Context: an optimization exercise on an open-source flow, tuned for small area and a short achievable clock period. The choices shown serve that exercise and are no tape-out recipe.
Where RTL was checked, it was by simulation tests only, not by an equivalence proof against the original.
Not every run is shown, and edits may drop behaviour that the tests do not exercise.
Only the layout flow was run in runs 7 to 11; the RTL was not checked for function there.

Figure 1. Wires at chosen ports, followed through buffers (run 1).
Bar = 50 um.
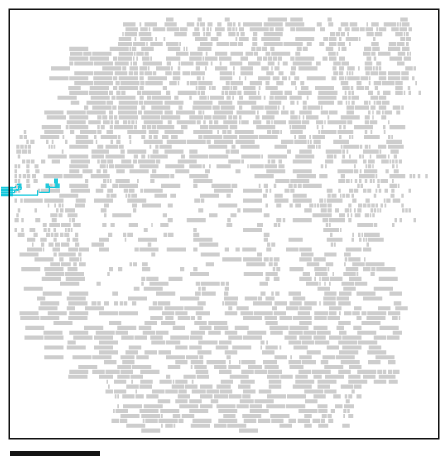
Figure 2. The whole layout, all layers (run 1).
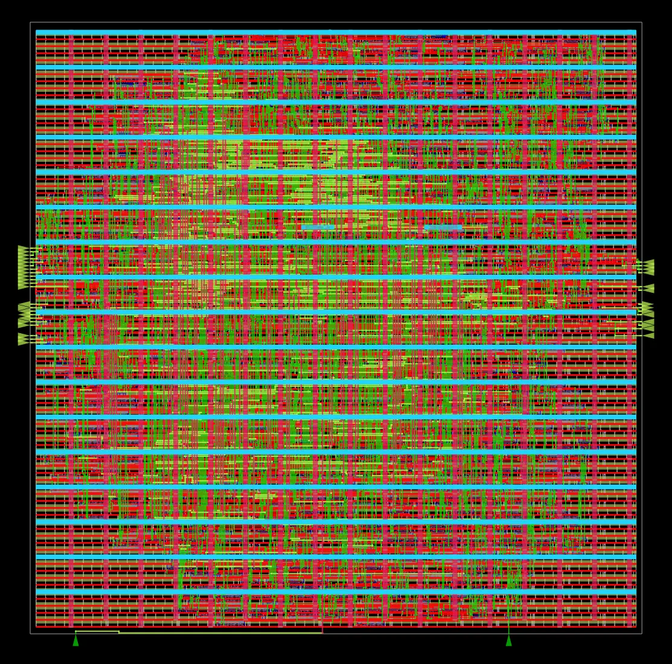
Figure 3. Ports around the boundary (run 1).
Pins as bars across the die edge, other pins in grey.
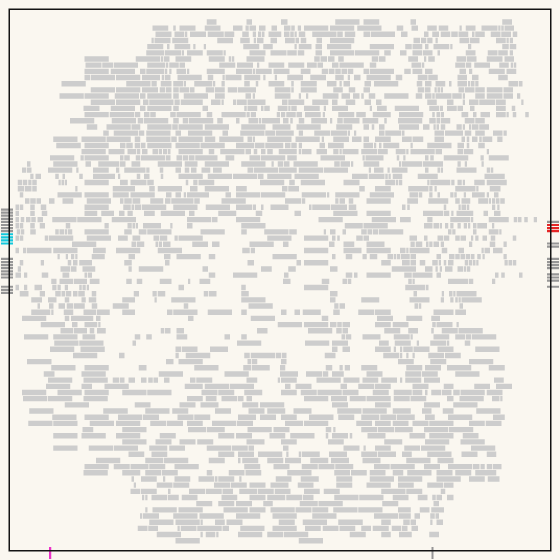
Figure 4. Routed metal, one colour a layer (run 1).
Bar = 50 um. Only two layers are drawn.
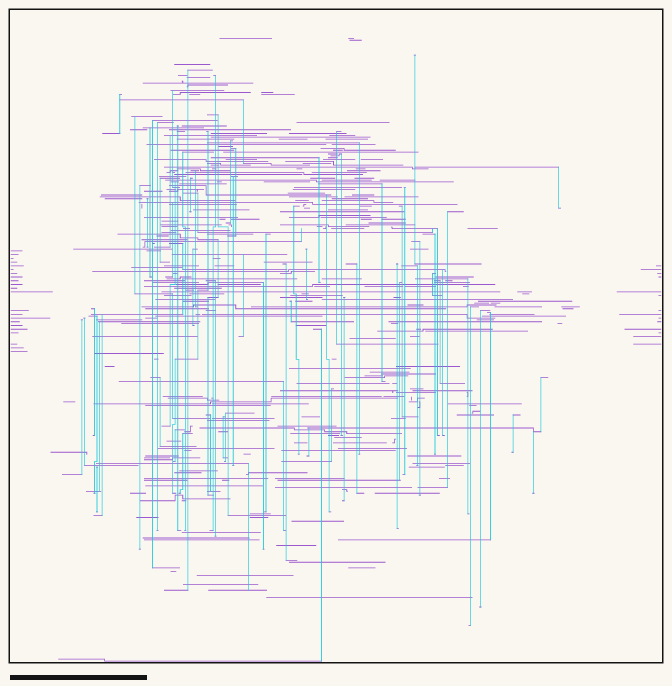
## flow/design.v in outline (module list and top-level ports)
// module CannyEdge: 838 lines
module CannyEdge(dAddrRegRow, dAddrRegCol, bWE, bCE, InData, OutData,
	OPMode, bOPEnable, dReadReg, dWriteReg,	clk, rst_b);
  // ...
==> flow/flow/run.sh <==
#!/bin/bash
# Layout flow: the standard flow (standard.sh), unchanged synthesis, plus
#  1. fapol.py on the synthesized netlist: full adders are self-dual, so
#     each fa cell may be fed complemented inputs and give complemented
#     outputs; fapol picks the polarities that need the fewest inverters
#     and rewrites the netlist (registers and ports untouched).
#  2. port buffers of a plain buffer cell (buf_2) instead of the default pick,
#  3. the resizer's setup margin raised so repair_timing keeps shortening
#     the critical paths past the 10 ns constraint,
#  4. a clock tree of smaller buffers and no dummy loads.
# Each tool's output goes to a log file in this folder.
set -u
R=orfs/results/${FLOW_PLATFORM:-sky130hd}/CannyEdge/base
export BUFFER_PORTS_ARGS="-buffer_cell sky130_fd_sc_hd__buf_2"
export SETUP_SLACK_MARGIN=${MARGIN:-6.2}
export CTS_ARGS="-sink_clustering_enable -repair_clock_nets -dont_use_dummy_load -buf_list sky130_fd_sc_hd__clkbuf_8 -sink_clustering_size 16 -sink_clustering_max_diameter 60"
bash standard.sh synth > synth.log 2>&1 || exit 1
if python3 flow/fapol.py $R/1_2_yosys.v $R/1_2_yosys_fapol.v > fapol.log 2>&1; then
  cp $R/1_2_yosys.v $R/1_2_yosys_std.v
  cp $R/1_2_yosys_fapol.v $R/1_2_yosys.v
  rm -f $R/1_synth.odb $R/1_synth.sdc
fi
bash standard.sh > standard.log 2>&1
==> flow/flow/fapol.py <==
#!/usr/bin/env python3
"""Full-adder polarity optimisation on a Yosys gate netlist (sky130hd).

A full adder is self-dual: fa(~a,~b,~c) = (~sum, ~cout).  Yosys's adder
extraction leaves many inverters between full adders; this pass chooses,
for each fa cell, whether to use it "flipped" (fed and producing
complemented signals) so that the number of inverters needed is minimal,
then rewrites the netlist.  The logic function at every register and port
is unchanged; registers are untouched.
usage: fapol.py in.v out.v
"""
import re, sys, random

src = open(sys.argv[1]).read()
INV = 'sky130_fd_sc_hd__inv_1'
FA = re.compile(r'sky130_fd_sc_hd__fa_\d+$')
OUTPINS = {'X', 'Y', 'Q', 'Q_N', 'SUM', 'COUT', 'HI', 'LO'}

# cell instances: type name ( pins );
cell_re = re.compile(r'^(\s*)(sky130_fd_sc_hd__\w+)\s+(\S+)\s*\((.*?)\);\s*$', re.S | re.M)
pin_re = re.compile(r'\.(\w+)\(\s*(.*?)\s*\)(?=\s*,|\s*$)', re.S)

cells = []
for m in cell_re.finditer(src):
    typ, name, body = m.group(2), m.group(3), m.group(4)
    pins = [(p, n.strip()) for p, n in pin_re.findall(body)]
    cells.append({'typ': typ, 'name': name, 'pins': pins, 'span': m.span()})

driver = {}
loads = {}
for i, c in enumerate(cells):
    for p, n in c['pins']:
        if p in OUTPINS:
            driver[n] = (i, p)
        else:
            loads.setdefault(n, []).append((i, p))

def is_inv(i):
    return cells[i]['typ'] == INV

def root(n):
    """follow inverters back: returns (root net, parity)"""
    q = 0
    while n in driver and is_inv(driver[n][0]):
        c = cells[driver[n][0]]
        n = dict(c['pins'])['A']
        q ^= 1
    return n, q

fa_ids = [i for i, c in enumerate(cells) if FA.match(c['typ'])]
fa_set = set(fa_ids)
inv_ids = [i for i, c in enumerate(cells) if c['typ'] == INV]

# demands: for every non-inverter consumer pin, which (root, parity) it needs
# (for fa pins, parity is relative to the fa's flip)
demands = []   # (consumer cell or None, pin, root, q)
nets_out_ports = set()
for i, c in enumerate(cells):
    if c['typ'] == INV:
        continue
    for p, n in c['pins']:
        if p in OUTPINS:
            continue
        if n.startswith("1'") or n == '':
            continue
        r, q = root(n)
        demands.append((i, p, r, q))

# module outputs / assigns that read nets: keep these nets' polarity as-is
assign_re = re.compile(r'^\s*assign\s+(.*?)\s*=\s*(.*?);', re.M)
port_reads = []
for m in assign_re.finditer(src):
    rhs = m.group(2).strip()
    if rhs in driver or rhs in loads:
        r, q = root(rhs)
        port_reads.append((rhs, r, q))

def root_pol(r, flip):
    d = driver.get(r)
    if d and d[0] in fa_set:
        return flip[d[0]]
    return 0

by_root = {}
for i, p, r, q in demands:
    by_root.setdefault(r, []).append((i, q))
for _, r, q in port_reads:
    by_root.setdefault(r, []).append((None, q))
fa_roots = {}
for i in fa_ids:
    rs = set()
    for p, n in cells[i]['pins']:
        if p in OUTPINS:
            rs.add(n)
        elif not (n.startswith("1'") or n == ''):
            rs.add(root(n)[0])
    fa_roots[i] = [r for r in rs if r in by_root]

def root_cost(r, flip):
    rp = root_pol(r, flip)
    wants = set(q ^ (flip[i] if i in fa_set else 0) for i, q in by_root[r])
    return sum(1 for w in wants if w != rp)

def total(flip):
    return sum(root_cost(r, flip) for r in by_root)

def search(flip, seed):
    rnd = random.Random(seed)
    improved = True
    while improved:
        improved = False
        order = fa_ids[:]
        rnd.shuffle(order)
        for i in order:
            before = sum(root_cost(r, flip) for r in fa_roots[i])
            flip[i] ^= 1
            after = sum(root_cost(r, flip) for r in fa_roots[i])
            if after < before or (after == before and rnd.random() < 0.3):
                if after < before:
                    improved = True
            else:
                flip[i] ^= 1
    return total(flip)

start = {i: 0 for i in fa_ids}
print('inverters before', len(inv_ids), 'needed with no flips', total(start), file=sys.stderr)
best, flip = None, None
for seed in range(40):
    f = {i: (random.Random(1000 + seed).random() < 0.5) * 1 if seed else 0 for i in fa_ids}
    c = search(f, seed)
    if best is None or c < best:
        best, flip = c, dict(f)
print('needed after', best, 'flipped', sum(flip.values()), file=sys.stderr)

if len(sys.argv) > 2:
    # rewrite: every (root, polarity) needed gets a net
    newcells = []
    invnet = {}
    cnt = [0]
    def net_for(r, want):
        if want == root_pol(r, flip):
            return r
        if r not in invnet:
            cnt[0] += 1
            nn = f'_fapol_{cnt[0]}_'
            invnet[r] = nn
            ra = r + ' ' if r.startswith('\\') else r
            newcells.append(f'  {INV} fapol_inv_{cnt[0]} (\n    .A({ra}),\n    .Y({nn})\n  );\n')
        return invnet[r]
    out = []
    last = 0
    for i, c in enumerate(cells):
        s, e = c['span']
        out.append(src[last:s])
        last = e
        if c['typ'] == INV:
            continue   # all inverters are re-created as needed
        pins = []
        for p, n in c['pins']:
            if p not in OUTPINS and not (n.startswith("1'") or n == ''):
                r, q = root(n)
                want = q ^ (flip[i] if i in fa_set else 0)
                n = net_for(r, want)
            pins.append(f'    .{p}({n}' + (' )' if n.startswith('\\') else ')'))
        out.append(f"  {c['typ']} {c['name']} (\n" + ',\n'.join(pins) + '\n  );')
    out.append(src[last:])
    text = ''.join(out)
    # port assigns
    def fix_assign(m):
        lhs, rhs = m.group(1), m.group(2).strip()
        if rhs in driver or rhs in loads:
            r, q = root(rhs)
            nn = net_for(r, q)
            return m.group(0).replace(m.group(2), nn + ' ' if nn.startswith('\\') else nn)
        return m.group(0)
    text = assign_re.sub(fix_assign, text)
    wires = ''.join(f'  wire {n};\n' for n in invnet.values())
    text = text.replace('endmodule', wires + ''.join(newcells) + 'endmodule')
    open(sys.argv[2], 'w').write(text)

==> flow/standard.sh <==
#!/bin/bash
# synth_recipe.tcl (not shown) runs the flow's synth.tcl, then flattens the netlist and writes it again
# the make line also repeats each setting of config.mk as NAME=value (left out here)
make -C /OpenROAD-flow-scripts/flow DESIGN_CONFIG=/design/flow/config.mk WORK_HOME=/design/flow/orfs CLKGATE_MAP_FILE= SYNTH_SCRIPT=/design/flow/synth_recipe.tcl "${@:-finish}"
==> flow/config.mk <==
export PLATFORM = sky130hd
export DESIGN_NAME = CannyEdge
export DESIGN_NICKNAME = CannyEdge
export VERILOG_FILES = /design/flow/design.v
export SDC_FILE = /design/flow/constraint.sdc
export NUM_CORES = 4
export LEC_CHECK = 0
export CAP_MARGIN = 20
export CORE_MARGIN = 2
export CORE_UTILIZATION = 40
export SLEW_MARGIN = 20
==> flow/constraint.sdc <==
create_clock -name core_clock -period 10.0 [get_ports {clk}]
set_input_delay 2.0000 -clock core_clock [delete_from_list [all_inputs] [get_ports {clk}]]
set_output_delay 2.0000 -clock core_clock [all_outputs]
set_load 0.01 [all_outputs]
==> results by group, run 1 <==
Route
  – Met2 wire len: 35000 um
  – WL met1: 30700 um
  – Drt initial violations: 1732
  – Via Count: 14100
  – WL/cell: 33.3 um
  – Post-route DRC: 0
  – Final WL: 78600 um
  – Initial DRT Pass Iterations: 6
  – ANT nets after route: 0
  – DR top layer: met5
  – Drt via density: 5.98
  – Routed wl met3: 7310 um

Global routing
  – GR peak layer: met2
  – Met1 GRT Util: 37.5%
  – Total track usage: 28.0%
  – Met3 Usage GRT: 5.45%
  – Grt total ovfl: 0
  – Largest net degree at the start of global routing: 57
  – Vias in the first global route: 14800
  – First-pass GRT wire length: 110000 um
  – Initial antenna violation count: 5
  – GR Util met2: 42.8%

Cells and area
  – Clock buf/inv share: 1.71%
  – Top cell category: multi-input gates
  – Comb_multi_in: 1017
  – Synthesis-to-finish area growth: 14.3%
  – # diodes: 2
  – Clock Buffer Count: 31
  – Commonest non-fill, non-tap cell in the layout: edfxtp_1
  – Fin area: 0.0250 mm^2
  – Bufs w/o clock: 167
  – Sequential portion of the cell area: 37.6%
  – FILL cells: 4730
  – Seq cells: 317
  – Final net count: 2126
  – Most frequent cells in the layout: edfxtp_1 (292), fa_1 (251), ha_1 (129)
  – Share of cells above drive strength 1: 21.8%
  – Buffering overhead: 5.24%
  – Multi-input combinational area share: 50.0%
  – Reg area: 0.00941 mm^2
  – Max FFs per register: 200
  – Fin cells: 2360
  – Multi-input logic area: 0.0125 mm^2
  – Number of non-clock inverters: 130

Worst setup path
  – Crit path max-delay family: adder cells
  – Worst EP required: 10.38 ns
  – Worst reg-to-reg path cell count: 6
  – CP endpoint kind: flop
  – Levels on crit path: 6
  – Critical-path cell list: fa_2 -> fa_1 -> fa_1 -> fa_2 -> fa_1 -> fa_1
  – Setup slack, reg-to-reg: 6.19 ns
  – Critical path class: reg2reg
  – Worst-path maximum fanout: 2
  – Crit start category: flop
  – Worst path buffer plus inverter count: 0
  – Max incr delay on CP: 0.61 ns
  – Critical Path Most Common Cell: fa_1
  – CP max stage cell: fa_2
  – Arrival time at the worst endpoint: 4.19 ns

Clock network
  – Clock tree buffer depth: 3
  – CTS Buf Count: 31
  – CTS HTree Levels: 1
  – CTS sink count: 317
  – Post-CTS resize count: 62
  – Reg clk slew, reported paths: 0.10 ns
  – Clock root cell: clkbuf_8
  – CTS tree: yes
  – Hold-fix buffers, CTS: 0
  – Clock Latency Late Sink: 0.68 ns
  – Postcts setup bufs: 83

STA
  – Hold Vio Cnt, Final: 0
  – Tcrit/Tclk final: 38.1%
  – Fmax: 262 MHz
  – RSZ-0062 raised after global routing: true
  – Minimum clock period: 3.81 ns
  – PnR worst setup slack: 6.19 ns
  – Hold Slack: 0.492 ns
  – TNS Setup: 0 ns
  – Final setup fails: 0
  – Relative slew slack: 38.3%
  – Least-Margin Pin Slew: 0.922 ns
  – Worst clock skew: 0.0632 ns
  – Final Max Tran Viols: 0

Yosys
  – Syn_nets: 1958
  – Post-Syn Area: 0.0219 mm^2
  – Average cell area after synthesis: 14.6 um^2
  – Synth warn: 2
  – Mapped Cells: 1496

Hold path
  – Worst hold path depth: 2
  – Min-Delay Path Class: reg2reg

Placement
  – Post-Place Setup Slack: 5.27 ns
  – Port bufs: 37
  – Gp weighted congestion: 1.11
  – Dpl cells: 2213
  – Hpwl dp: 61100 um
  – Post-DP Area: 0.0231 mm^2

Floorplanning
  – # Taps: 696
  – Area of the core: 0.0539 mm^2
  – Initial Utilization: 40.6%
  – Die footprint: 0.0566 mm^2

Flow run
  – Maximum Capacitance Violations: 0

Run status
  – Outcome: timing/DRC/antenna clean
About Figure 1:
| colour | port | bits | direction | end cells | wire |
|---|---|---|---|---|---|
| cyan | dWriteReg | 4 | input | 4 | 52.1 um |

About Figure 2:
die height: 238 um
Row Count: 85
I/O pin total: 38
Die W: 238 um
final core occ: 46.4%

About Figure 3:
| colour | port | pins | direction | edge |
|---|---|---|---|---|
| red | OPMode | 3 | input | right |
| cyan | dWriteReg | 4 | input | left |
| magenta | clk | 1 | input | bottom |

About Figure 4:
| colour | layer | wire length |
|---|---|---|
| cyan | M4 | 5610 um |
| purple | M3 | 7310 um |

==> run 2: changes to the inputs <==
--- a/flow/config.mk
+++ b/flow/config.mk
@@ -6,4 +6,5 @@
 export NUM_CORES = 4
 export LEC_CHECK = 0
+export ABC_AREA = 1
 export CAP_MARGIN = 20
 export CORE_MARGIN = 2
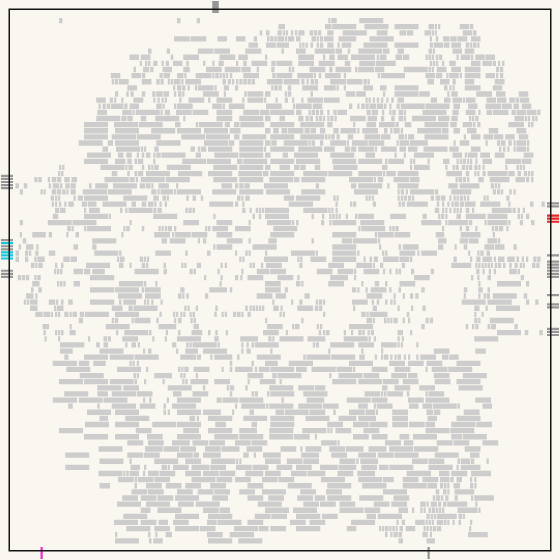
Figure 5: run 2, ports around the boundary.
Pins as bars across the die edge, other pins in grey.
| colour | port | pins | direction | edge |
|---|---|---|---|---|
| red | OPMode | 3 | input | right |
| magenta | clk | 1 | input | bottom |
| cyan | dWriteReg | 4 | input | left |

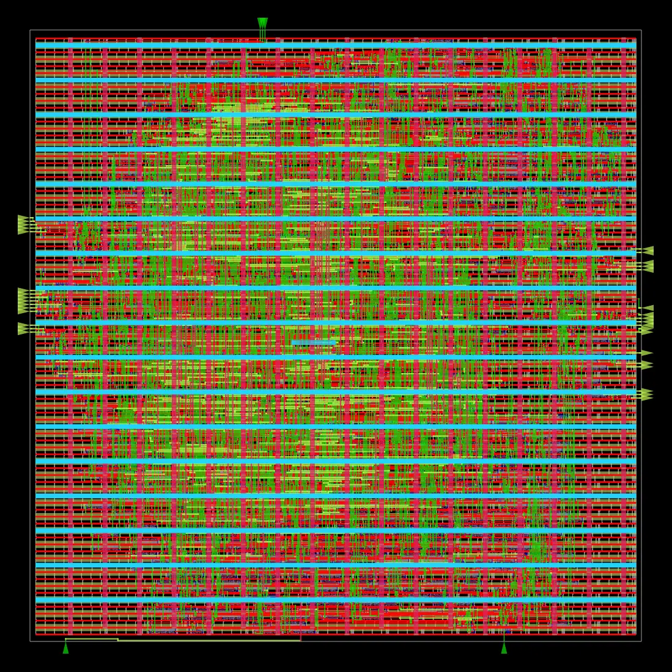
Figure 6: run 2, the whole layout, all layers.
die footprint: 0.0576 mm^2
final WL: 77300 um

==> run 2 against run 1 <==
  * Synthesized area rose by 1.8%
  * Fmax shrank 0.42%
  * Setup slack worse by 0.016 ns
  * Global-route usage is 0.58 points lower
  * Critical path depth is the same
  * Via count grew 7.4%
  * Wire length shrank 1.6%
  * First-iteration DRC count decreased by 4.1%
  * Design area decreased by 1.0%
==> results by group, run 2 <==
Run status
  – Outcome: timing/DRC/antenna clean

Floorplanning
  – Initial Utilization: 40.4% (-0.13 points)
  – Area of the core: 0.0551 mm^2 (+2.2%)
  – I/O pin total: 38 (unchanged)
  – Die W: 240 um (+0.90%)
  – # Taps: 748 (+7.5%)
  – Die height: 240 um (+0.90%)
  – Row Count: 86 (+1.2%)

Global routing
  – Largest net degree at the start of global routing: 57 (unchanged)
  – Initial antenna violation count: 3 (-2)
  – Grt total ovfl: 0 (unchanged)
  – Vias in the first global route: 15500 (+5.1%)
  – Total track usage: 27.4% (-0.58 points)
  – GR Util met2: 44.2% (+1.4 points)
  – First-pass GRT wire length: 109000 um (-0.40%)
  – Met3 Usage GRT: 5.12% (-0.33 points)
  – GR peak layer: met2
  – Met1 GRT Util: 36.9% (-0.55 points)

Clock network
  – Clock tree buffer depth: 3 (unchanged)
  – Reg clk slew, reported paths: 0.10 ns (about the same)
  – Post-CTS resize count: 56 (-9.7%)
  – CTS sink count: 317 (unchanged)
  – CTS tree: yes
  – Clock Latency Late Sink: 0.65 ns (-0.03 ns)
  – Clock root cell: clkbuf_8
  – Hold-fix buffers, CTS: 0 (unchanged)
  – CTS HTree Levels: 1 (unchanged)
  – Postcts setup bufs: 53 (-36%)
  – CTS Buf Count: 30 (-3.2%)

Placement
  – Hpwl dp: 61600 um (+0.80%)
  – Post-Place Setup Slack: 4.30 ns (-0.969 ns)
  – Dpl cells: 2672 (+21%)
  – Post-DP Area: 0.0235 mm^2 (+1.5%)
  – Gp weighted congestion: 1.02 (-8.2%)
  – Port bufs: 37 (unchanged)

Worst setup path
  – Critical Path Most Common Cell: fa_1
  – Worst-path maximum fanout: 2 (unchanged)
  – Worst EP required: 10.38 ns (about the same)
  – Max incr delay on CP: 0.61 ns (about the same)
  – Critical path class: reg2reg
  – CP max stage cell: fa_2
  – Crit path max-delay family: adder cells
  – Worst path buffer plus inverter count: 0 (unchanged)
  – Levels on crit path: 6 (unchanged)
  – Arrival time at the worst endpoint: 4.21 ns (+0.02 ns)
  – Critical-path cell list: fa_2 -> fa_1 -> fa_1 -> fa_2 -> fa_1 -> fa_1
  – Crit start category: flop
  – Setup slack, reg-to-reg: 6.17 ns (-0.02 ns)
  – Worst reg-to-reg path cell count: 6 (unchanged)
  – CP endpoint kind: flop

Cells and area
  – Final net count: 2487 (+17%)
  – Most frequent cells in the layout: nand2_1 (408), edfxtp_1 (292), fa_1 (265)
  – FILL cells: 5137 (+8.6%)
  – Number of non-clock inverters: 231 (+78%)
  – Seq cells: 317 (unchanged)
  – Multi-input logic area: 0.0123 mm^2 (-1.6%)
  – # diodes: 1 (-1)
  – Top cell category: multi-input gates
  – Fin area: 0.0248 mm^2 (-1.0%)
  – Sequential portion of the cell area: 38.0% (+0.36 points)
  – Comb_multi_in: 1327 (+30%)
  – Final core occ: 44.9% (-1.4 points)
  – Fin cells: 2772 (+17%)
  – Multi-input combinational area share: 49.7% (-0.30 points)
  – Bufs w/o clock: 118 (-29%)
  – Max FFs per register: 200 (unchanged)
  – Commonest non-fill, non-tap cell in the layout: nand2_1
  – Buffering overhead: 3.36% (-1.9 points)
  – Clock Buffer Count: 30 (-3.2%)
  – Reg area: 0.00940 mm^2 (about the same)
  – Synthesis-to-finish area growth: 11.1%
  – Clock buf/inv share: 1.67% (-0.038 points)
  – Share of cells above drive strength 1: 14.2% (-7.6 points)

Route
  – Routed wl met3: 6790 um (-7.2%)
  – Met2 wire len: 36100 um (+3.0%)
  – Initial DRT Pass Iterations: 7 (+1)
  – Via Count: 15100 (+7.4%)
  – WL/cell: 27.9 um (-16%)
  – Drt initial violations: 1661 (-4.1%)
  – DR top layer: met5
  – WL met1: 31000 um (+1.2%)
  – Post-route DRC: 0 (unchanged)
  – Drt via density: 5.46 (-8.6%)
  – ANT nets after route: 0 (unchanged)

Yosys
  – Syn_nets: 2350 (+20%)
  – Mapped Cells: 1888 (+26%)
  – Post-Syn Area: 0.0223 mm^2 (+1.8%)
  – Synth warn: 2 (unchanged)
  – Average cell area after synthesis: 11.8 um^2 (-19%)

STA
  – Relative slew slack: 38.2% (-0.10 points)
  – Tcrit/Tclk final: 38.3% (+0.16 points)
  – Final Max Tran Viols: 0 (unchanged)
  – Fmax: 261 MHz (-0.42%)
  – Worst clock skew: 0.0780 ns (+0.0148 ns)
  – Hold Vio Cnt, Final: 0 (unchanged)
  – TNS Setup: 0 ns (unchanged)
  – RSZ-0062 raised after global routing: true
  – Hold Slack: 0.502 ns (+0.00995 ns)
  – Minimum clock period: 3.83 ns (+0.0162 ns)
  – PnR worst setup slack: 6.17 ns (-0.0162 ns)
  – Final setup fails: 0 (unchanged)
  – Least-Margin Pin Slew: 0.927 ns (+0.00498 ns)

Flow run
  – Maximum Capacitance Violations: 0 (unchanged)

Hold path
  – Min-Delay Path Class: reg2reg
  – Worst hold path depth: 2 (unchanged)
==> run 3: changes to the inputs <==
--- a/flow/config.mk
+++ b/flow/config.mk
@@ -6,7 +6,6 @@
 export NUM_CORES = 4
 export LEC_CHECK = 0
-export ABC_AREA = 1
-export CAP_MARGIN = 20
+export CAP_MARGIN = 5
 export CORE_MARGIN = 2
 export CORE_UTILIZATION = 40
-export SLEW_MARGIN = 20
+export SLEW_MARGIN = 5
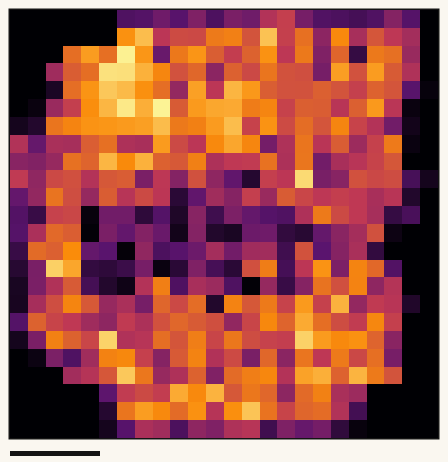
Figure 7: run 3, cell density map.
Bar = 50 um. 24 x 24 tiles, from black (low) to pale yellow (high), 0 to 100% covered.
densest ninth of the die: top middle
mean over tiles: 43%
fullest tile: 98%

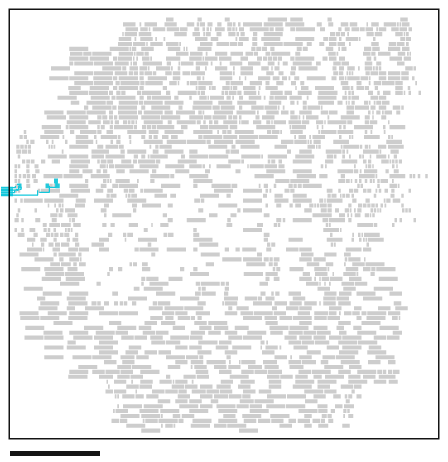
Figure 8: run 3, wires at chosen ports, followed through buffers.
Bar = 50 um.
port bufs: 37

==> run 3 against run 2 <==
  * Count of clock-buffer cells in the layout up 1
  * Sequential cell count unchanged
  * Synthesized cell count is 21% lower
  * Wire length rose by 1.6%
  * First-iteration DRC count is 1.7% higher
  * Via count fell by 6.6%
  * Design area rose by 0.99%
  * Clock skew decreased by 0.0064 ns
  * Worst hold slack got worse by 0.0099 ns
  * Largest cell class unchanged
==> results by group, run 3 <==
Run status
  – Outcome: timing/DRC/antenna clean

Global routing
  – Met3 Usage GRT: 5.45% (+0.33 points)
  – GR Util met2: 42.8% (-1.4 points)
  – Vias in the first global route: 14800 (-4.8%)
  – Initial antenna violation count: 5 (+2)
  – Met1 GRT Util: 37.5% (+0.55 points)
  – Grt total ovfl: 0 (unchanged)
  – First-pass GRT wire length: 110000 um (+0.40%)
  – Total track usage: 28.0% (+0.58 points)
  – Largest net degree at the start of global routing: 57 (unchanged)

Yosys
  – Post-Syn Area: 0.0219 mm^2 (-1.8%)
  – Syn_nets: 1958 (-17%)
  – Mapped Cells: 1496 (-21%)
  – Average cell area after synthesis: 14.6 um^2 (+24%)
  – Synth warn: 2 (unchanged)

Floorplanning
  – # Taps: 696 (-7.0%)
  – Initial Utilization: 40.6% (+0.13 points)
  – Row Count: 85 (-1.2%)
  – Die footprint: 0.0566 mm^2 (-1.8%)
  – Area of the core: 0.0539 mm^2 (-2.1%)
  – Die height: 238 um (-0.90%)

Worst setup path
  – Critical-path cell list: fa_2 -> fa_1 -> fa_1 -> fa_2 -> fa_1 -> fa_1
  – Critical path class: reg2reg
  – Setup slack, reg-to-reg: 6.17 ns (about the same)
  – Worst-path maximum fanout: 2 (unchanged)
  – Worst EP required: 10.37 ns (about the same)
  – Levels on crit path: 6 (unchanged)
  – Crit path max-delay family: adder cells
  – Max incr delay on CP: 0.61 ns (about the same)
  – Worst reg-to-reg path cell count: 6 (unchanged)
  – CP endpoint kind: flop

Cells and area
  – Bufs w/o clock: 167 (+42%)
  – Buffering overhead: 5.24% (+1.9 points)
  – Number of non-clock inverters: 130 (-44%)
  – Commonest non-fill, non-tap cell in the layout: edfxtp_1
  – Final net count: 2126 (-15%)
  – Fin area: 0.0250 mm^2 (+0.99%)
  – Top cell category: multi-input gates
  – Comb_multi_in: 1017 (-23%)
  – Most frequent cells in the layout: edfxtp_1 (292), fa_1 (251), ha_1 (129)
  – Reg area: 0.00941 mm^2 (about the same)
  – Synthesis-to-finish area growth: 14.3%
  – Seq cells: 317 (unchanged)
  – Multi-input combinational area share: 50.0% (+0.29 points)
  – FILL cells: 4730 (-7.9%)
  – Clock Buffer Count: 31 (+3.3%)
  – # diodes: 2 (+1)
  – Final core occ: 46.4% (+1.4 points)
  – Sequential portion of the cell area: 37.6% (-0.36 points)
  – Max FFs per register: 200 (unchanged)

STA
  – Least-Margin Pin Slew: 1.08 ns (+0.149 ns)
  – Final Max Tran Viols: 0 (unchanged)
  – Worst clock skew: 0.0716 ns (-0.00637 ns)
  – PnR worst setup slack: 6.17 ns (-0.00328 ns)
  – Minimum clock period: 3.83 ns (+0.00328 ns)
  – Hold Vio Cnt, Final: 0 (unchanged)
  – Final setup fails: 0 (unchanged)
  – RSZ-0062 raised after global routing: true
  – TNS Setup: 0 ns (unchanged)
  – Fmax: 261 MHz (about the same)
  – Tcrit/Tclk final: 38.3% (about the same)

Clock network
  – CTS tree: yes
  – CTS sink count: 317 (unchanged)
  – Hold-fix buffers, CTS: 0 (unchanged)
  – Post-CTS resize count: 62 (+11%)
  – Postcts setup bufs: 83 (+57%)
  – CTS HTree Levels: 1 (unchanged)
  – Clock root cell: clkbuf_8
  – Clock Latency Late Sink: 0.69 ns (+0.04 ns)
  – Clock tree buffer depth: 3 (unchanged)
  – CTS Buf Count: 31 (+3.3%)

Route
  – Final WL: 78600 um (+1.6%)
  – Drt via density: 5.99 (+9.7%)
  – ANT nets after route: 0 (unchanged)
  – Post-route DRC: 0 (unchanged)
  – Drt initial violations: 1689 (+1.7%)
  – WL met1: 30700 um (-1.1%)
  – WL/cell: 33.3 um (+19%)
  – Met2 wire len: 34900 um (-3.2%)
  – DR top layer: met5
  – Initial DRT Pass Iterations: 8 (+1)
  – Routed wl met3: 7210 um (+6.3%)

Hold path
  – Worst hold path depth: 2 (unchanged)
  – Min-Delay Path Class: reg2reg

Placement
  – Gp weighted congestion: 1.11 (+9.0%)
  – Post-Place Setup Slack: 5.27 ns (+0.969 ns)
  – Dpl cells: 2213 (-17%)
  – Hpwl dp: 61100 um (-0.80%)

Flow run
  – Maximum Capacitance Violations: 0 (unchanged)
==> run 4: changes to the inputs <==
--- a/flow/flow/run.sh
+++ b/flow/flow/run.sh
@@ -13,5 +13,5 @@
 R=orfs/results/${FLOW_PLATFORM:-sky130hd}/CannyEdge/base
 export BUFFER_PORTS_ARGS="-buffer_cell sky130_fd_sc_hd__buf_2"
-export SETUP_SLACK_MARGIN=${MARGIN:-6.2}
+export SETUP_SLACK_MARGIN=${MARGIN:-6.4}
 export CTS_ARGS="-sink_clustering_enable -repair_clock_nets -dont_use_dummy_load -buf_list sky130_fd_sc_hd__clkbuf_8 -sink_clustering_size 16 -sink_clustering_max_diameter 60"
 bash standard.sh synth > synth.log 2>&1 || exit 1
--- a/flow/config.mk
+++ b/flow/config.mk
@@ -6,6 +6,7 @@
 export NUM_CORES = 4
 export LEC_CHECK = 0
-export CAP_MARGIN = 5
+export ABC_AREA = 1
+export CAP_MARGIN = 20
 export CORE_MARGIN = 2
 export CORE_UTILIZATION = 40
-export SLEW_MARGIN = 5
+export SLEW_MARGIN = 20
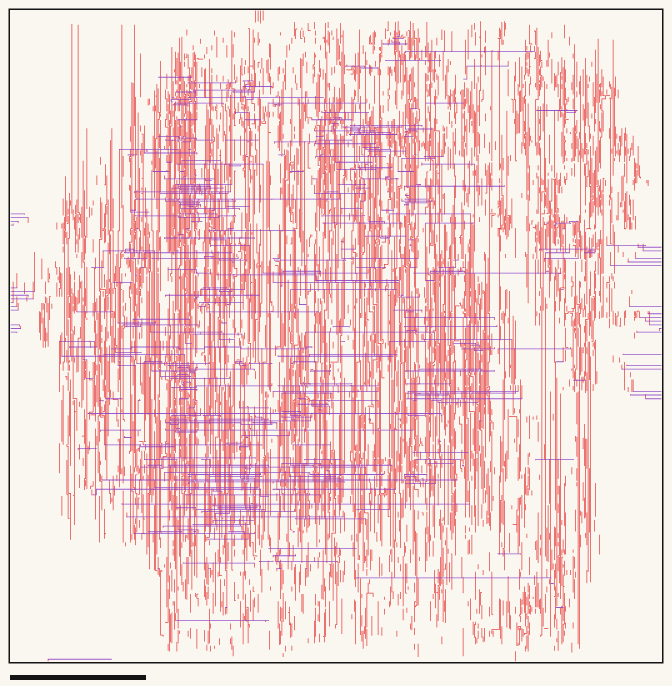
Figure 9: run 4, routed metal, one colour a layer.
Bar = 50 um. Only two layers are drawn.
| colour | layer | wire length |
|---|---|---|
| red | M2 | 36.6 mm |
| purple | M3 | 5920 um |

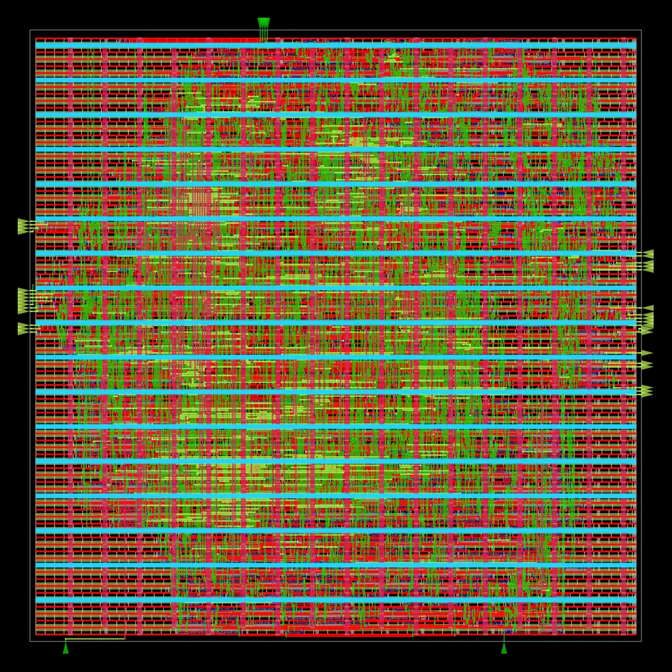
Figure 10: run 4, the whole layout, all layers.
Die W: 240 um
Row Count: 86
die height: 240 um

==> run 4 against run 3 <==
  * Sequential share of layout area fell by 1.2 points
  * Highest routed layer is now met4
  * Still clean
  * Critical path depth did not move
  * Clock skew fell by 0.015 ns
  * Die area rose by 1.8%
  * Critical path type unchanged
  * Global-route usage fell by 0.15 points
  * Via count rose by 9.5%
==> results by group, run 4 <==
Yosys
  – Syn_nets: 2350 (+20%)
  – Mapped Cells: 1888 (+26%)
  – Post-Syn Area: 0.0223 mm^2 (+1.8%)
  – Average cell area after synthesis: 11.8 um^2 (-19%)
  – Synth warn: 2 (unchanged)

Route
  – Final WL: 79000 um (+0.58%)
  – Post-route DRC: 0 (unchanged)
  – DR top layer: met4
  – Drt initial violations: 1702 (+0.77%)
  – Met2 wire len: 36600 um (+4.9%)
  – Drt via density: 5.45 (-9.1%)
  – Routed wl met3: 5920 um (-18%)
  – WL/cell: 27.8 um (-16%)
  – WL met1: 32600 um (+6.1%)

Global routing
  – First-pass GRT wire length: 111000 um (+1.3%)
  – Largest net degree at the start of global routing: 57 (unchanged)
  – Met1 GRT Util: 38.9% (+1.5 points)
  – Grt total ovfl: 0 (unchanged)
  – Vias in the first global route: 15600 (+5.6%)
  – Initial antenna violation count: 3 (-2)
  – Met3 Usage GRT: 3.49% (-2.0 points)
  – GR Util met2: 44.4% (+1.6 points)
  – Total track usage: 27.9% (-0.15 points)

Cells and area
  – Max FFs per register: 200 (unchanged)
  – Reg area: 0.00940 mm^2 (about the same)
  – Buffering overhead: 5.27% (+0.030 points)
  – # diodes: 2 (unchanged)
  – Final net count: 2555 (+20%)
  – Comb_multi_in: 1327 (+30%)
  – Clock Buffer Count: 31 (unchanged)
  – Sequential portion of the cell area: 36.4% (-1.2 points)
  – Multi-input combinational area share: 49.6% (-0.33 points)
  – Top cell category: multi-input gates
  – Number of non-clock inverters: 231 (+78%)
  – Synthesis-to-finish area growth: 15.9%
  – Commonest non-fill, non-tap cell in the layout: nand2_1
  – Final core occ: 46.8% (+0.48 points)

Worst setup path
  – Critical path class: reg2reg
  – Worst-path maximum fanout: 3 (+1)
  – Setup slack, reg-to-reg: 6.19 ns (+0.02 ns)
  – Max incr delay on CP: 0.59 ns (-0.02 ns)
  – Crit path max-delay family: adder cells
  – CP endpoint kind: flop
  – Critical-path cell list: fa_2 -> fa_2 -> fa_1 -> fa_2 -> fa_2 -> fa_2
  – Worst EP required: 10.39 ns (+0.02 ns)

Run status
  – Outcome: timing/DRC/antenna clean

STA
  – Worst clock skew: 0.0564 ns (-0.0152 ns)
  – Tcrit/Tclk final: 38.1% (-0.16 points)
  – Least-Margin Pin Slew: 1.13 ns (+0.0508 ns)
  – RSZ-0062 raised after global routing: true
  – Final setup fails: 0 (unchanged)
  – Hold Vio Cnt, Final: 0 (unchanged)
  – Final Max Tran Viols: 0 (unchanged)
  – Minimum clock period: 3.81 ns (-0.0160 ns)
  – Fmax: 262 MHz (+0.42%)

Placement
  – Hpwl dp: 62400 um (+2.1%)
  – Port bufs: 37 (unchanged)
  – Dpl cells: 2673 (+21%)
  – Post-Place Setup Slack: 4.57 ns (-0.699 ns)

Floorplanning
  – Die footprint: 0.0576 mm^2 (+1.8%)
  – # Taps: 748 (+7.5%)
  – Area of the core: 0.0551 mm^2 (+2.2%)
  – Initial Utilization: 40.4% (-0.13 points)

Clock network
  – Post-CTS resize count: 118 (+90%)
  – Clock Latency Late Sink: 0.64 ns (-0.05 ns)
  – Clock tree buffer depth: 3 (unchanged)
  – Hold-fix buffers, CTS: 0 (unchanged)
  – CTS sink count: 317 (unchanged)
  – CTS Buf Count: 31 (unchanged)

Hold path
  – Worst hold path depth: 2 (unchanged)
  – Min-Delay Path Class: reg2reg

Flow run
  – Maximum Capacitance Violations: 0 (unchanged)
==> run 5: changes to the inputs <==
--- a/flow/flow/run.sh
+++ b/flow/flow/run.sh
@@ -13,5 +13,5 @@
 R=orfs/results/${FLOW_PLATFORM:-sky130hd}/CannyEdge/base
 export BUFFER_PORTS_ARGS="-buffer_cell sky130_fd_sc_hd__buf_2"
-export SETUP_SLACK_MARGIN=${MARGIN:-6.4}
+export SETUP_SLACK_MARGIN=${MARGIN:-6.0}
 export CTS_ARGS="-sink_clustering_enable -repair_clock_nets -dont_use_dummy_load -buf_list sky130_fd_sc_hd__clkbuf_8 -sink_clustering_size 16 -sink_clustering_max_diameter 60"
 bash standard.sh synth > synth.log 2>&1 || exit 1
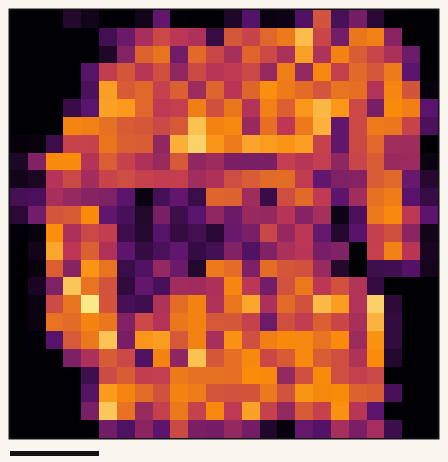
Figure 11: run 5, cell density map.
Bar = 50 um. 24 x 24 tiles, from black (low) to pale yellow (high), 0 to 100% covered.
emptiest ninth of the die: top left
mean over tiles: 40%
fullest tile: 95%
tiles over 75% full: 6.9%

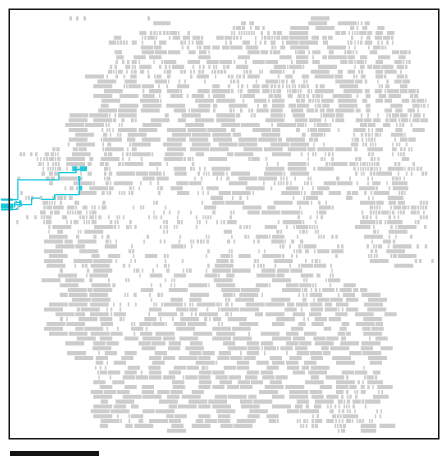
Figure 12: run 5, wires at chosen ports, followed through buffers.
Bar = 50 um.

==> run 5 against run 4 <==
  * Critical path type unchanged
  * Design area fell by 6.2%
  * Cell count fell by 4.0%
  * Sequential cell count did not move
  * Still clean
  * Critical endpoint unchanged
  * Largest cell class unchanged
==> results by group, run 5 <==
Global routing
  – Met1 GRT Util: 36.5% (-2.5 points)
  – Largest net degree at the start of global routing: 57 (unchanged)
  – Initial antenna violation count: 2 (-1)
  – Total track usage: 26.9% (-1.0 points)
  – Met3 Usage GRT: 5.67% (+2.2 points)
  – GR Util met2: 41.8% (-2.5 points)

Clock network
  – Hold-fix buffers, CTS: 0 (unchanged)
  – Clock tree buffer depth: 3 (unchanged)
  – CTS sink count: 317 (unchanged)
  – Clock Latency Late Sink: 0.68 ns (+0.04 ns)
  – CTS Buf Count: 30 (-3.2%)
  – Post-CTS resize count: 28 (-76%)

Placement
  – Hpwl dp: 61700 um (-1.1%)
  – Post-Place Setup Slack: 4.35 ns (-0.224 ns)
  – Dpl cells: 2671 (-0.075%)

Floorplanning
  – # Taps: 748 (unchanged)
  – Die height: 240 um (unchanged)
  – Area of the core: 0.0551 mm^2 (unchanged)
  – Die footprint: 0.0576 mm^2 (unchanged)
  – Initial Utilization: 40.4% (unchanged)
  – Row Count: 86 (unchanged)
  – Die W: 240 um (unchanged)

Worst setup path
  – Critical path class: reg2reg
  – Setup slack, reg-to-reg: 6.04 ns (-0.15 ns)
  – Worst EP required: 10.40 ns (about the same)
  – Crit path max-delay family: adder cells
  – Max incr delay on CP: 0.73 ns (+0.14 ns)

STA
  – Hold Vio Cnt, Final: 0 (unchanged)
  – Least-Margin Pin Slew: 0.974 ns (-0.153 ns)
  – Worst clock skew: 0.117 ns (+0.0611 ns)
  – Final Max Tran Viols: 0 (unchanged)
  – Final setup fails: 0 (unchanged)
  – Fmax: 253 MHz (-3.7%)
  – Tcrit/Tclk final: 39.6% (+1.5 points)
  – RSZ-0062 raised after global routing: true

Cells and area
  – Clock Buffer Count: 30 (-3.2%)
  – Final net count: 2442 (-4.4%)
  – Top cell category: multi-input gates
  – Commonest non-fill, non-tap cell in the layout: nand2_1
  – Reg area: 0.00940 mm^2 (about the same)
  – Multi-input combinational area share: 50.1% (+0.45 points)
  – Buffering overhead: 1.89% (-3.4 points)
  – Sequential portion of the cell area: 38.8% (+2.4 points)
  – Synthesis-to-finish area growth: 8.65%
  – Final core occ: 43.9% (-2.9 points)

Yosys
  – Post-Syn Area: 0.0223 mm^2 (unchanged)
  – Syn_nets: 2350 (unchanged)
  – Average cell area after synthesis: 11.8 um^2 (unchanged)
  – Mapped Cells: 1888 (unchanged)

Route
  – WL met1: 30700 um (-5.6%)
  – Routed wl met3: 6990 um (+18%)
  – Met2 wire len: 34500 um (-5.7%)
  – WL/cell: 27.8 um (about the same)
  – Final WL: 75800 um (-4.1%)
  – Drt via density: 5.52 (+1.3%)
  – Drt initial violations: 1677 (-1.5%)
  – Post-route DRC: 0 (unchanged)

Flow run
  – Maximum Capacitance Violations: 0 (unchanged)

Hold path
  – Min-Delay Path Class: reg2reg

Run status
  – Outcome: timing/DRC/antenna clean
==> run 6: changes to the inputs <==
--- a/flow/flow/run.sh
+++ b/flow/flow/run.sh
@@ -6,6 +6,7 @@
 #     and rewrites the netlist (registers and ports untouched).
 #  2. port buffers of a plain buffer cell (buf_2) instead of the default pick,
-#  3. the resizer's setup margin raised so repair_timing keeps shortening
-#     the critical paths past the 10 ns constraint,
+#  3. the resizer's setup margin raised (at CTS and global routing) so
+#     repair_timing keeps shortening the critical paths past the 10 ns
+#     constraint,
 #  4. a clock tree of smaller buffers and no dummy loads.
 # Each tool's output goes to a log file in this folder.
@@ -13,5 +14,5 @@
 R=orfs/results/${FLOW_PLATFORM:-sky130hd}/CannyEdge/base
 export BUFFER_PORTS_ARGS="-buffer_cell sky130_fd_sc_hd__buf_2"
-export SETUP_SLACK_MARGIN=${MARGIN:-6.0}
+export SETUP_SLACK_MARGIN=${MARGIN:-6.2}
 export CTS_ARGS="-sink_clustering_enable -repair_clock_nets -dont_use_dummy_load -buf_list sky130_fd_sc_hd__clkbuf_8 -sink_clustering_size 16 -sink_clustering_max_diameter 60"
 bash standard.sh synth > synth.log 2>&1 || exit 1
@@ -21,3 +22,5 @@
   rm -f $R/1_synth.odb $R/1_synth.sdc
 fi
+# floorplan and placement without the raised margin; CTS and routing with it
+SETUP_SLACK_MARGIN=0 bash standard.sh place > place.log 2>&1 || exit 1
 bash standard.sh > standard.log 2>&1
--- a/flow/config.mk
+++ b/flow/config.mk
@@ -6,5 +6,4 @@
 export NUM_CORES = 4
 export LEC_CHECK = 0
-export ABC_AREA = 1
 export CAP_MARGIN = 20
 export CORE_MARGIN = 2
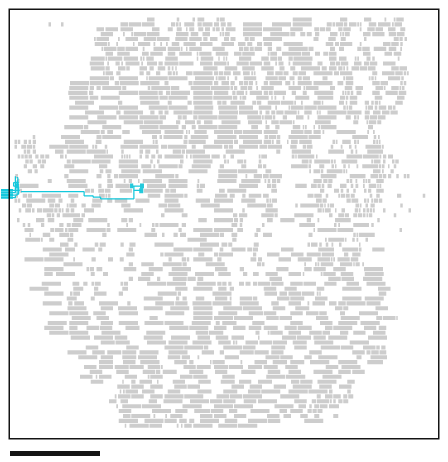
Figure 13: run 6, wires at chosen ports, followed through buffers.
Bar = 50 um.
| colour | port | bits | direction | end cells | wire |
|---|---|---|---|---|---|
| cyan | dWriteReg | 4 | input | 4 | 129 um |

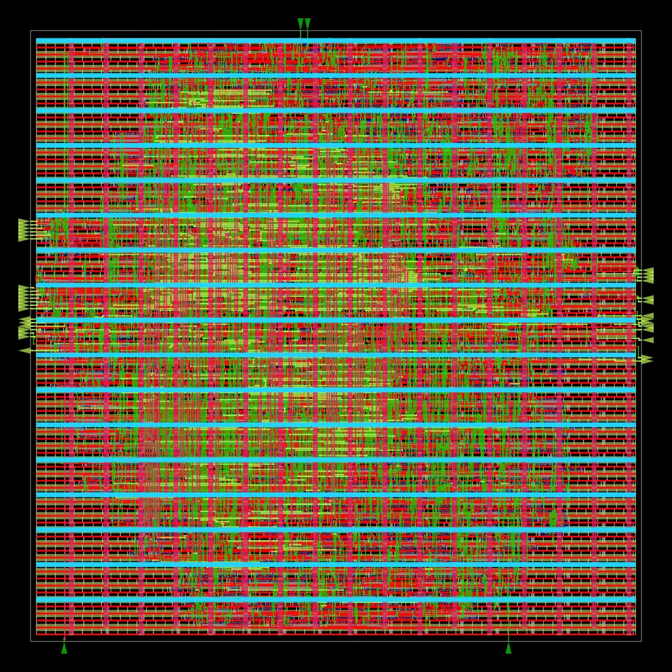
Figure 14: run 6, the whole layout, all layers.
fin area: 0.0248 mm^2
Row Count: 85

==> run 6 against run 5 <==
  * Still clean
  * Setup slack got worse by 0.0069 ns
  * Synthesized cell count down 21%
  * Design area up 2.4%
  * Via count decreased by 7.8%
  * Fmax is 0.17% lower
  * Sequential share of layout area fell by 0.89 points
  * Cell count down 14%
  * Sequential cell count unchanged
  * Critical path depth is 6 higher
  * Critical endpoint is now Gx[9]$_DFFE_PP_
==> results by group, run 6 <==
Run status
  – Outcome: timing/DRC/antenna clean

Route
  – Drt via density: 5.92 (+7.3%)
  – Met2 wire len: 32700 um (-5.1%)
  – Post-route DRC: 0 (unchanged)
  – WL/cell: 31.6 um (+14%)
  – Final WL: 74000 um (-2.4%)
  – Drt initial violations: 1689 (+0.72%)
  – Routed wl met3: 6400 um (-8.5%)
  – WL met1: 29200 um (-5.0%)

Yosys
  – Mapped Cells: 1496 (-21%)
  – Post-Syn Area: 0.0219 mm^2 (-1.8%)
  – Syn_nets: 1958 (-17%)
  – Average cell area after synthesis: 14.6 um^2 (+24%)

Global routing
  – Initial antenna violation count: 2 (unchanged)
  – Met3 Usage GRT: 4.85% (-0.82 points)
  – Largest net degree at the start of global routing: 57 (unchanged)
  – GR Util met2: 40.3% (-1.5 points)
  – Met1 GRT Util: 34.9% (-1.5 points)
  – Total track usage: 26.4% (-0.47 points)

Placement
  – Post-Place Setup Slack: 4.74 ns (+0.393 ns)
  – Dpl cells: 2213 (-17%)
  – Post-DP Area: 0.0229 mm^2
  – Hpwl dp: 57900 um (-6.2%)
  – Gp weighted congestion: 0.988

Worst setup path
  – Levels on crit path: 12
  – Crit path max-delay family: adder cells
  – Arrival time at the worst endpoint: 4.37 ns
  – Critical path class: reg2reg
  – Setup slack, reg-to-reg: 6.03 ns (about the same)
  – Max incr delay on CP: 0.70 ns (-0.03 ns)
  – Worst EP required: 10.40 ns (about the same)
  – Crit start category: flop

Clock network
  – Hold-fix buffers, CTS: 0 (unchanged)
  – Clock tree buffer depth: 3 (unchanged)
  – CTS Buf Count: 30 (unchanged)
  – Post-CTS resize count: 111 (+300%)
  – Postcts setup bufs: 76
  – CTS sink count: 317 (unchanged)
  – Reg clk slew, reported paths: 0.10 ns
  – Clock Latency Late Sink: 0.67 ns (about the same)

Floorplanning
  – Die W: 238 um (-0.90%)
  – I/O pin total: 38
  – # Taps: 696 (-7.0%)
  – Area of the core: 0.0539 mm^2 (-2.1%)
  – Die footprint: 0.0566 mm^2 (-1.8%)
  – Initial Utilization: 40.6% (+0.13 points)
  – Die height: 238 um (-0.90%)

STA
  – RSZ-0062 raised after global routing: true
  – Fmax: 252 MHz (-0.17%)
  – Hold Vio Cnt, Final: 0 (unchanged)
  – Tcrit/Tclk final: 39.7% (+0.069 points)
  – Least-Margin Pin Slew: 0.892 ns (-0.0820 ns)
  – Final setup fails: 0 (unchanged)
  – TNS Setup: 0 ns
  – Worst clock skew: 0.0522 ns (-0.0653 ns)
  – Final Max Tran Viols: 0 (unchanged)
  – Hold Slack: 0.502 ns

Cells and area
  – Multi-input logic area: 0.0125 mm^2
  – # diodes: 2
  – Commonest non-fill, non-tap cell in the layout: edfxtp_1
  – Final net count: 2110 (-14%)
  – Clock buf/inv share: 1.67%
  – Reg area: 0.00941 mm^2 (about the same)
  – Multi-input combinational area share: 50.3% (+0.25 points)
  – Final core occ: 46.0% (+2.0 points)
  – Clock Buffer Count: 30 (unchanged)
  – Top cell category: multi-input gates
  – Sequential portion of the cell area: 37.9% (-0.89 points)
  – Buffering overhead: 4.55% (+2.7 points)
  – Fin cells: 2344
  – Synthesis-to-finish area growth: 13.3%

Flow run
  – Maximum Capacitance Violations: 0 (unchanged)

Hold path
  – Min-Delay Path Class: reg2reg
==> run 7: changes to the inputs <==
--- a/flow/design.v
+++ b/flow/design.v
@@ -480,8 +480,8 @@
 assign gsum3 = {1'b0, 1'b0, g_426, g_416, g_398, g_395, g_369, g_341, g_309, g_277, g_245, g_215, glow[2]};
 assign gsum4 = {1'b0, 1'b0, g_429, g_427, g_415, g_397, g_371, g_343, g_311, g_279, g_247, g_217, g_191};
-wire signed [10:0] gx_n = {3'b0, x2} + {3'b0, x12} + {2'b0, x7, 1'b0}
-                        - {3'b0, x0} - {3'b0, x10} - {2'b0, x5, 1'b0};
-wire signed [10:0] gy_n = {3'b0, x0} + {3'b0, x2} + {2'b0, x1, 1'b0}
-                        - {3'b0, x10} - {3'b0, x12} - {2'b0, x11, 1'b0};
+wire [10:0] sp = {3'b0, x2} - {3'b0, x10};
+wire [10:0] sq = {3'b0, x12} - {3'b0, x0};
+wire [10:0] gx_n = sp + sq + {2'b0, x7, 1'b0} - {2'b0, x5, 1'b0};
+wire [10:0] gy_n = sp - sq + {2'b0, x1, 1'b0} - {2'b0, x11, 1'b0};
 wire sx = Gx[10], sy = Gy[10];
 wire [10:0] A = Gx ^ {11{sx}};
--- a/flow/flow/run.sh
+++ b/flow/flow/run.sh
@@ -6,7 +6,6 @@
 #     and rewrites the netlist (registers and ports untouched).
 #  2. port buffers of a plain buffer cell (buf_2) instead of the default pick,
-#  3. the resizer's setup margin raised (at CTS and global routing) so
-#     repair_timing keeps shortening the critical paths past the 10 ns
-#     constraint,
+#  3. the resizer's setup margin raised so repair_timing keeps shortening
+#     the critical paths past the 10 ns constraint,
 #  4. a clock tree of smaller buffers and no dummy loads.
 # Each tool's output goes to a log file in this folder.
@@ -22,5 +21,3 @@
   rm -f $R/1_synth.odb $R/1_synth.sdc
 fi
-# floorplan and placement without the raised margin; CTS and routing with it
-SETUP_SLACK_MARGIN=0 bash standard.sh place > place.log 2>&1 || exit 1
 bash standard.sh > standard.log 2>&1
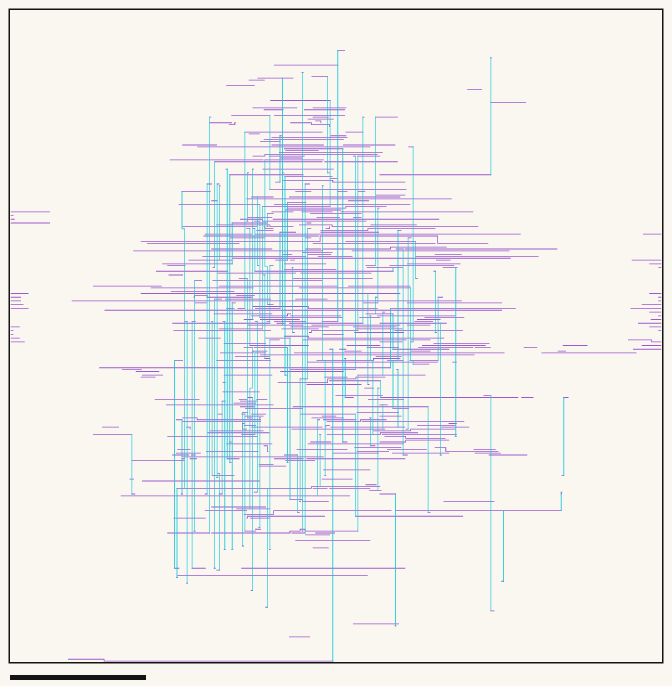
Figure 15: run 7, routed metal, one colour a layer.
Bar = 50 um. Only two layers are drawn.
| colour | layer | wire length |
|---|---|---|
| purple | M3 | 7710 um |
| cyan | M4 | 5290 um |

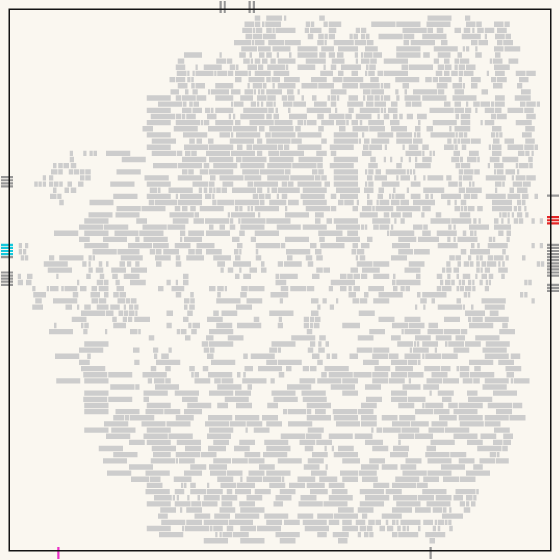
Figure 16: run 7, ports around the boundary.
Pins as bars across the die edge, other pins in grey.
die height: 239 um
Die W: 239 um

==> run 7 against run 6 <==
  * Still clean
  * Cell count increased by 3.0%
  * Worst hold slack got worse by 0.0029 ns
  * Count of clock-buffer cells in the layout decreased by 2
  * Global-route usage increased by 0.91 points
  * Clock skew decreased by 0.0071 ns
  * Synthesized area increased by 0.88%
  * Critical path depth increased by 5
  * Wire length increased by 4.0%
==> results by group, run 7 <==
Run status
  – Outcome: timing/DRC/antenna clean

Worst setup path
  – Arrival time at the worst endpoint: 4.71 ns (+0.34 ns)
  – Critical-path cell list: inv_1 -> ha_1 -> inv_2 -> fa_2 -> a21o_1 -> a21oi_2 -> nor2b_1 -> o21a_1 -> or3_4 -> nand2_4 -> fa_1 -> fa_2 -> ha_4 -> o2111ai_2 -> nand3_2 -> o41a_1 -> xor2_1
  – Critical path class: reg2reg
  – Worst reg-to-reg path cell count: 17
  – Critical Path Most Common Cell: fa_2
  – Levels on crit path: 17 (+5)
  – Worst EP required: 10.40 ns (about the same)
  – Crit path max-delay family: adder cells
  – Max incr delay on CP: 0.58 ns (-0.12 ns)
  – Setup slack, reg-to-reg: 5.69 ns (-0.34 ns)
  – Crit start category: flop

Cells and area
  – Seq cells: 316
  – Clock Buffer Count: 28 (-6.7%)
  – Comb_multi_in: 1063
  – Top cell category: multi-input gates
  – Bufs w/o clock: 161
  – Sequential portion of the cell area: 37.2% (-0.75 points)
  – Clock buf/inv share: 1.53% (-0.14 points)
  – Max FFs per register: 200
  – # diodes: 1 (-1)
  – Commonest non-fill, non-tap cell in the layout: edfxtp_1
  – Multi-input combinational area share: 50.8% (+0.44 points)
  – Reg area: 0.00938 mm^2 (-0.32%)
  – Synthesis-to-finish area growth: 14.3%
  – Final net count: 2164 (+2.6%)
  – Number of non-clock inverters: 142
  – Share of cells above drive strength 1: 22.7%
  – Fin area: 0.0252 mm^2 (+1.7%)
  – Multi-input logic area: 0.0128 mm^2 (+2.6%)
  – Buffering overhead: 4.88% (+0.33 points)
  – Final core occ: 46.0% (+0.052 points)
  – Fin cells: 2415 (+3.0%)

STA
  – Tcrit/Tclk final: 43.1% (+3.4 points)
  – Final Max Tran Viols: 0 (unchanged)
  – Hold Slack: 0.499 ns (-0.00292 ns)
  – Worst clock skew: 0.0451 ns (-0.00708 ns)
  – TNS Setup: 0 ns (unchanged)
  – Relative slew slack: 22.7%
  – Fmax: 232 MHz (-8.0%)
  – Final setup fails: 0 (unchanged)
  – RSZ-0062 raised after global routing: true
  – Least-Margin Pin Slew: 1.15 ns (+0.258 ns)
  – Hold Vio Cnt, Final: 0 (unchanged)

Floorplanning
  – Initial Utilization: 40.3% (-0.28 points)
  – # Taps: 704 (+1.1%)
  – I/O pin total: 38 (unchanged)
  – Die footprint: 0.0570 mm^2 (+0.86%)
  – Area of the core: 0.0548 mm^2 (+1.6%)
  – Row Count: 86 (+1.2%)

Route
  – DR top layer: met5
  – WL met1: 30100 um (+3.3%)
  – Final WL: 77000 um (+4.0%)
  – Drt initial violations: 1664 (-1.5%)
  – WL/cell: 31.9 um (+0.98%)
  – Routed wl met3: 7710 um (+21%)
  – Post-route DRC: 0 (unchanged)
  – Met2 wire len: 33800 um (+3.4%)
  – Drt via density: 5.97 (+0.81%)

Clock network
  – Reg clk slew, reported paths: 0.10 ns (about the same)
  – CTS Buf Count: 28 (-6.7%)
  – CTS sink count: 316 (-0.32%)
  – Clock tree buffer depth: 3 (unchanged)
  – Clock Latency Late Sink: 0.64 ns (-0.03 ns)
  – Hold-fix buffers, CTS: 0 (unchanged)
  – Post-CTS resize count: 71 (-36%)
  – Postcts setup bufs: 82 (+7.9%)

Placement
  – Dpl cells: 2275 (+2.8%)
  – Post-DP Area: 0.0234 mm^2 (+1.8%)
  – Port bufs: 37
  – Hpwl dp: 59400 um (+2.6%)
  – Post-Place Setup Slack: 4.66 ns (-0.0793 ns)
  – Gp weighted congestion: 1.07 (+8.8%)

Global routing
  – GR Util met2: 41.9% (+1.6 points)
  – Largest net degree at the start of global routing: 57 (unchanged)
  – Met1 GRT Util: 36.5% (+1.6 points)
  – Total track usage: 27.3% (+0.91 points)
  – Met3 Usage GRT: 5.66% (+0.81 points)
  – Initial antenna violation count: 2 (unchanged)

Yosys
  – Average cell area after synthesis: 14.2 um^2 (-3.2%)
  – Mapped Cells: 1559 (+4.2%)
  – Post-Syn Area: 0.0221 mm^2 (+0.88%)
  – Syn_nets: 2011 (+2.7%)

Flow run
  – Maximum Capacitance Violations: 0 (unchanged)

Hold path
  – Min-Delay Path Class: reg2reg
==> run 8: changes to the inputs <==
--- a/flow/design.v
+++ b/flow/design.v
@@ -480,11 +480,131 @@
 assign gsum3 = {1'b0, 1'b0, g_426, g_416, g_398, g_395, g_369, g_341, g_309, g_277, g_245, g_215, glow[2]};
 assign gsum4 = {1'b0, 1'b0, g_429, g_427, g_415, g_397, g_371, g_343, g_311, g_279, g_247, g_217, g_191};
-wire [10:0] sp = {3'b0, x2} - {3'b0, x10};
-wire [10:0] sq = {3'b0, x12} - {3'b0, x0};
-wire [10:0] gx_n = sp + sq + {2'b0, x7, 1'b0} - {2'b0, x5, 1'b0};
-wire [10:0] gy_n = sp - sq + {2'b0, x1, 1'b0} - {2'b0, x11, 1'b0};
 wire sx = Gx[10], sy = Gy[10];
 wire [10:0] A = Gx ^ {11{sx}};
 wire [10:0] B = Gy ^ {11{sy}};
+wire gx_1 = x2[0] ^ x12[0] ^ ~x0[0];
+wire gx_2 = (x2[0] & x12[0]) | (x2[0] & ~x0[0]) | (x12[0] & ~x0[0]);
+wire gx_3 = x2[1] ^ x12[1] ^ x7[0];
+wire gx_4 = (x2[1] & x12[1]) | (x2[1] & x7[0]) | (x12[1] & x7[0]);
+wire gx_5 = ~x0[1] ^ ~x10[1] ^ ~x5[0];
+wire gx_6 = (~x0[1] & ~x10[1]) | (~x0[1] & ~x5[0]) | (~x10[1] & ~x5[0]);
+wire gx_7 = gx_2 ^ gx_3;
+wire gx_8 = gx_2 & gx_3;
+wire gx_9 = x2[2] ^ x12[2] ^ x7[1];
+wire gx_10 = (x2[2] & x12[2]) | (x2[2] & x7[1]) | (x12[2] & x7[1]);
+wire gx_11 = ~x0[2] ^ ~x10[2] ^ ~x5[1];
+wire gx_12 = (~x0[2] & ~x10[2]) | (~x0[2] & ~x5[1]) | (~x10[2] & ~x5[1]);
+wire gx_13 = 1'b1 ^ gx_4 ^ gx_6;
+wire gx_14 = (1'b1 & gx_4) | (1'b1 & gx_6) | (gx_4 & gx_6);
+wire gx_15 = gx_9 ^ gx_11 ^ gx_8;
+wire gx_16 = (gx_9 & gx_11) | (gx_9 & gx_8) | (gx_11 & gx_8);
+wire gx_17 = x2[3] ^ x12[3] ^ x7[2];
+wire gx_18 = (x2[3] & x12[3]) | (x2[3] & x7[2]) | (x12[3] & x7[2]);
+wire gx_19 = ~x0[3] ^ ~x10[3] ^ ~x5[2];
+wire gx_20 = (~x0[3] & ~x10[3]) | (~x0[3] & ~x5[2]) | (~x10[3] & ~x5[2]);
+wire gx_21 = gx_10 ^ gx_12 ^ gx_17;
+wire gx_22 = (gx_10 & gx_12) | (gx_10 & gx_17) | (gx_12 & gx_17);
+wire gx_23 = gx_19 ^ gx_14 ^ gx_21;
+wire gx_24 = (gx_19 & gx_14) | (gx_19 & gx_21) | (gx_14 & gx_21);
+wire gx_25 = x2[4] ^ x12[4] ^ x7[3];
+wire gx_26 = (x2[4] & x12[4]) | (x2[4] & x7[3]) | (x12[4] & x7[3]);
+wire gx_27 = ~x0[4] ^ ~x10[4] ^ ~x5[3];
+wire gx_28 = (~x0[4] & ~x10[4]) | (~x0[4] & ~x5[3]) | (~x10[4] & ~x5[3]);
+wire gx_29 = gx_18 ^ gx_20 ^ gx_25;
+wire gx_30 = (gx_18 & gx_20) | (gx_18 & gx_25) | (gx_20 & gx_25);
+wire gx_31 = gx_27 ^ gx_22 ^ gx_29;
+wire gx_32 = (gx_27 & gx_22) | (gx_27 & gx_29) | (gx_22 & gx_29);
+wire gx_33 = x2[5] ^ x12[5] ^ x7[4];
+wire gx_34 = (x2[5] & x12[5]) | (x2[5] & x7[4]) | (x12[5] & x7[4]);
+wire gx_35 = ~x0[5] ^ ~x10[5] ^ ~x5[4];
+wire gx_36 = (~x0[5] & ~x10[5]) | (~x0[5] & ~x5[4]) | (~x10[5] & ~x5[4]);
+wire gx_37 = gx_26 ^ gx_28 ^ gx_33;
+wire gx_38 = (gx_26 & gx_28) | (gx_26 & gx_33) | (gx_28 & gx_33);
+wire gx_39 = gx_35 ^ gx_30 ^ gx_37;
+wire gx_40 = (gx_35 & gx_30) | (gx_35 & gx_37) | (gx_30 & gx_37);
+wire gx_41 = x2[6] ^ x12[6] ^ x7[5];
+wire gx_42 = (x2[6] & x12[6]) | (x2[6] & x7[5]) | (x12[6] & x7[5]);
+wire gx_43 = ~x0[6] ^ ~x10[6] ^ ~x5[5];
+wire gx_44 = (~x0[6] & ~x10[6]) | (~x0[6] & ~x5[5]) | (~x10[6] & ~x5[5]);
+wire gx_45 = gx_34 ^ gx_36 ^ gx_41;
+wire gx_46 = (gx_34 & gx_36) | (gx_34 & gx_41) | (gx_36 & gx_41);
+wire gx_47 = gx_43 ^ gx_38 ^ gx_45;
+wire gx_48 = (gx_43 & gx_38) | (gx_43 & gx_45) | (gx_38 & gx_45);
+wire gx_49 = x2[7] ^ x12[7] ^ x7[6];
+wire gx_50 = (x2[7] & x12[7]) | (x2[7] & x7[6]) | (x12[7] & x7[6]);
+wire gx_51 = ~x0[7] ^ ~x10[7] ^ ~x5[6];
+wire gx_52 = (~x0[7] & ~x10[7]) | (~x0[7] & ~x5[6]) | (~x10[7] & ~x5[6]);
+wire gx_53 = gx_42 ^ gx_44 ^ gx_49;
+wire gx_54 = (gx_42 & gx_44) | (gx_42 & gx_49) | (gx_44 & gx_49);
+wire gx_55 = gx_51 ^ gx_46 ^ gx_53;
+wire gx_56 = (gx_51 & gx_46) | (gx_51 & gx_53) | (gx_46 & gx_53);
+wire gx_57 = x7[7] ^ ~x5[7] ^ gx_50;
+wire gx_58 = (x7[7] & ~x5[7]) | (x7[7] & gx_50) | (~x5[7] & gx_50);
+wire gx_59 = gx_52 ^ gx_54 ^ gx_57;
+wire gx_60 = (gx_52 & gx_54) | (gx_52 & gx_57) | (gx_54 & gx_57);
+wire [10:0] gx_r0 = {1'b1, gx_58, gx_56, gx_48, gx_40, gx_32, gx_24, gx_16, gx_13, gx_5, ~x10[0]};
+wire [10:0] gx_r1 = {1'b0, gx_60, gx_59, gx_55, gx_47, gx_39, gx_31, gx_23, gx_15, gx_7, gx_1};
+wire gy_1 = x0[0] ^ x2[0] ^ ~x10[0];
+wire gy_2 = (x0[0] & x2[0]) | (x0[0] & ~x10[0]) | (x2[0] & ~x10[0]);
+wire gy_3 = x0[1] ^ x2[1] ^ x1[0];
+wire gy_4 = (x0[1] & x2[1]) | (x0[1] & x1[0]) | (x2[1] & x1[0]);
+wire gy_5 = ~x10[1] ^ ~x12[1] ^ ~x11[0];
+wire gy_6 = (~x10[1] & ~x12[1]) | (~x10[1] & ~x11[0]) | (~x12[1] & ~x11[0]);
+wire gy_7 = gy_2 ^ gy_3;
+wire gy_8 = gy_2 & gy_3;
+wire gy_9 = x0[2] ^ x2[2] ^ x1[1];
+wire gy_10 = (x0[2] & x2[2]) | (x0[2] & x1[1]) | (x2[2] & x1[1]);
+wire gy_11 = ~x10[2] ^ ~x12[2] ^ ~x11[1];
+wire gy_12 = (~x10[2] & ~x12[2]) | (~x10[2] & ~x11[1]) | (~x12[2] & ~x11[1]);
+wire gy_13 = 1'b1 ^ gy_4 ^ gy_6;
+wire gy_14 = (1'b1 & gy_4) | (1'b1 & gy_6) | (gy_4 & gy_6);
+wire gy_15 = gy_9 ^ gy_11 ^ gy_8;
+wire gy_16 = (gy_9 & gy_11) | (gy_9 & gy_8) | (gy_11 & gy_8);
+wire gy_17 = x0[3] ^ x2[3] ^ x1[2];
+wire gy_18 = (x0[3] & x2[3]) | (x0[3] & x1[2]) | (x2[3] & x1[2]);
+wire gy_19 = ~x10[3] ^ ~x12[3] ^ ~x11[2];
+wire gy_20 = (~x10[3] & ~x12[3]) | (~x10[3] & ~x11[2]) | (~x12[3] & ~x11[2]);
+wire gy_21 = gy_10 ^ gy_12 ^ gy_17;
+wire gy_22 = (gy_10 & gy_12) | (gy_10 & gy_17) | (gy_12 & gy_17);
+wire gy_23 = gy_19 ^ gy_14 ^ gy_21;
+wire gy_24 = (gy_19 & gy_14) | (gy_19 & gy_21) | (gy_14 & gy_21);
+wire gy_25 = x0[4] ^ x2[4] ^ x1[3];
+wire gy_26 = (x0[4] & x2[4]) | (x0[4] & x1[3]) | (x2[4] & x1[3]);
+wire gy_27 = ~x10[4] ^ ~x12[4] ^ ~x11[3];
+wire gy_28 = (~x10[4] & ~x12[4]) | (~x10[4] & ~x11[3]) | (~x12[4] & ~x11[3]);
+wire gy_29 = gy_18 ^ gy_20 ^ gy_25;
+wire gy_30 = (gy_18 & gy_20) | (gy_18 & gy_25) | (gy_20 & gy_25);
+wire gy_31 = gy_27 ^ gy_22 ^ gy_29;
+wire gy_32 = (gy_27 & gy_22) | (gy_27 & gy_29) | (gy_22 & gy_29);
+wire gy_33 = x0[5] ^ x2[5] ^ x1[4];
+wire gy_34 = (x0[5] & x2[5]) | (x0[5] & x1[4]) | (x2[5] & x1[4]);
+wire gy_35 = ~x10[5] ^ ~x12[5] ^ ~x11[4];
+wire gy_36 = (~x10[5] & ~x12[5]) | (~x10[5] & ~x11[4]) | (~x12[5] & ~x11[4]);
+wire gy_37 = gy_26 ^ gy_28 ^ gy_33;
+wire gy_38 = (gy_26 & gy_28) | (gy_26 & gy_33) | (gy_28 & gy_33);
+wire gy_39 = gy_35 ^ gy_30 ^ gy_37;
+wire gy_40 = (gy_35 & gy_30) | (gy_35 & gy_37) | (gy_30 & gy_37);
+wire gy_41 = x0[6] ^ x2[6] ^ x1[5];
+wire gy_42 = (x0[6] & x2[6]) | (x0[6] & x1[5]) | (x2[6] & x1[5]);
+wire gy_43 = ~x10[6] ^ ~x12[6] ^ ~x11[5];
+wire gy_44 = (~x10[6] & ~x12[6]) | (~x10[6] & ~x11[5]) | (~x12[6] & ~x11[5]);
+wire gy_45 = gy_34 ^ gy_36 ^ gy_41;
+wire gy_46 = (gy_34 & gy_36) | (gy_34 & gy_41) | (gy_36 & gy_41);
+wire gy_47 = gy_43 ^ gy_38 ^ gy_45;
+wire gy_48 = (gy_43 & gy_38) | (gy_43 & gy_45) | (gy_38 & gy_45);
+wire gy_49 = x0[7] ^ x2[7] ^ x1[6];
+wire gy_50 = (x0[7] & x2[7]) | (x0[7] & x1[6]) | (x2[7] & x1[6]);
+wire gy_51 = ~x10[7] ^ ~x12[7] ^ ~x11[6];
+wire gy_52 = (~x10[7] & ~x12[7]) | (~x10[7] & ~x11[6]) | (~x12[7] & ~x11[6]);
+wire gy_53 = gy_42 ^ gy_44 ^ gy_49;
+wire gy_54 = (gy_42 & gy_44) | (gy_42 & gy_49) | (gy_44 & gy_49);
+wire gy_55 = gy_51 ^ gy_46 ^ gy_53;
+wire gy_56 = (gy_51 & gy_46) | (gy_51 & gy_53) | (gy_46 & gy_53);
+wire gy_57 = x1[7] ^ ~x11[7] ^ gy_50;
+wire gy_58 = (x1[7] & ~x11[7]) | (x1[7] & gy_50) | (~x11[7] & gy_50);
+wire gy_59 = gy_52 ^ gy_54 ^ gy_57;
+wire gy_60 = (gy_52 & gy_54) | (gy_52 & gy_57) | (gy_54 & gy_57);
+wire [10:0] gy_r0 = {1'b1, gy_58, gy_56, gy_48, gy_40, gy_32, gy_24, gy_16, gy_13, gy_5, ~x12[0]};
+wire [10:0] gy_r1 = {1'b0, gy_60, gy_59, gy_55, gy_47, gy_39, gy_31, gy_23, gy_15, gy_7, gy_1};
 wire sg_1 = A[0] ^ B[0] ^ sx;
 wire sg_2 = (A[0] & B[0]) | (A[0] & sx) | (B[0] & sx);
@@ -833,6 +953,6 @@
 	end
 	if (rst_b && step && m_sob && st == 2'd0) begin
-		Gx <= gx_n;
-		Gy <= gy_n;
+		Gx <= gx_r0 + gx_r1;
+		Gy <= gy_r0 + gy_r1;
 	end
 end
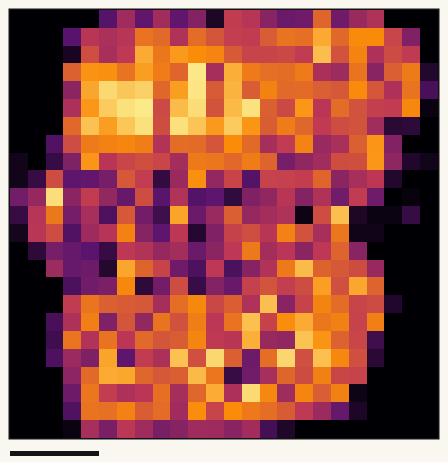
Figure 17: run 8, cell density map.
Bar = 50 um. 24 x 24 tiles, from black (low) to pale yellow (high), 0 to 100% covered.
area of the core: 0.0549 mm^2
final core occ: 45.4%
Initial Utilization: 40.3%

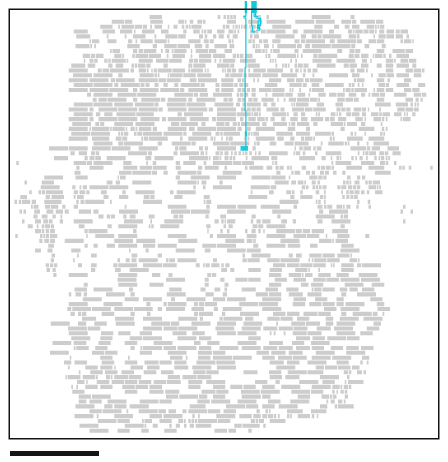
Figure 18: run 8, wires at chosen ports, followed through buffers.
Bar = 50 um.
| colour | port | bits | direction | end cells | wire |
|---|---|---|---|---|---|
| cyan | dWriteReg | 4 | input | 3 | 120 um |

==> run 8 against run 7 <==
  * Design area fell by 1.1%
  * First-iteration DRC count increased by 11%
  * Die area up 0.26%
  * Setup slack improved by 0.45 ns
  * Critical path depth down 9
  * Cell count stayed put
  * Worst hold slack worse by 0.017 ns
  * Utilization fell by 0.57 points
==> results by group, run 8 <==
Yosys
  – Mapped Cells: 1559 (unchanged)
  – Synth warn: 2
  – Post-Syn Area: 0.0221 mm^2 (+0.26%)
  – Average cell area after synthesis: 14.2 um^2 (+0.26%)
  – Syn_nets: 2015 (+0.20%)

Global routing
  – Met3 Usage GRT: 5.35% (-0.31 points)
  – Met1 GRT Util: 37.5% (+0.93 points)
  – Total track usage: 27.7% (+0.43 points)
  – GR Util met2: 42.3% (+0.46 points)
  – Initial antenna violation count: 4 (+2)
  – Largest net degree at the start of global routing: 57 (unchanged)

Worst setup path
  – Crit path max-delay family: adder cells
  – Setup slack, reg-to-reg: 6.14 ns (+0.45 ns)
  – Worst reg-to-reg path cell count: 8 (-9)
  – Worst path buffer plus inverter count: 2
  – Crit start category: flop
  – Critical-path cell list: fa_2 -> fa_2 -> buf_4 -> inv_1 -> fa_2 -> fa_2 -> fa_2 -> fa_2
  – Worst EP required: 10.39 ns (about the same)
  – Levels on crit path: 8 (-9)
  – Max incr delay on CP: 0.65 ns (+0.07 ns)
  – Critical path class: reg2reg
  – Arrival time at the worst endpoint: 4.26 ns (-0.45 ns)
  – Critical Path Most Common Cell: fa_2

Cells and area
  – Sequential portion of the cell area: 37.7% (+0.50 points)
  – # diodes: 1 (unchanged)
  – Commonest non-fill, non-tap cell in the layout: edfxtp_1
  – Buffering overhead: 5.07% (+0.19 points)
  – Synthesis-to-finish area growth: 12.8%
  – FILL cells: 4900
  – Number of non-clock inverters: 128 (-9.9%)
  – Multi-input combinational area share: 50.2% (-0.55 points)
  – Clock buf/inv share: 1.55% (+0.016 points)
  – Seq cells: 317 (+0.32%)
  – Clock Buffer Count: 28 (unchanged)
  – Reg area: 0.00940 mm^2 (+0.28%)
  – Share of cells above drive strength 1: 19.2% (-3.5 points)
  – Top cell category: multi-input gates
  – Final net count: 2168 (+0.18%)
  – Fin area: 0.0249 mm^2 (-1.1%)
  – Fin cells: 2415 (unchanged)
  – Bufs w/o clock: 169 (+5.0%)
  – Multi-input logic area: 0.0125 mm^2 (-2.1%)
  – Comb_multi_in: 1068 (+0.47%)
  – Max FFs per register: 200 (unchanged)

Clock network
  – CTS Buf Count: 28 (unchanged)
  – Postcts setup bufs: 79 (-3.7%)
  – Clock tree buffer depth: 3 (unchanged)
  – Hold-fix buffers, CTS: 0 (unchanged)
  – Reg clk slew, reported paths: 0.11 ns (about the same)
  – CTS sink count: 317 (+0.32%)
  – Post-CTS resize count: 57 (-20%)
  – Clock Latency Late Sink: 0.67 ns (+0.03 ns)

Hold path
  – Min-Delay Path Class: reg2reg

STA
  – Tcrit/Tclk final: 38.6% (-4.5 points)
  – Relative slew slack: 22.7% (about the same)
  – RSZ-0062 raised after global routing: true
  – Final Max Tran Viols: 0 (unchanged)
  – Worst clock skew: 0.0612 ns (+0.0162 ns)
  – Fmax: 259 MHz (+12%)
  – Hold Slack: 0.482 ns (-0.0172 ns)
  – Hold Vio Cnt, Final: 0 (unchanged)
  – Least-Margin Pin Slew: 1.15 ns (-0.000842 ns)
  – Final setup fails: 0 (unchanged)
  – TNS Setup: 0 ns (unchanged)

Route
  – WL/cell: 32.4 um (+1.7%)
  – Drt initial violations: 1843 (+11%)
  – Met2 wire len: 35000 um (+3.5%)
  – DR top layer: met5
  – Routed wl met3: 7350 um (-4.7%)
  – Drt via density: 6.04 (+1.2%)
  – Final WL: 78300 um (+1.7%)
  – Post-route DRC: 0 (unchanged)
  – WL met1: 30900 um (+2.5%)
  – Initial DRT Pass Iterations: 5

Placement
  – Post-DP Area: 0.0233 mm^2 (-0.36%)
  – Port bufs: 37 (unchanged)
  – Post-Place Setup Slack: 5.28 ns (+0.617 ns)
  – Gp weighted congestion: 0.973 (-9.5%)
  – Hpwl dp: 59900 um (+0.80%)
  – Dpl cells: 2272 (-0.13%)

Floorplanning
  – # Taps: 704 (unchanged)
  – Die footprint: 0.0572 mm^2 (+0.26%)
  – Row Count: 86 (unchanged)
  – Die height: 239 um (+0.13%)
  – Die W: 239 um (+0.13%)
  – I/O pin total: 38 (unchanged)

Run status
  – Outcome: timing/DRC/antenna clean

Flow run
  – Maximum Capacitance Violations: 0 (unchanged)
## Run 9: large edit since run 8, in outline
flow/design.v: 959 -> 769 lines; modules unchanged: 0
  CannyEdge: edited, 958 -> 768 lines
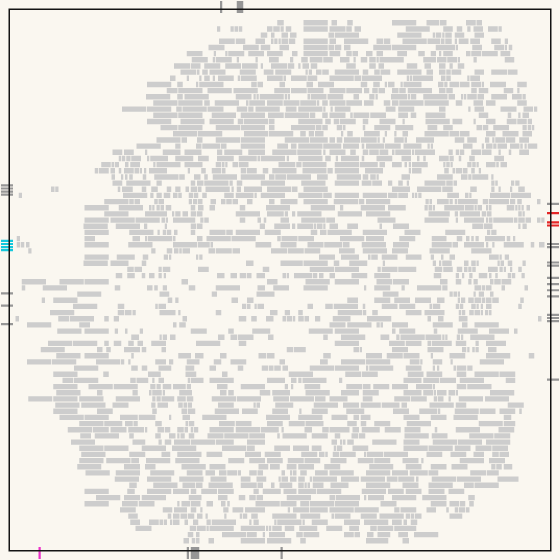
Figure 19: run 9, ports around the boundary.
Pins as bars across the die edge, other pins in grey.
| colour | port | pins | direction | edge |
|---|---|---|---|---|
| red | OPMode | 3 | input | right |
| cyan | dWriteReg | 4 | input | left |
| magenta | clk | 1 | input | bottom |
all pins by edge: 16 right, 11 left, 7 bottom, 4 top

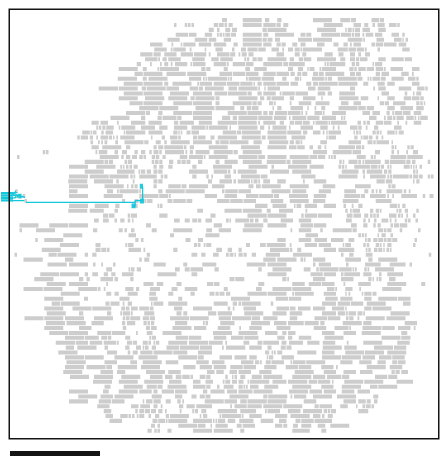
Figure 20: run 9, wires at chosen ports, followed through buffers.
Bar = 50 um.

==> run 9 against run 8 <==
  * Global-route usage increased by 0.69 points
  * Design area increased by 0.97%
  * Largest cell class unchanged
  * Clock skew about the same
  * Worst hold slack improved by 0.0035 ns
  * Register-to-register slack got worse by 0.19 ns
  * Cell count increased by 0.62%
  * Critical path type unchanged
  * Synthesized area decreased by 0.81%
  * Still clean
  * Utilization increased by 1.2 points
  * Critical endpoint unchanged
  * Critical path depth increased by 4
==> results by group, run 9 <==
Floorplanning
  – Row Count: 85 (-1.2%)
  – Die height: 238 um (-0.40%)
  – Area of the core: 0.0540 mm^2 (-1.6%)
  – I/O pin total: 38 (unchanged)
  – Initial Utilization: 40.6% (+0.30 points)

Worst setup path
  – Worst EP required: 10.35 ns (-0.04 ns)
  – Max incr delay on CP: 0.58 ns (-0.07 ns)
  – Crit path max-delay family: adder cells
  – Worst reg-to-reg path cell count: 12 (+4)
  – Setup slack, reg-to-reg: 5.95 ns (-0.19 ns)
  – Crit start category: flop
  – Levels on crit path: 12 (+4)
  – Critical Path Most Common Cell: fa_1
  – Worst path buffer plus inverter count: 1 (-1)

Global routing
  – Largest net degree at the start of global routing: 57 (unchanged)
  – Initial antenna violation count: 4 (unchanged)
  – Total track usage: 28.4% (+0.69 points)
  – GR Util met2: 41.9% (-0.39 points)
  – Met1 GRT Util: 37.8% (+0.33 points)
  – Met3 Usage GRT: 7.61% (+2.3 points)

Run status
  – Outcome: timing/DRC/antenna clean

Route
  – WL met1: 31300 um (+1.4%)
  – Routed wl met3: 8960 um (+22%)
  – DR top layer: met5
  – Met2 wire len: 34100 um (-2.6%)
  – Drt via density: 6.11 (+1.2%)
  – Initial DRT Pass Iterations: 8 (+3)
  – Post-route DRC: 0 (unchanged)
  – Drt initial violations: 1739 (-5.6%)

Cells and area
  – Clock Buffer Count: 31 (+11%)
  – Final net count: 2182 (+0.65%)
  – Comb_multi_in: 1089 (+2.0%)
  – Bufs w/o clock: 165 (-2.4%)
  – Buffering overhead: 5.05% (-0.024 points)
  – Number of non-clock inverters: 131 (+2.3%)
  – Final core occ: 46.6% (+1.2 points)
  – Reg area: 0.00941 mm^2 (about the same)
  – FILL cells: 4746 (-3.1%)
  – Multi-input combinational area share: 50.5% (+0.27 points)
  – Fin cells: 2430 (+0.62%)
  – Top cell category: multi-input gates
  – # diodes: 1 (unchanged)
  – Synthesis-to-finish area growth: 14.8%
  – Commonest non-fill, non-tap cell in the layout: edfxtp_1
  – Sequential portion of the cell area: 37.4% (-0.35 points)
  – Fin area: 0.0252 mm^2 (+0.97%)
  – Multi-input logic area: 0.0127 mm^2 (+1.5%)
  – Share of cells above drive strength 1: 22.4% (+3.2 points)
  – Clock buf/inv share: 1.69% (+0.15 points)
  – Max FFs per register: 200 (unchanged)

STA
  – RSZ-0062 raised after global routing: true
  – Hold Vio Cnt, Final: 0 (unchanged)
  – Final Max Tran Viols: 0 (unchanged)
  – Fmax: 247 MHz (-4.6%)
  – Tcrit/Tclk final: 40.5% (+1.9 points)
  – Final setup fails: 0 (unchanged)
  – Worst clock skew: 0.0614 ns (+0.000185 ns)

Yosys
  – Synth warn: 2 (unchanged)
  – Average cell area after synthesis: 13.9 um^2 (-2.0%)
  – Post-Syn Area: 0.0219 mm^2 (-0.81%)

Flow run
  – Maximum Capacitance Violations: 0 (unchanged)

Clock network
  – CTS sink count: 317 (unchanged)
  – Clock Latency Late Sink: 0.66 ns (about the same)
  – CTS Buf Count: 31 (+11%)
  – Hold-fix buffers, CTS: 0 (unchanged)

Placement
  – Gp weighted congestion: 1.03 (+6.3%)
  – Post-DP Area: 0.0230 mm^2 (-0.99%)
  – Hpwl dp: 61500 um (+2.8%)
  – Post-Place Setup Slack: 4.56 ns (-0.720 ns)
  – Port bufs: 37 (unchanged)

Hold path
  – Min-Delay Path Class: reg2reg
==> run 10: changes to the inputs <==
--- a/flow/flow/run.sh
+++ b/flow/flow/run.sh
@@ -13,5 +13,5 @@
 R=orfs/results/${FLOW_PLATFORM:-sky130hd}/CannyEdge/base
 export BUFFER_PORTS_ARGS="-buffer_cell sky130_fd_sc_hd__buf_2"
-export SETUP_SLACK_MARGIN=${MARGIN:-6.2}
+export SETUP_SLACK_MARGIN=${MARGIN:-6.0}
 export CTS_ARGS="-sink_clustering_enable -repair_clock_nets -dont_use_dummy_load -buf_list sky130_fd_sc_hd__clkbuf_8 -sink_clustering_size 16 -sink_clustering_max_diameter 60"
 bash standard.sh synth > synth.log 2>&1 || exit 1
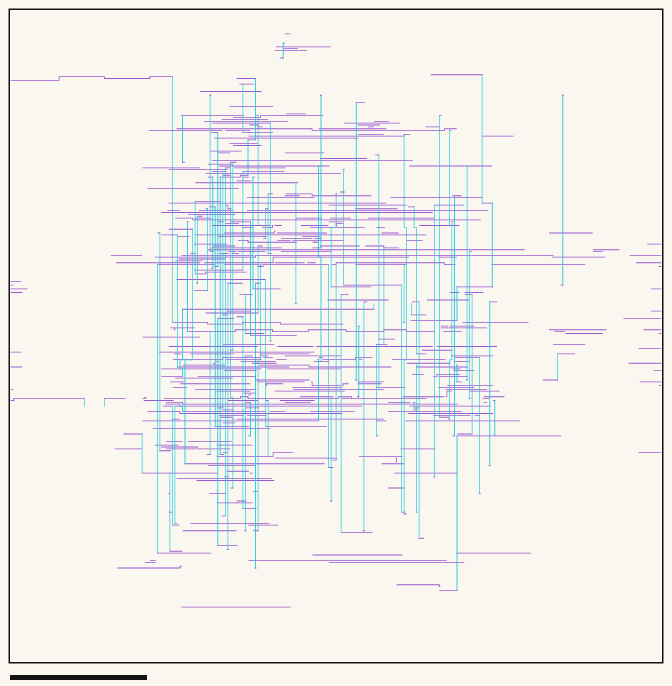
Figure 21: run 10, routed metal, one colour a layer.
Bar = 50 um. Only two layers are drawn.
| colour | layer | wire length |
|---|---|---|
| purple | M3 | 6430 um |
| cyan | M4 | 4750 um |

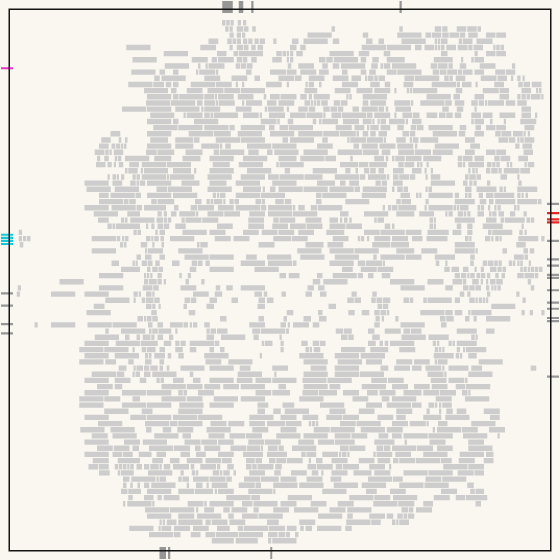
Figure 22: run 10, ports around the boundary.
Pins as bars across the die edge, other pins in grey.
| colour | port | pins | direction | edge |
|---|---|---|---|---|
| cyan | dWriteReg | 4 | input | left |
| red | OPMode | 3 | input | right |
| magenta | clk | 1 | input | left |

==> run 10 against run 9 <==
  * Setup slack better by 0.0099 ns
  * Sequential share of layout area is 0.79 points higher
  * Non-clock buffer count is 29 lower
  * Sequential cell count stayed put
  * Count of clock-buffer cells in the layout is 3 higher
  * Fmax is 0.25% higher
  * Synthesized cell count stayed put
  * Highest routed layer unchanged
==> results by group, run 10 <==
Run status
  – Outcome: timing/DRC/antenna clean

Route
  – WL/cell: 30.4 um
  – Drt initial violations: 1573 (-9.5%)
  – DR top layer: met5
  – WL met1: 28400 um (-9.4%)
  – Via Count: 14400
  – Final WL: 73100 um
  – ANT nets after route: 0
  – Initial DRT Pass Iterations: 8 (unchanged)
  – Met2 wire len: 33500 um (-1.7%)
  – Post-route DRC: 0 (unchanged)
  – Routed wl met3: 6430 um (-28%)
  – Drt via density: 5.98 (-2.1%)

Clock network
  – Reg clk slew, reported paths: 0.09 ns
  – CTS tree: yes
  – CTS sink count: 317 (unchanged)
  – Clock root cell: clkbuf_8
  – Hold-fix buffers, CTS: 0 (unchanged)
  – CTS Buf Count: 34 (+9.7%)
  – CTS HTree Levels: 2
  – Clock Latency Late Sink: 0.63 ns (-0.03 ns)
  – Post-CTS resize count: 60
  – Clock tree buffer depth: 3
  – Postcts setup bufs: 53

Cells and area
  – Fin cells: 2406 (-0.99%)
  – Number of non-clock inverters: 131 (unchanged)
  – Multi-input logic area: 0.0125 mm^2 (-2.1%)
  – Clock Buffer Count: 34 (+9.7%)
  – Final net count: 2156 (-1.2%)
  – Synthesis-to-finish area growth: 12.4%
  – Final core occ: 45.6% (-0.97 points)
  – FILL cells: 4777 (+0.65%)
  – Top cell category: multi-input gates
  – Bufs w/o clock: 136 (-18%)
  – Max FFs per register: 200 (unchanged)
  – Clock buf/inv share: 1.90% (+0.20 points)
  – Seq cells: 317
  – Most frequent cells in the layout: edfxtp_1 (292), fa_1 (253), ha_1 (141)
  – Buffering overhead: 3.90% (-1.2 points)
  – Commonest non-fill, non-tap cell in the layout: edfxtp_1
  – Sequential portion of the cell area: 38.1% (+0.79 points)
  – Reg area: 0.00941 mm^2 (unchanged)
  – Multi-input combinational area share: 50.5% (about the same)
  – # diodes: 3 (+2)
  – Share of cells above drive strength 1: 17.9% (-4.5 points)
  – Fin area: 0.0247 mm^2 (-2.1%)
  – Comb_multi_in: 1089 (unchanged)

Global routing
  – First-pass GRT wire length: 103000 um
  – GR Util met2: 40.9% (-1.1 points)
  – Met3 Usage GRT: 6.40% (-1.2 points)
  – Initial antenna violation count: 4 (unchanged)
  – Met1 GRT Util: 33.2% (-4.6 points)
  – Vias in the first global route: 14800
  – GR peak layer: met2
  – Largest net degree at the start of global routing: 57 (unchanged)
  – Total track usage: 26.0% (-2.4 points)

Placement
  – Hpwl dp: 55800 um (-9.3%)
  – Post-Place Setup Slack: 4.57 ns (+0.0139 ns)
  – Port bufs: 37 (unchanged)
  – Post-DP Area: 0.0230 mm^2 (-0.33%)
  – Gp weighted congestion: 1.03 (-0.15%)
  – Dpl cells: 2288

Yosys
  – Syn_nets: 2025
  – Synth warn: 2 (unchanged)
  – Mapped Cells: 1578
  – Average cell area after synthesis: 13.9 um^2 (unchanged)
  – Post-Syn Area: 0.0219 mm^2 (unchanged)

Worst setup path
  – Worst-path maximum fanout: 3
  – CP endpoint kind: flop
  – Max incr delay on CP: 0.56 ns (-0.02 ns)
  – Worst EP required: 10.30 ns (-0.05 ns)
  – Worst reg-to-reg path cell count: 12 (unchanged)
  – Levels on crit path: 12 (unchanged)
  – Setup slack, reg-to-reg: 5.96 ns (about the same)
  – CP max stage cell: edfxtp_1
  – Arrival time at the worst endpoint: 4.35 ns
  – Critical Path Most Common Cell: fa_1
  – Critical path class: reg2reg
  – Crit start category: flop
  – Critical-path cell list: fa_1 -> fa_1 -> ha_4 -> a21oi_2 -> nor2_2 -> nor2_4 -> o21bai_2 -> a21oi_2 -> buf_4 -> xor2_4 -> fa_1 -> fa_2
  – Crit path max-delay family: adder cells
  – Worst path buffer plus inverter count: 1 (unchanged)

Floorplanning
  – Die W: 238 um
  – Area of the core: 0.0540 mm^2 (unchanged)
  – # Taps: 696
  – I/O pin total: 38 (unchanged)
  – Die height: 238 um (unchanged)
  – Row Count: 85 (unchanged)
  – Initial Utilization: 40.6% (unchanged)
  – Die footprint: 0.0567 mm^2

STA
  – PnR worst setup slack: 5.96 ns
  – Final setup fails: 0 (unchanged)
  – TNS Setup: 0 ns
  – Tcrit/Tclk final: 40.4% (-0.10 points)
  – Worst clock skew: 0.0716 ns (+0.0102 ns)
  – RSZ-0062 raised after global routing: true
  – Fmax: 247 MHz (+0.25%)
  – Hold Vio Cnt, Final: 0 (unchanged)
  – Minimum clock period: 4.04 ns
  – Least-Margin Pin Slew: 1.02 ns
  – Final Max Tran Viols: 0 (unchanged)
  – Hold Slack: 0.484 ns

Flow run
  – Maximum Capacitance Violations: 0 (unchanged)

Hold path
  – Min-Delay Path Class: reg2reg
==> run 11: too many edits to list; what changed since run 10 <==
flow/design.v: 769 -> 785 lines; modules unchanged: 0
  CannyEdge: edited, 768 -> 784 lines
==> flow/run.sh (new file) <==
#!/bin/bash
# synth_recipe.tcl (not shown) runs the flow's synth.tcl, then flattens the netlist and writes it again
# the make line also repeats each setting of config.mk as NAME=value (left out here)
make -C /OpenROAD-flow-scripts/flow DESIGN_CONFIG=/design/flow/config.mk WORK_HOME=/design/flow/orfs CLKGATE_MAP_FILE= SYNTH_SCRIPT=/design/flow/synth_recipe.tcl finish
removed: flow/flow/run.sh
removed: flow/flow/fapol.py
removed: flow/standard.sh
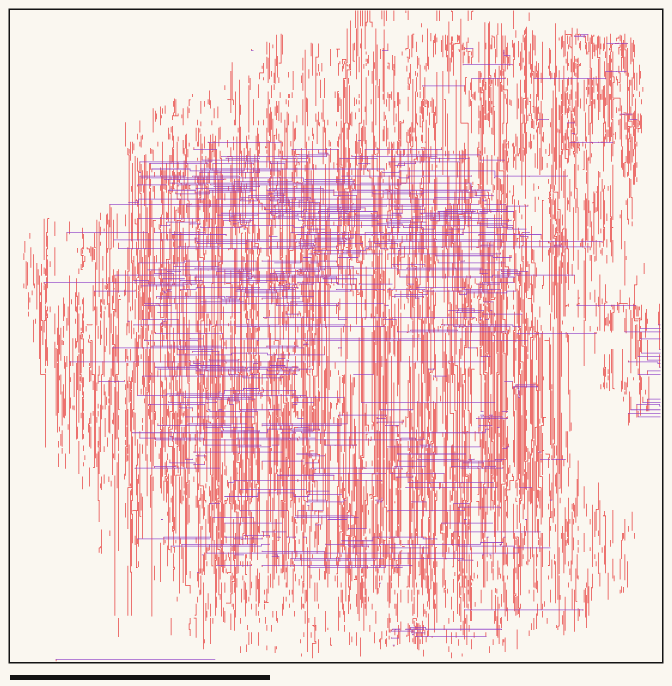
Figure 23: run 11, routed metal, one colour a layer.
Bar = 100 um. Only two layers are drawn.
| colour | layer | wire length |
|---|---|---|
| purple | M3 | 9400 um |
| red | M2 | 39.5 mm |

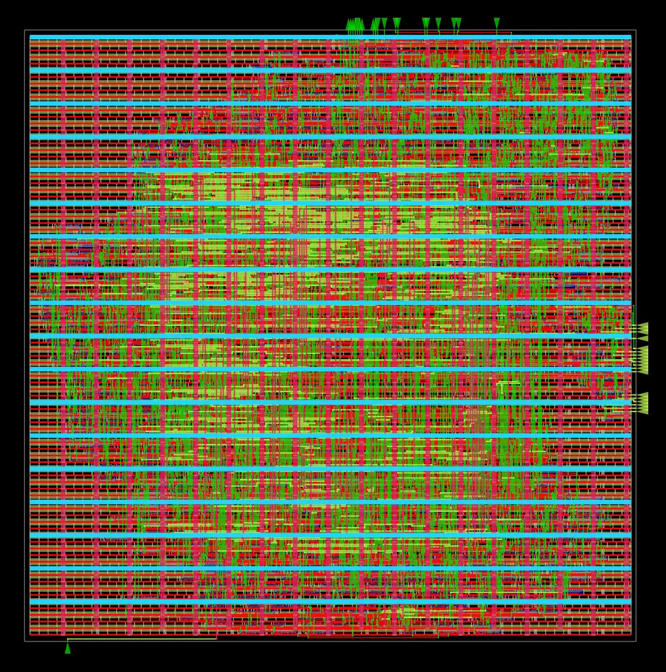
Figure 24: run 11, the whole layout, all layers.
Row Count: 90
final core occ: 44.7%
fin area: 0.0270 mm^2
die footprint: 0.0627 mm^2

==> run 11 against run 10 <==
  * Still clean
  * Worst hold slack better by 0.0034 ns
  * Via count up 16%
  * First-iteration DRC count up 22%
  * Count of clock-buffer cells in the layout up 6
  * Setup slack worse by 2.3 ns
  * Highest routed layer is now met4
==> results by group, run 11 <==
Run status
  – Outcome: timing/DRC/antenna clean

STA
  – Relative slew slack: 23.0%
  – Minimum clock period: 6.32 ns (+2.27 ns)
  – Tcrit/Tclk final: 63.2% (+23 points)
  – Worst clock skew: 0.0305 ns (-0.0411 ns)
  – RSZ-0062 raised after global routing: false
  – Fmax: 158 MHz (-36%)
  – PnR worst setup slack: 3.68 ns (-2.27 ns)
  – Final Max Tran Viols: 0 (unchanged)
  – Least-Margin Pin Slew: 1.15 ns (+0.132 ns)
  – TNS Setup: 0 ns (unchanged)
  – Final setup fails: 0 (unchanged)
  – Hold Slack: 0.487 ns (+0.00344 ns)
  – Hold Vio Cnt, Final: 0 (unchanged)

Cells and area
  – Fin cells: 2883 (+20%)
  – Buffering overhead: 2.00% (-1.9 points)
  – Seq cells: 291 (-8.2%)
  – Multi-input logic area: 0.0138 mm^2 (+11%)
  – Synthesis-to-finish area growth: 10.9%
  – Clock buf/inv share: 4.57% (+2.7 points)
  – Comb_multi_in: 1207 (+11%)
  – Max FFs per register: 200 (unchanged)
  – Most frequent cells in the layout: inv_1 (480), fa_1 (364), edfxtp_1 (266)
  – Commonest non-fill, non-tap cell in the layout: inv_1
  – Share of cells above drive strength 1: 7.00% (-11 points)
  – Number of non-clock inverters: 480 (+270%)
  – Final net count: 2575 (+19%)
  – Clock Buffer Count: 40 (+18%)
  – Sequential portion of the cell area: 32.0% (-6.2 points)
  – Top cell category: multi-input gates
  – Reg area: 0.00862 mm^2 (-8.4%)
  – FILL cells: 5449 (+14%)
  – Bufs w/o clock: 60 (-56%)
  – # diodes: 0 (-3)
  – Multi-input combinational area share: 51.2% (+0.66 points)

Clock network
  – Post-CTS resize count: 0 (-100%)
  – Clock Latency Late Sink: 0.58 ns (-0.05 ns)
  – CTS sink count: 291 (-8.2%)
  – Clock tree buffer depth: 3 (unchanged)
  – Clock root cell: clkbuf_16
  – CTS tree: yes
  – Reg clk slew, reported paths: 0.06 ns (-0.03 ns)
  – CTS Buf Count: 35 (+2.9%)
  – CTS HTree Levels: 2 (unchanged)
  – Postcts setup bufs: 0 (-100%)
  – Hold-fix buffers, CTS: 0 (unchanged)

Yosys
  – Post-Synth Adder-Cell Area: 35.7%
  – Synth top area share: 32.9%
  – Most instantiated library cell after synthesis: inv_1
  – Synth warn: 2 (unchanged)
  – Post-Syn Area: 0.0243 mm^2 (+11%)
  – Synth Area in Simple Gates: 6.42%
  – Most used DFF post-synth: edfxtp_1
  – FFs w/ async S/R, synth: 8.59%
  – Distinct cells, synth: 87
  – Syn_nets: 2522 (+25%)
  – Synth top area cells: edfxtp_1 (33%), fa_1 (30%), inv_1 (7.4%), ha_1 (5.5%), dfrtp_1 (2.2%)
  – Average cell area after synthesis: 12.0 um^2 (-14%)
  – Area leader, netlist: edfxtp_1
  – Main combinational cell family by area after synthesis: adder cells
  – #FFs+latches synth: 291
  – Seq/Total Area, Yosys: 35.5%
  – Post-synth EDFFs: 266
  – Synth Area in XOR/XNOR: 2.53%
  – Compound-Gate Fraction of Synth Area: 9.73%
  – Mapped Cells: 2022 (+28%)
  – Mux cell area share after synthesis: 2.04%
  – Post-synth top cells: inv_1 (480), fa_1 (364), edfxtp_1 (266)

Placement
  – Gp weighted congestion: 1.01 (-1.9%)
  – Post-Place Setup Slack: 2.79 ns (-1.78 ns)
  – Port bufs: 37 (unchanged)
  – Post-DP Area: 0.0257 mm^2 (+12%)
  – Hpwl dp: 71900 um (+29%)
  – Dpl cells: 2819 (+23%)

Global routing
  – Met1 GRT Util: 40.3% (+7.0 points)
  – Largest net degree at the start of global routing: 41 (-28%)
  – Met3 Usage GRT: 7.66% (+1.3 points)
  – Total track usage: 29.2% (+3.2 points)
  – GR Util met2: 43.4% (+2.6 points)
  – First-pass GRT wire length: 128000 um (+24%)
  – GR peak layer: met2
  – Initial antenna violation count: 0 (-4)
  – Grt total ovfl: 0
  – Vias in the first global route: 17200 (+16%)

Worst setup path
  – Crit start category: input pin
  – CP endpoint kind: flop
  – Worst path buffer plus inverter count: 2 (+1)
  – Critical-path cell list: clkdlybuf4s50_1 -> ha_1 -> ha_1 -> fa_1 -> nand2b_1 -> nor2_1 -> buf_4 -> a222oi_1 -> a31oi_1 -> a2111oi_0 -> a31oi_1 -> o32a_1
  – Critical path class: in2reg
  – CP max stage cell: fa_1
  – Arrival time at the worst endpoint: 6.63 ns (+2.28 ns)
  – Worst reg-to-reg path cell count: 12 (unchanged)
  – Crit path max-delay family: adder cells
  – Max incr delay on CP: 1.07 ns (+0.51 ns)
  – Worst EP required: 10.31 ns (about the same)
  – Worst-path maximum fanout: 18 (+15)
  – Setup slack, reg-to-reg: 4.32 ns (-1.64 ns)
  – Levels on crit path: 12 (unchanged)

Floorplanning
  – I/O pin total: 38 (unchanged)
  – # Taps: 782 (+12%)
  – Die height: 250 um (+5.1%)
  – Die W: 250 um (+5.1%)
  – Initial Utilization: 40.3% (-0.28 points)
  – Area of the core: 0.0602 mm^2 (+12%)

Route
  – Routed wl met3: 9400 um (+46%)
  – ANT nets after route: 0 (unchanged)
  – DR top layer: met4
  – Drt initial violations: 1926 (+22%)
  – WL/cell: 31.0 um (+1.9%)
  – Via Count: 16700 (+16%)
  – WL met1: 35700 um (+26%)
  – Met2 wire len: 39500 um (+18%)
  – Initial DRT Pass Iterations: 6 (-2)
  – Final WL: 89200 um (+22%)
  – Post-route DRC: 0 (unchanged)
  – Drt via density: 5.80 (-3.0%)

Hold path
  – Min-Delay Path Class: reg2reg
  – Worst hold path depth: 2

Flow run
  – Maximum Capacitance Violations: 0 (unchanged)

==> notes/layouts.md <==
Pictures saved along the way, in no particular order.

The whole layout, all layers.
panel A
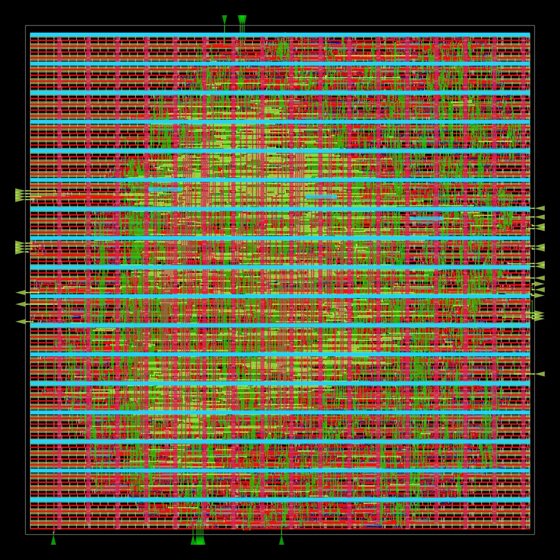
panel B
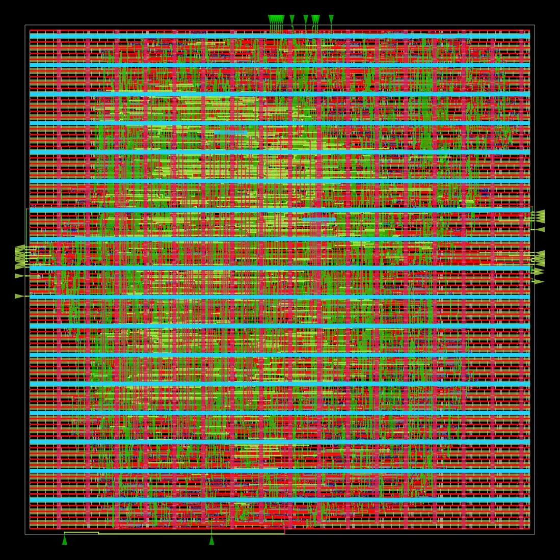
panel C
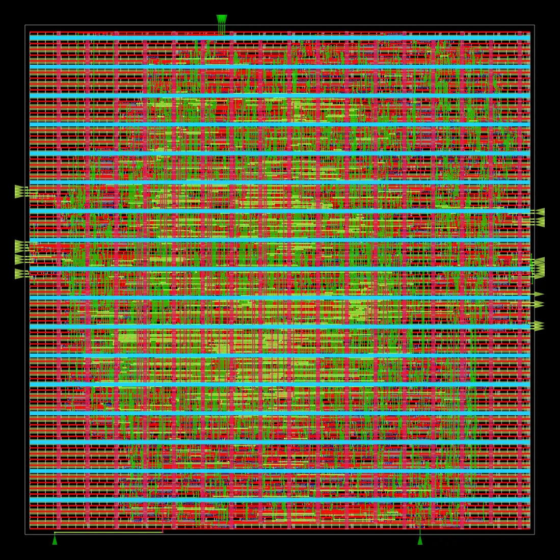
- run 8 = panel B
- run 5 = panel C
- run 9 = panel A


## Gallery

Routed metal, one colour a layer.
Bar = 50 um. Only two layers are drawn.
Plate I
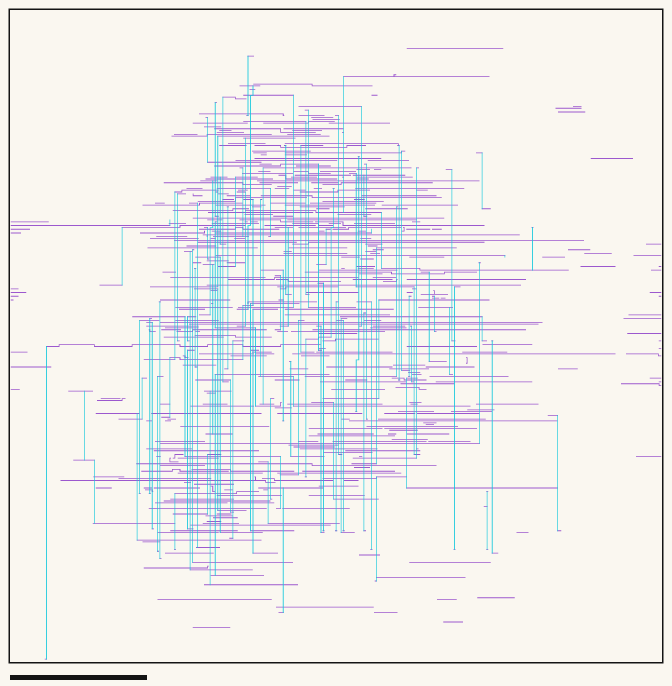
Plate II
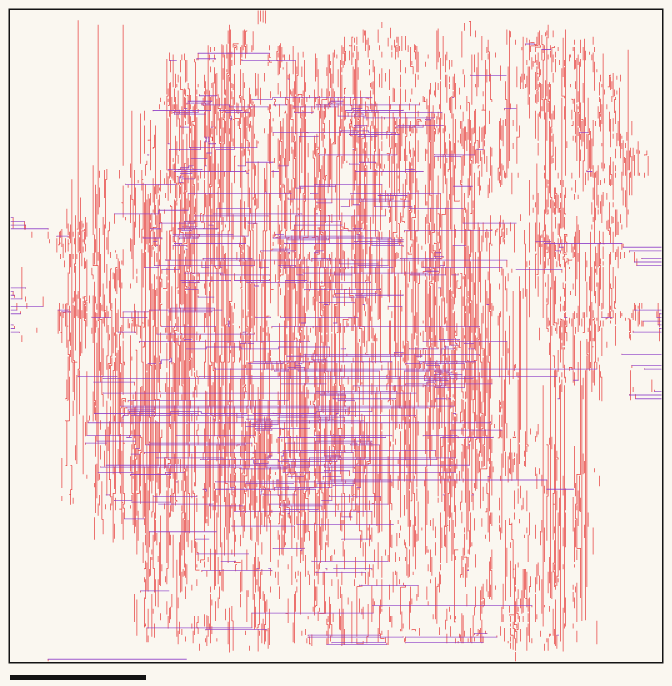
Plate III
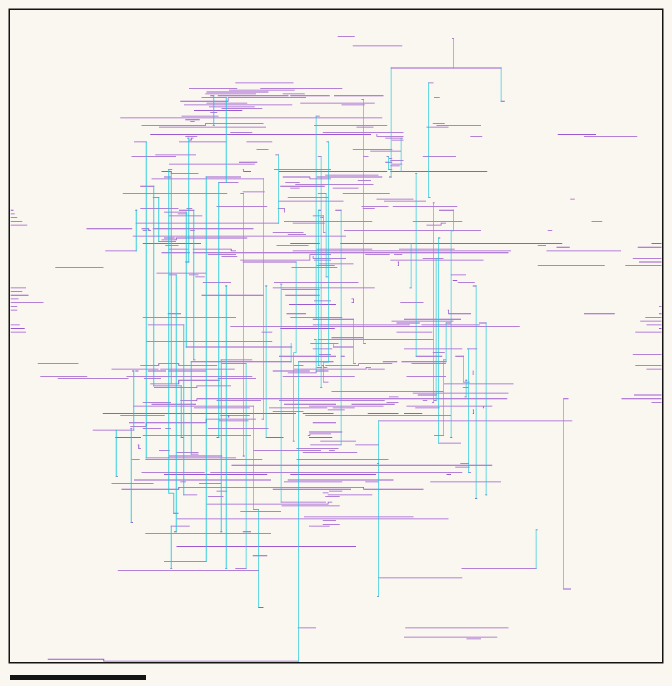
run 9 -> Plate I
run 2 -> Plate III
run 5 -> Plate II

-- static timing again, ports no longer ideal --
No port has a modelled driver above. Below, the same layouts with a new extraction and two added sets of constraints.
Step 1 assumes that a clkbuf_16 drives the clock port and a buf_2 every other input.
Step 2, shift: input delay + t, output delay - t, t = (earliest + latest rising clock arrival at the registers) / 2. This alone moves slack from input paths to output paths.
Slacks: no drivers / after step 1 / after step 2; pairs: no drivers / after step 1.
run	t (ns)	setup slack, ns	worst setup path at the end	latest minus earliest clock arrival (ns)	worst slew at a driven data input, ns
run 1	0.704	6.190 / 6.190 / 5.562	input to register	0.064 / 0.064	0.09
run 2	0.664	6.174 / 6.174 / 5.667	input to register	0.091 / 0.091	0.06
run 3	0.704	6.171 / 6.171 / 5.552	input to register	0.072 / 0.072	0.08
run 4	0.671	6.187 / 6.187 / 5.718	input to register	0.058 / 0.058	0.08
run 5	0.683	6.040 / 6.040 / 5.495	input to register	0.135 / 0.135	0.07
run 6	0.698	6.033 / 6.033 / 5.544	input to register	0.059 / 0.059	0.10
run 7	0.665	5.689 / 5.689 / 5.592	input to register	0.054 / 0.054	0.12
run 8	0.688	6.135 / 6.135 / 5.575	input to register	0.061 / 0.061	0.06
run 9	0.686	5.947 / 5.947 / 5.504	input to register	0.064 / 0.063	0.09
run 10	0.650	5.957 / 5.957 / 5.357	input to register	0.072 / 0.072	0.07
run 11	0.619	3.683 / 3.712 / 3.093	input to register	0.031 / 0.030	0.05
After both steps every run listed still meets setup and hold. The setup slack of run 1, which loses most, moves by 0.000 ns with the drivers and by -0.628 ns with both steps.
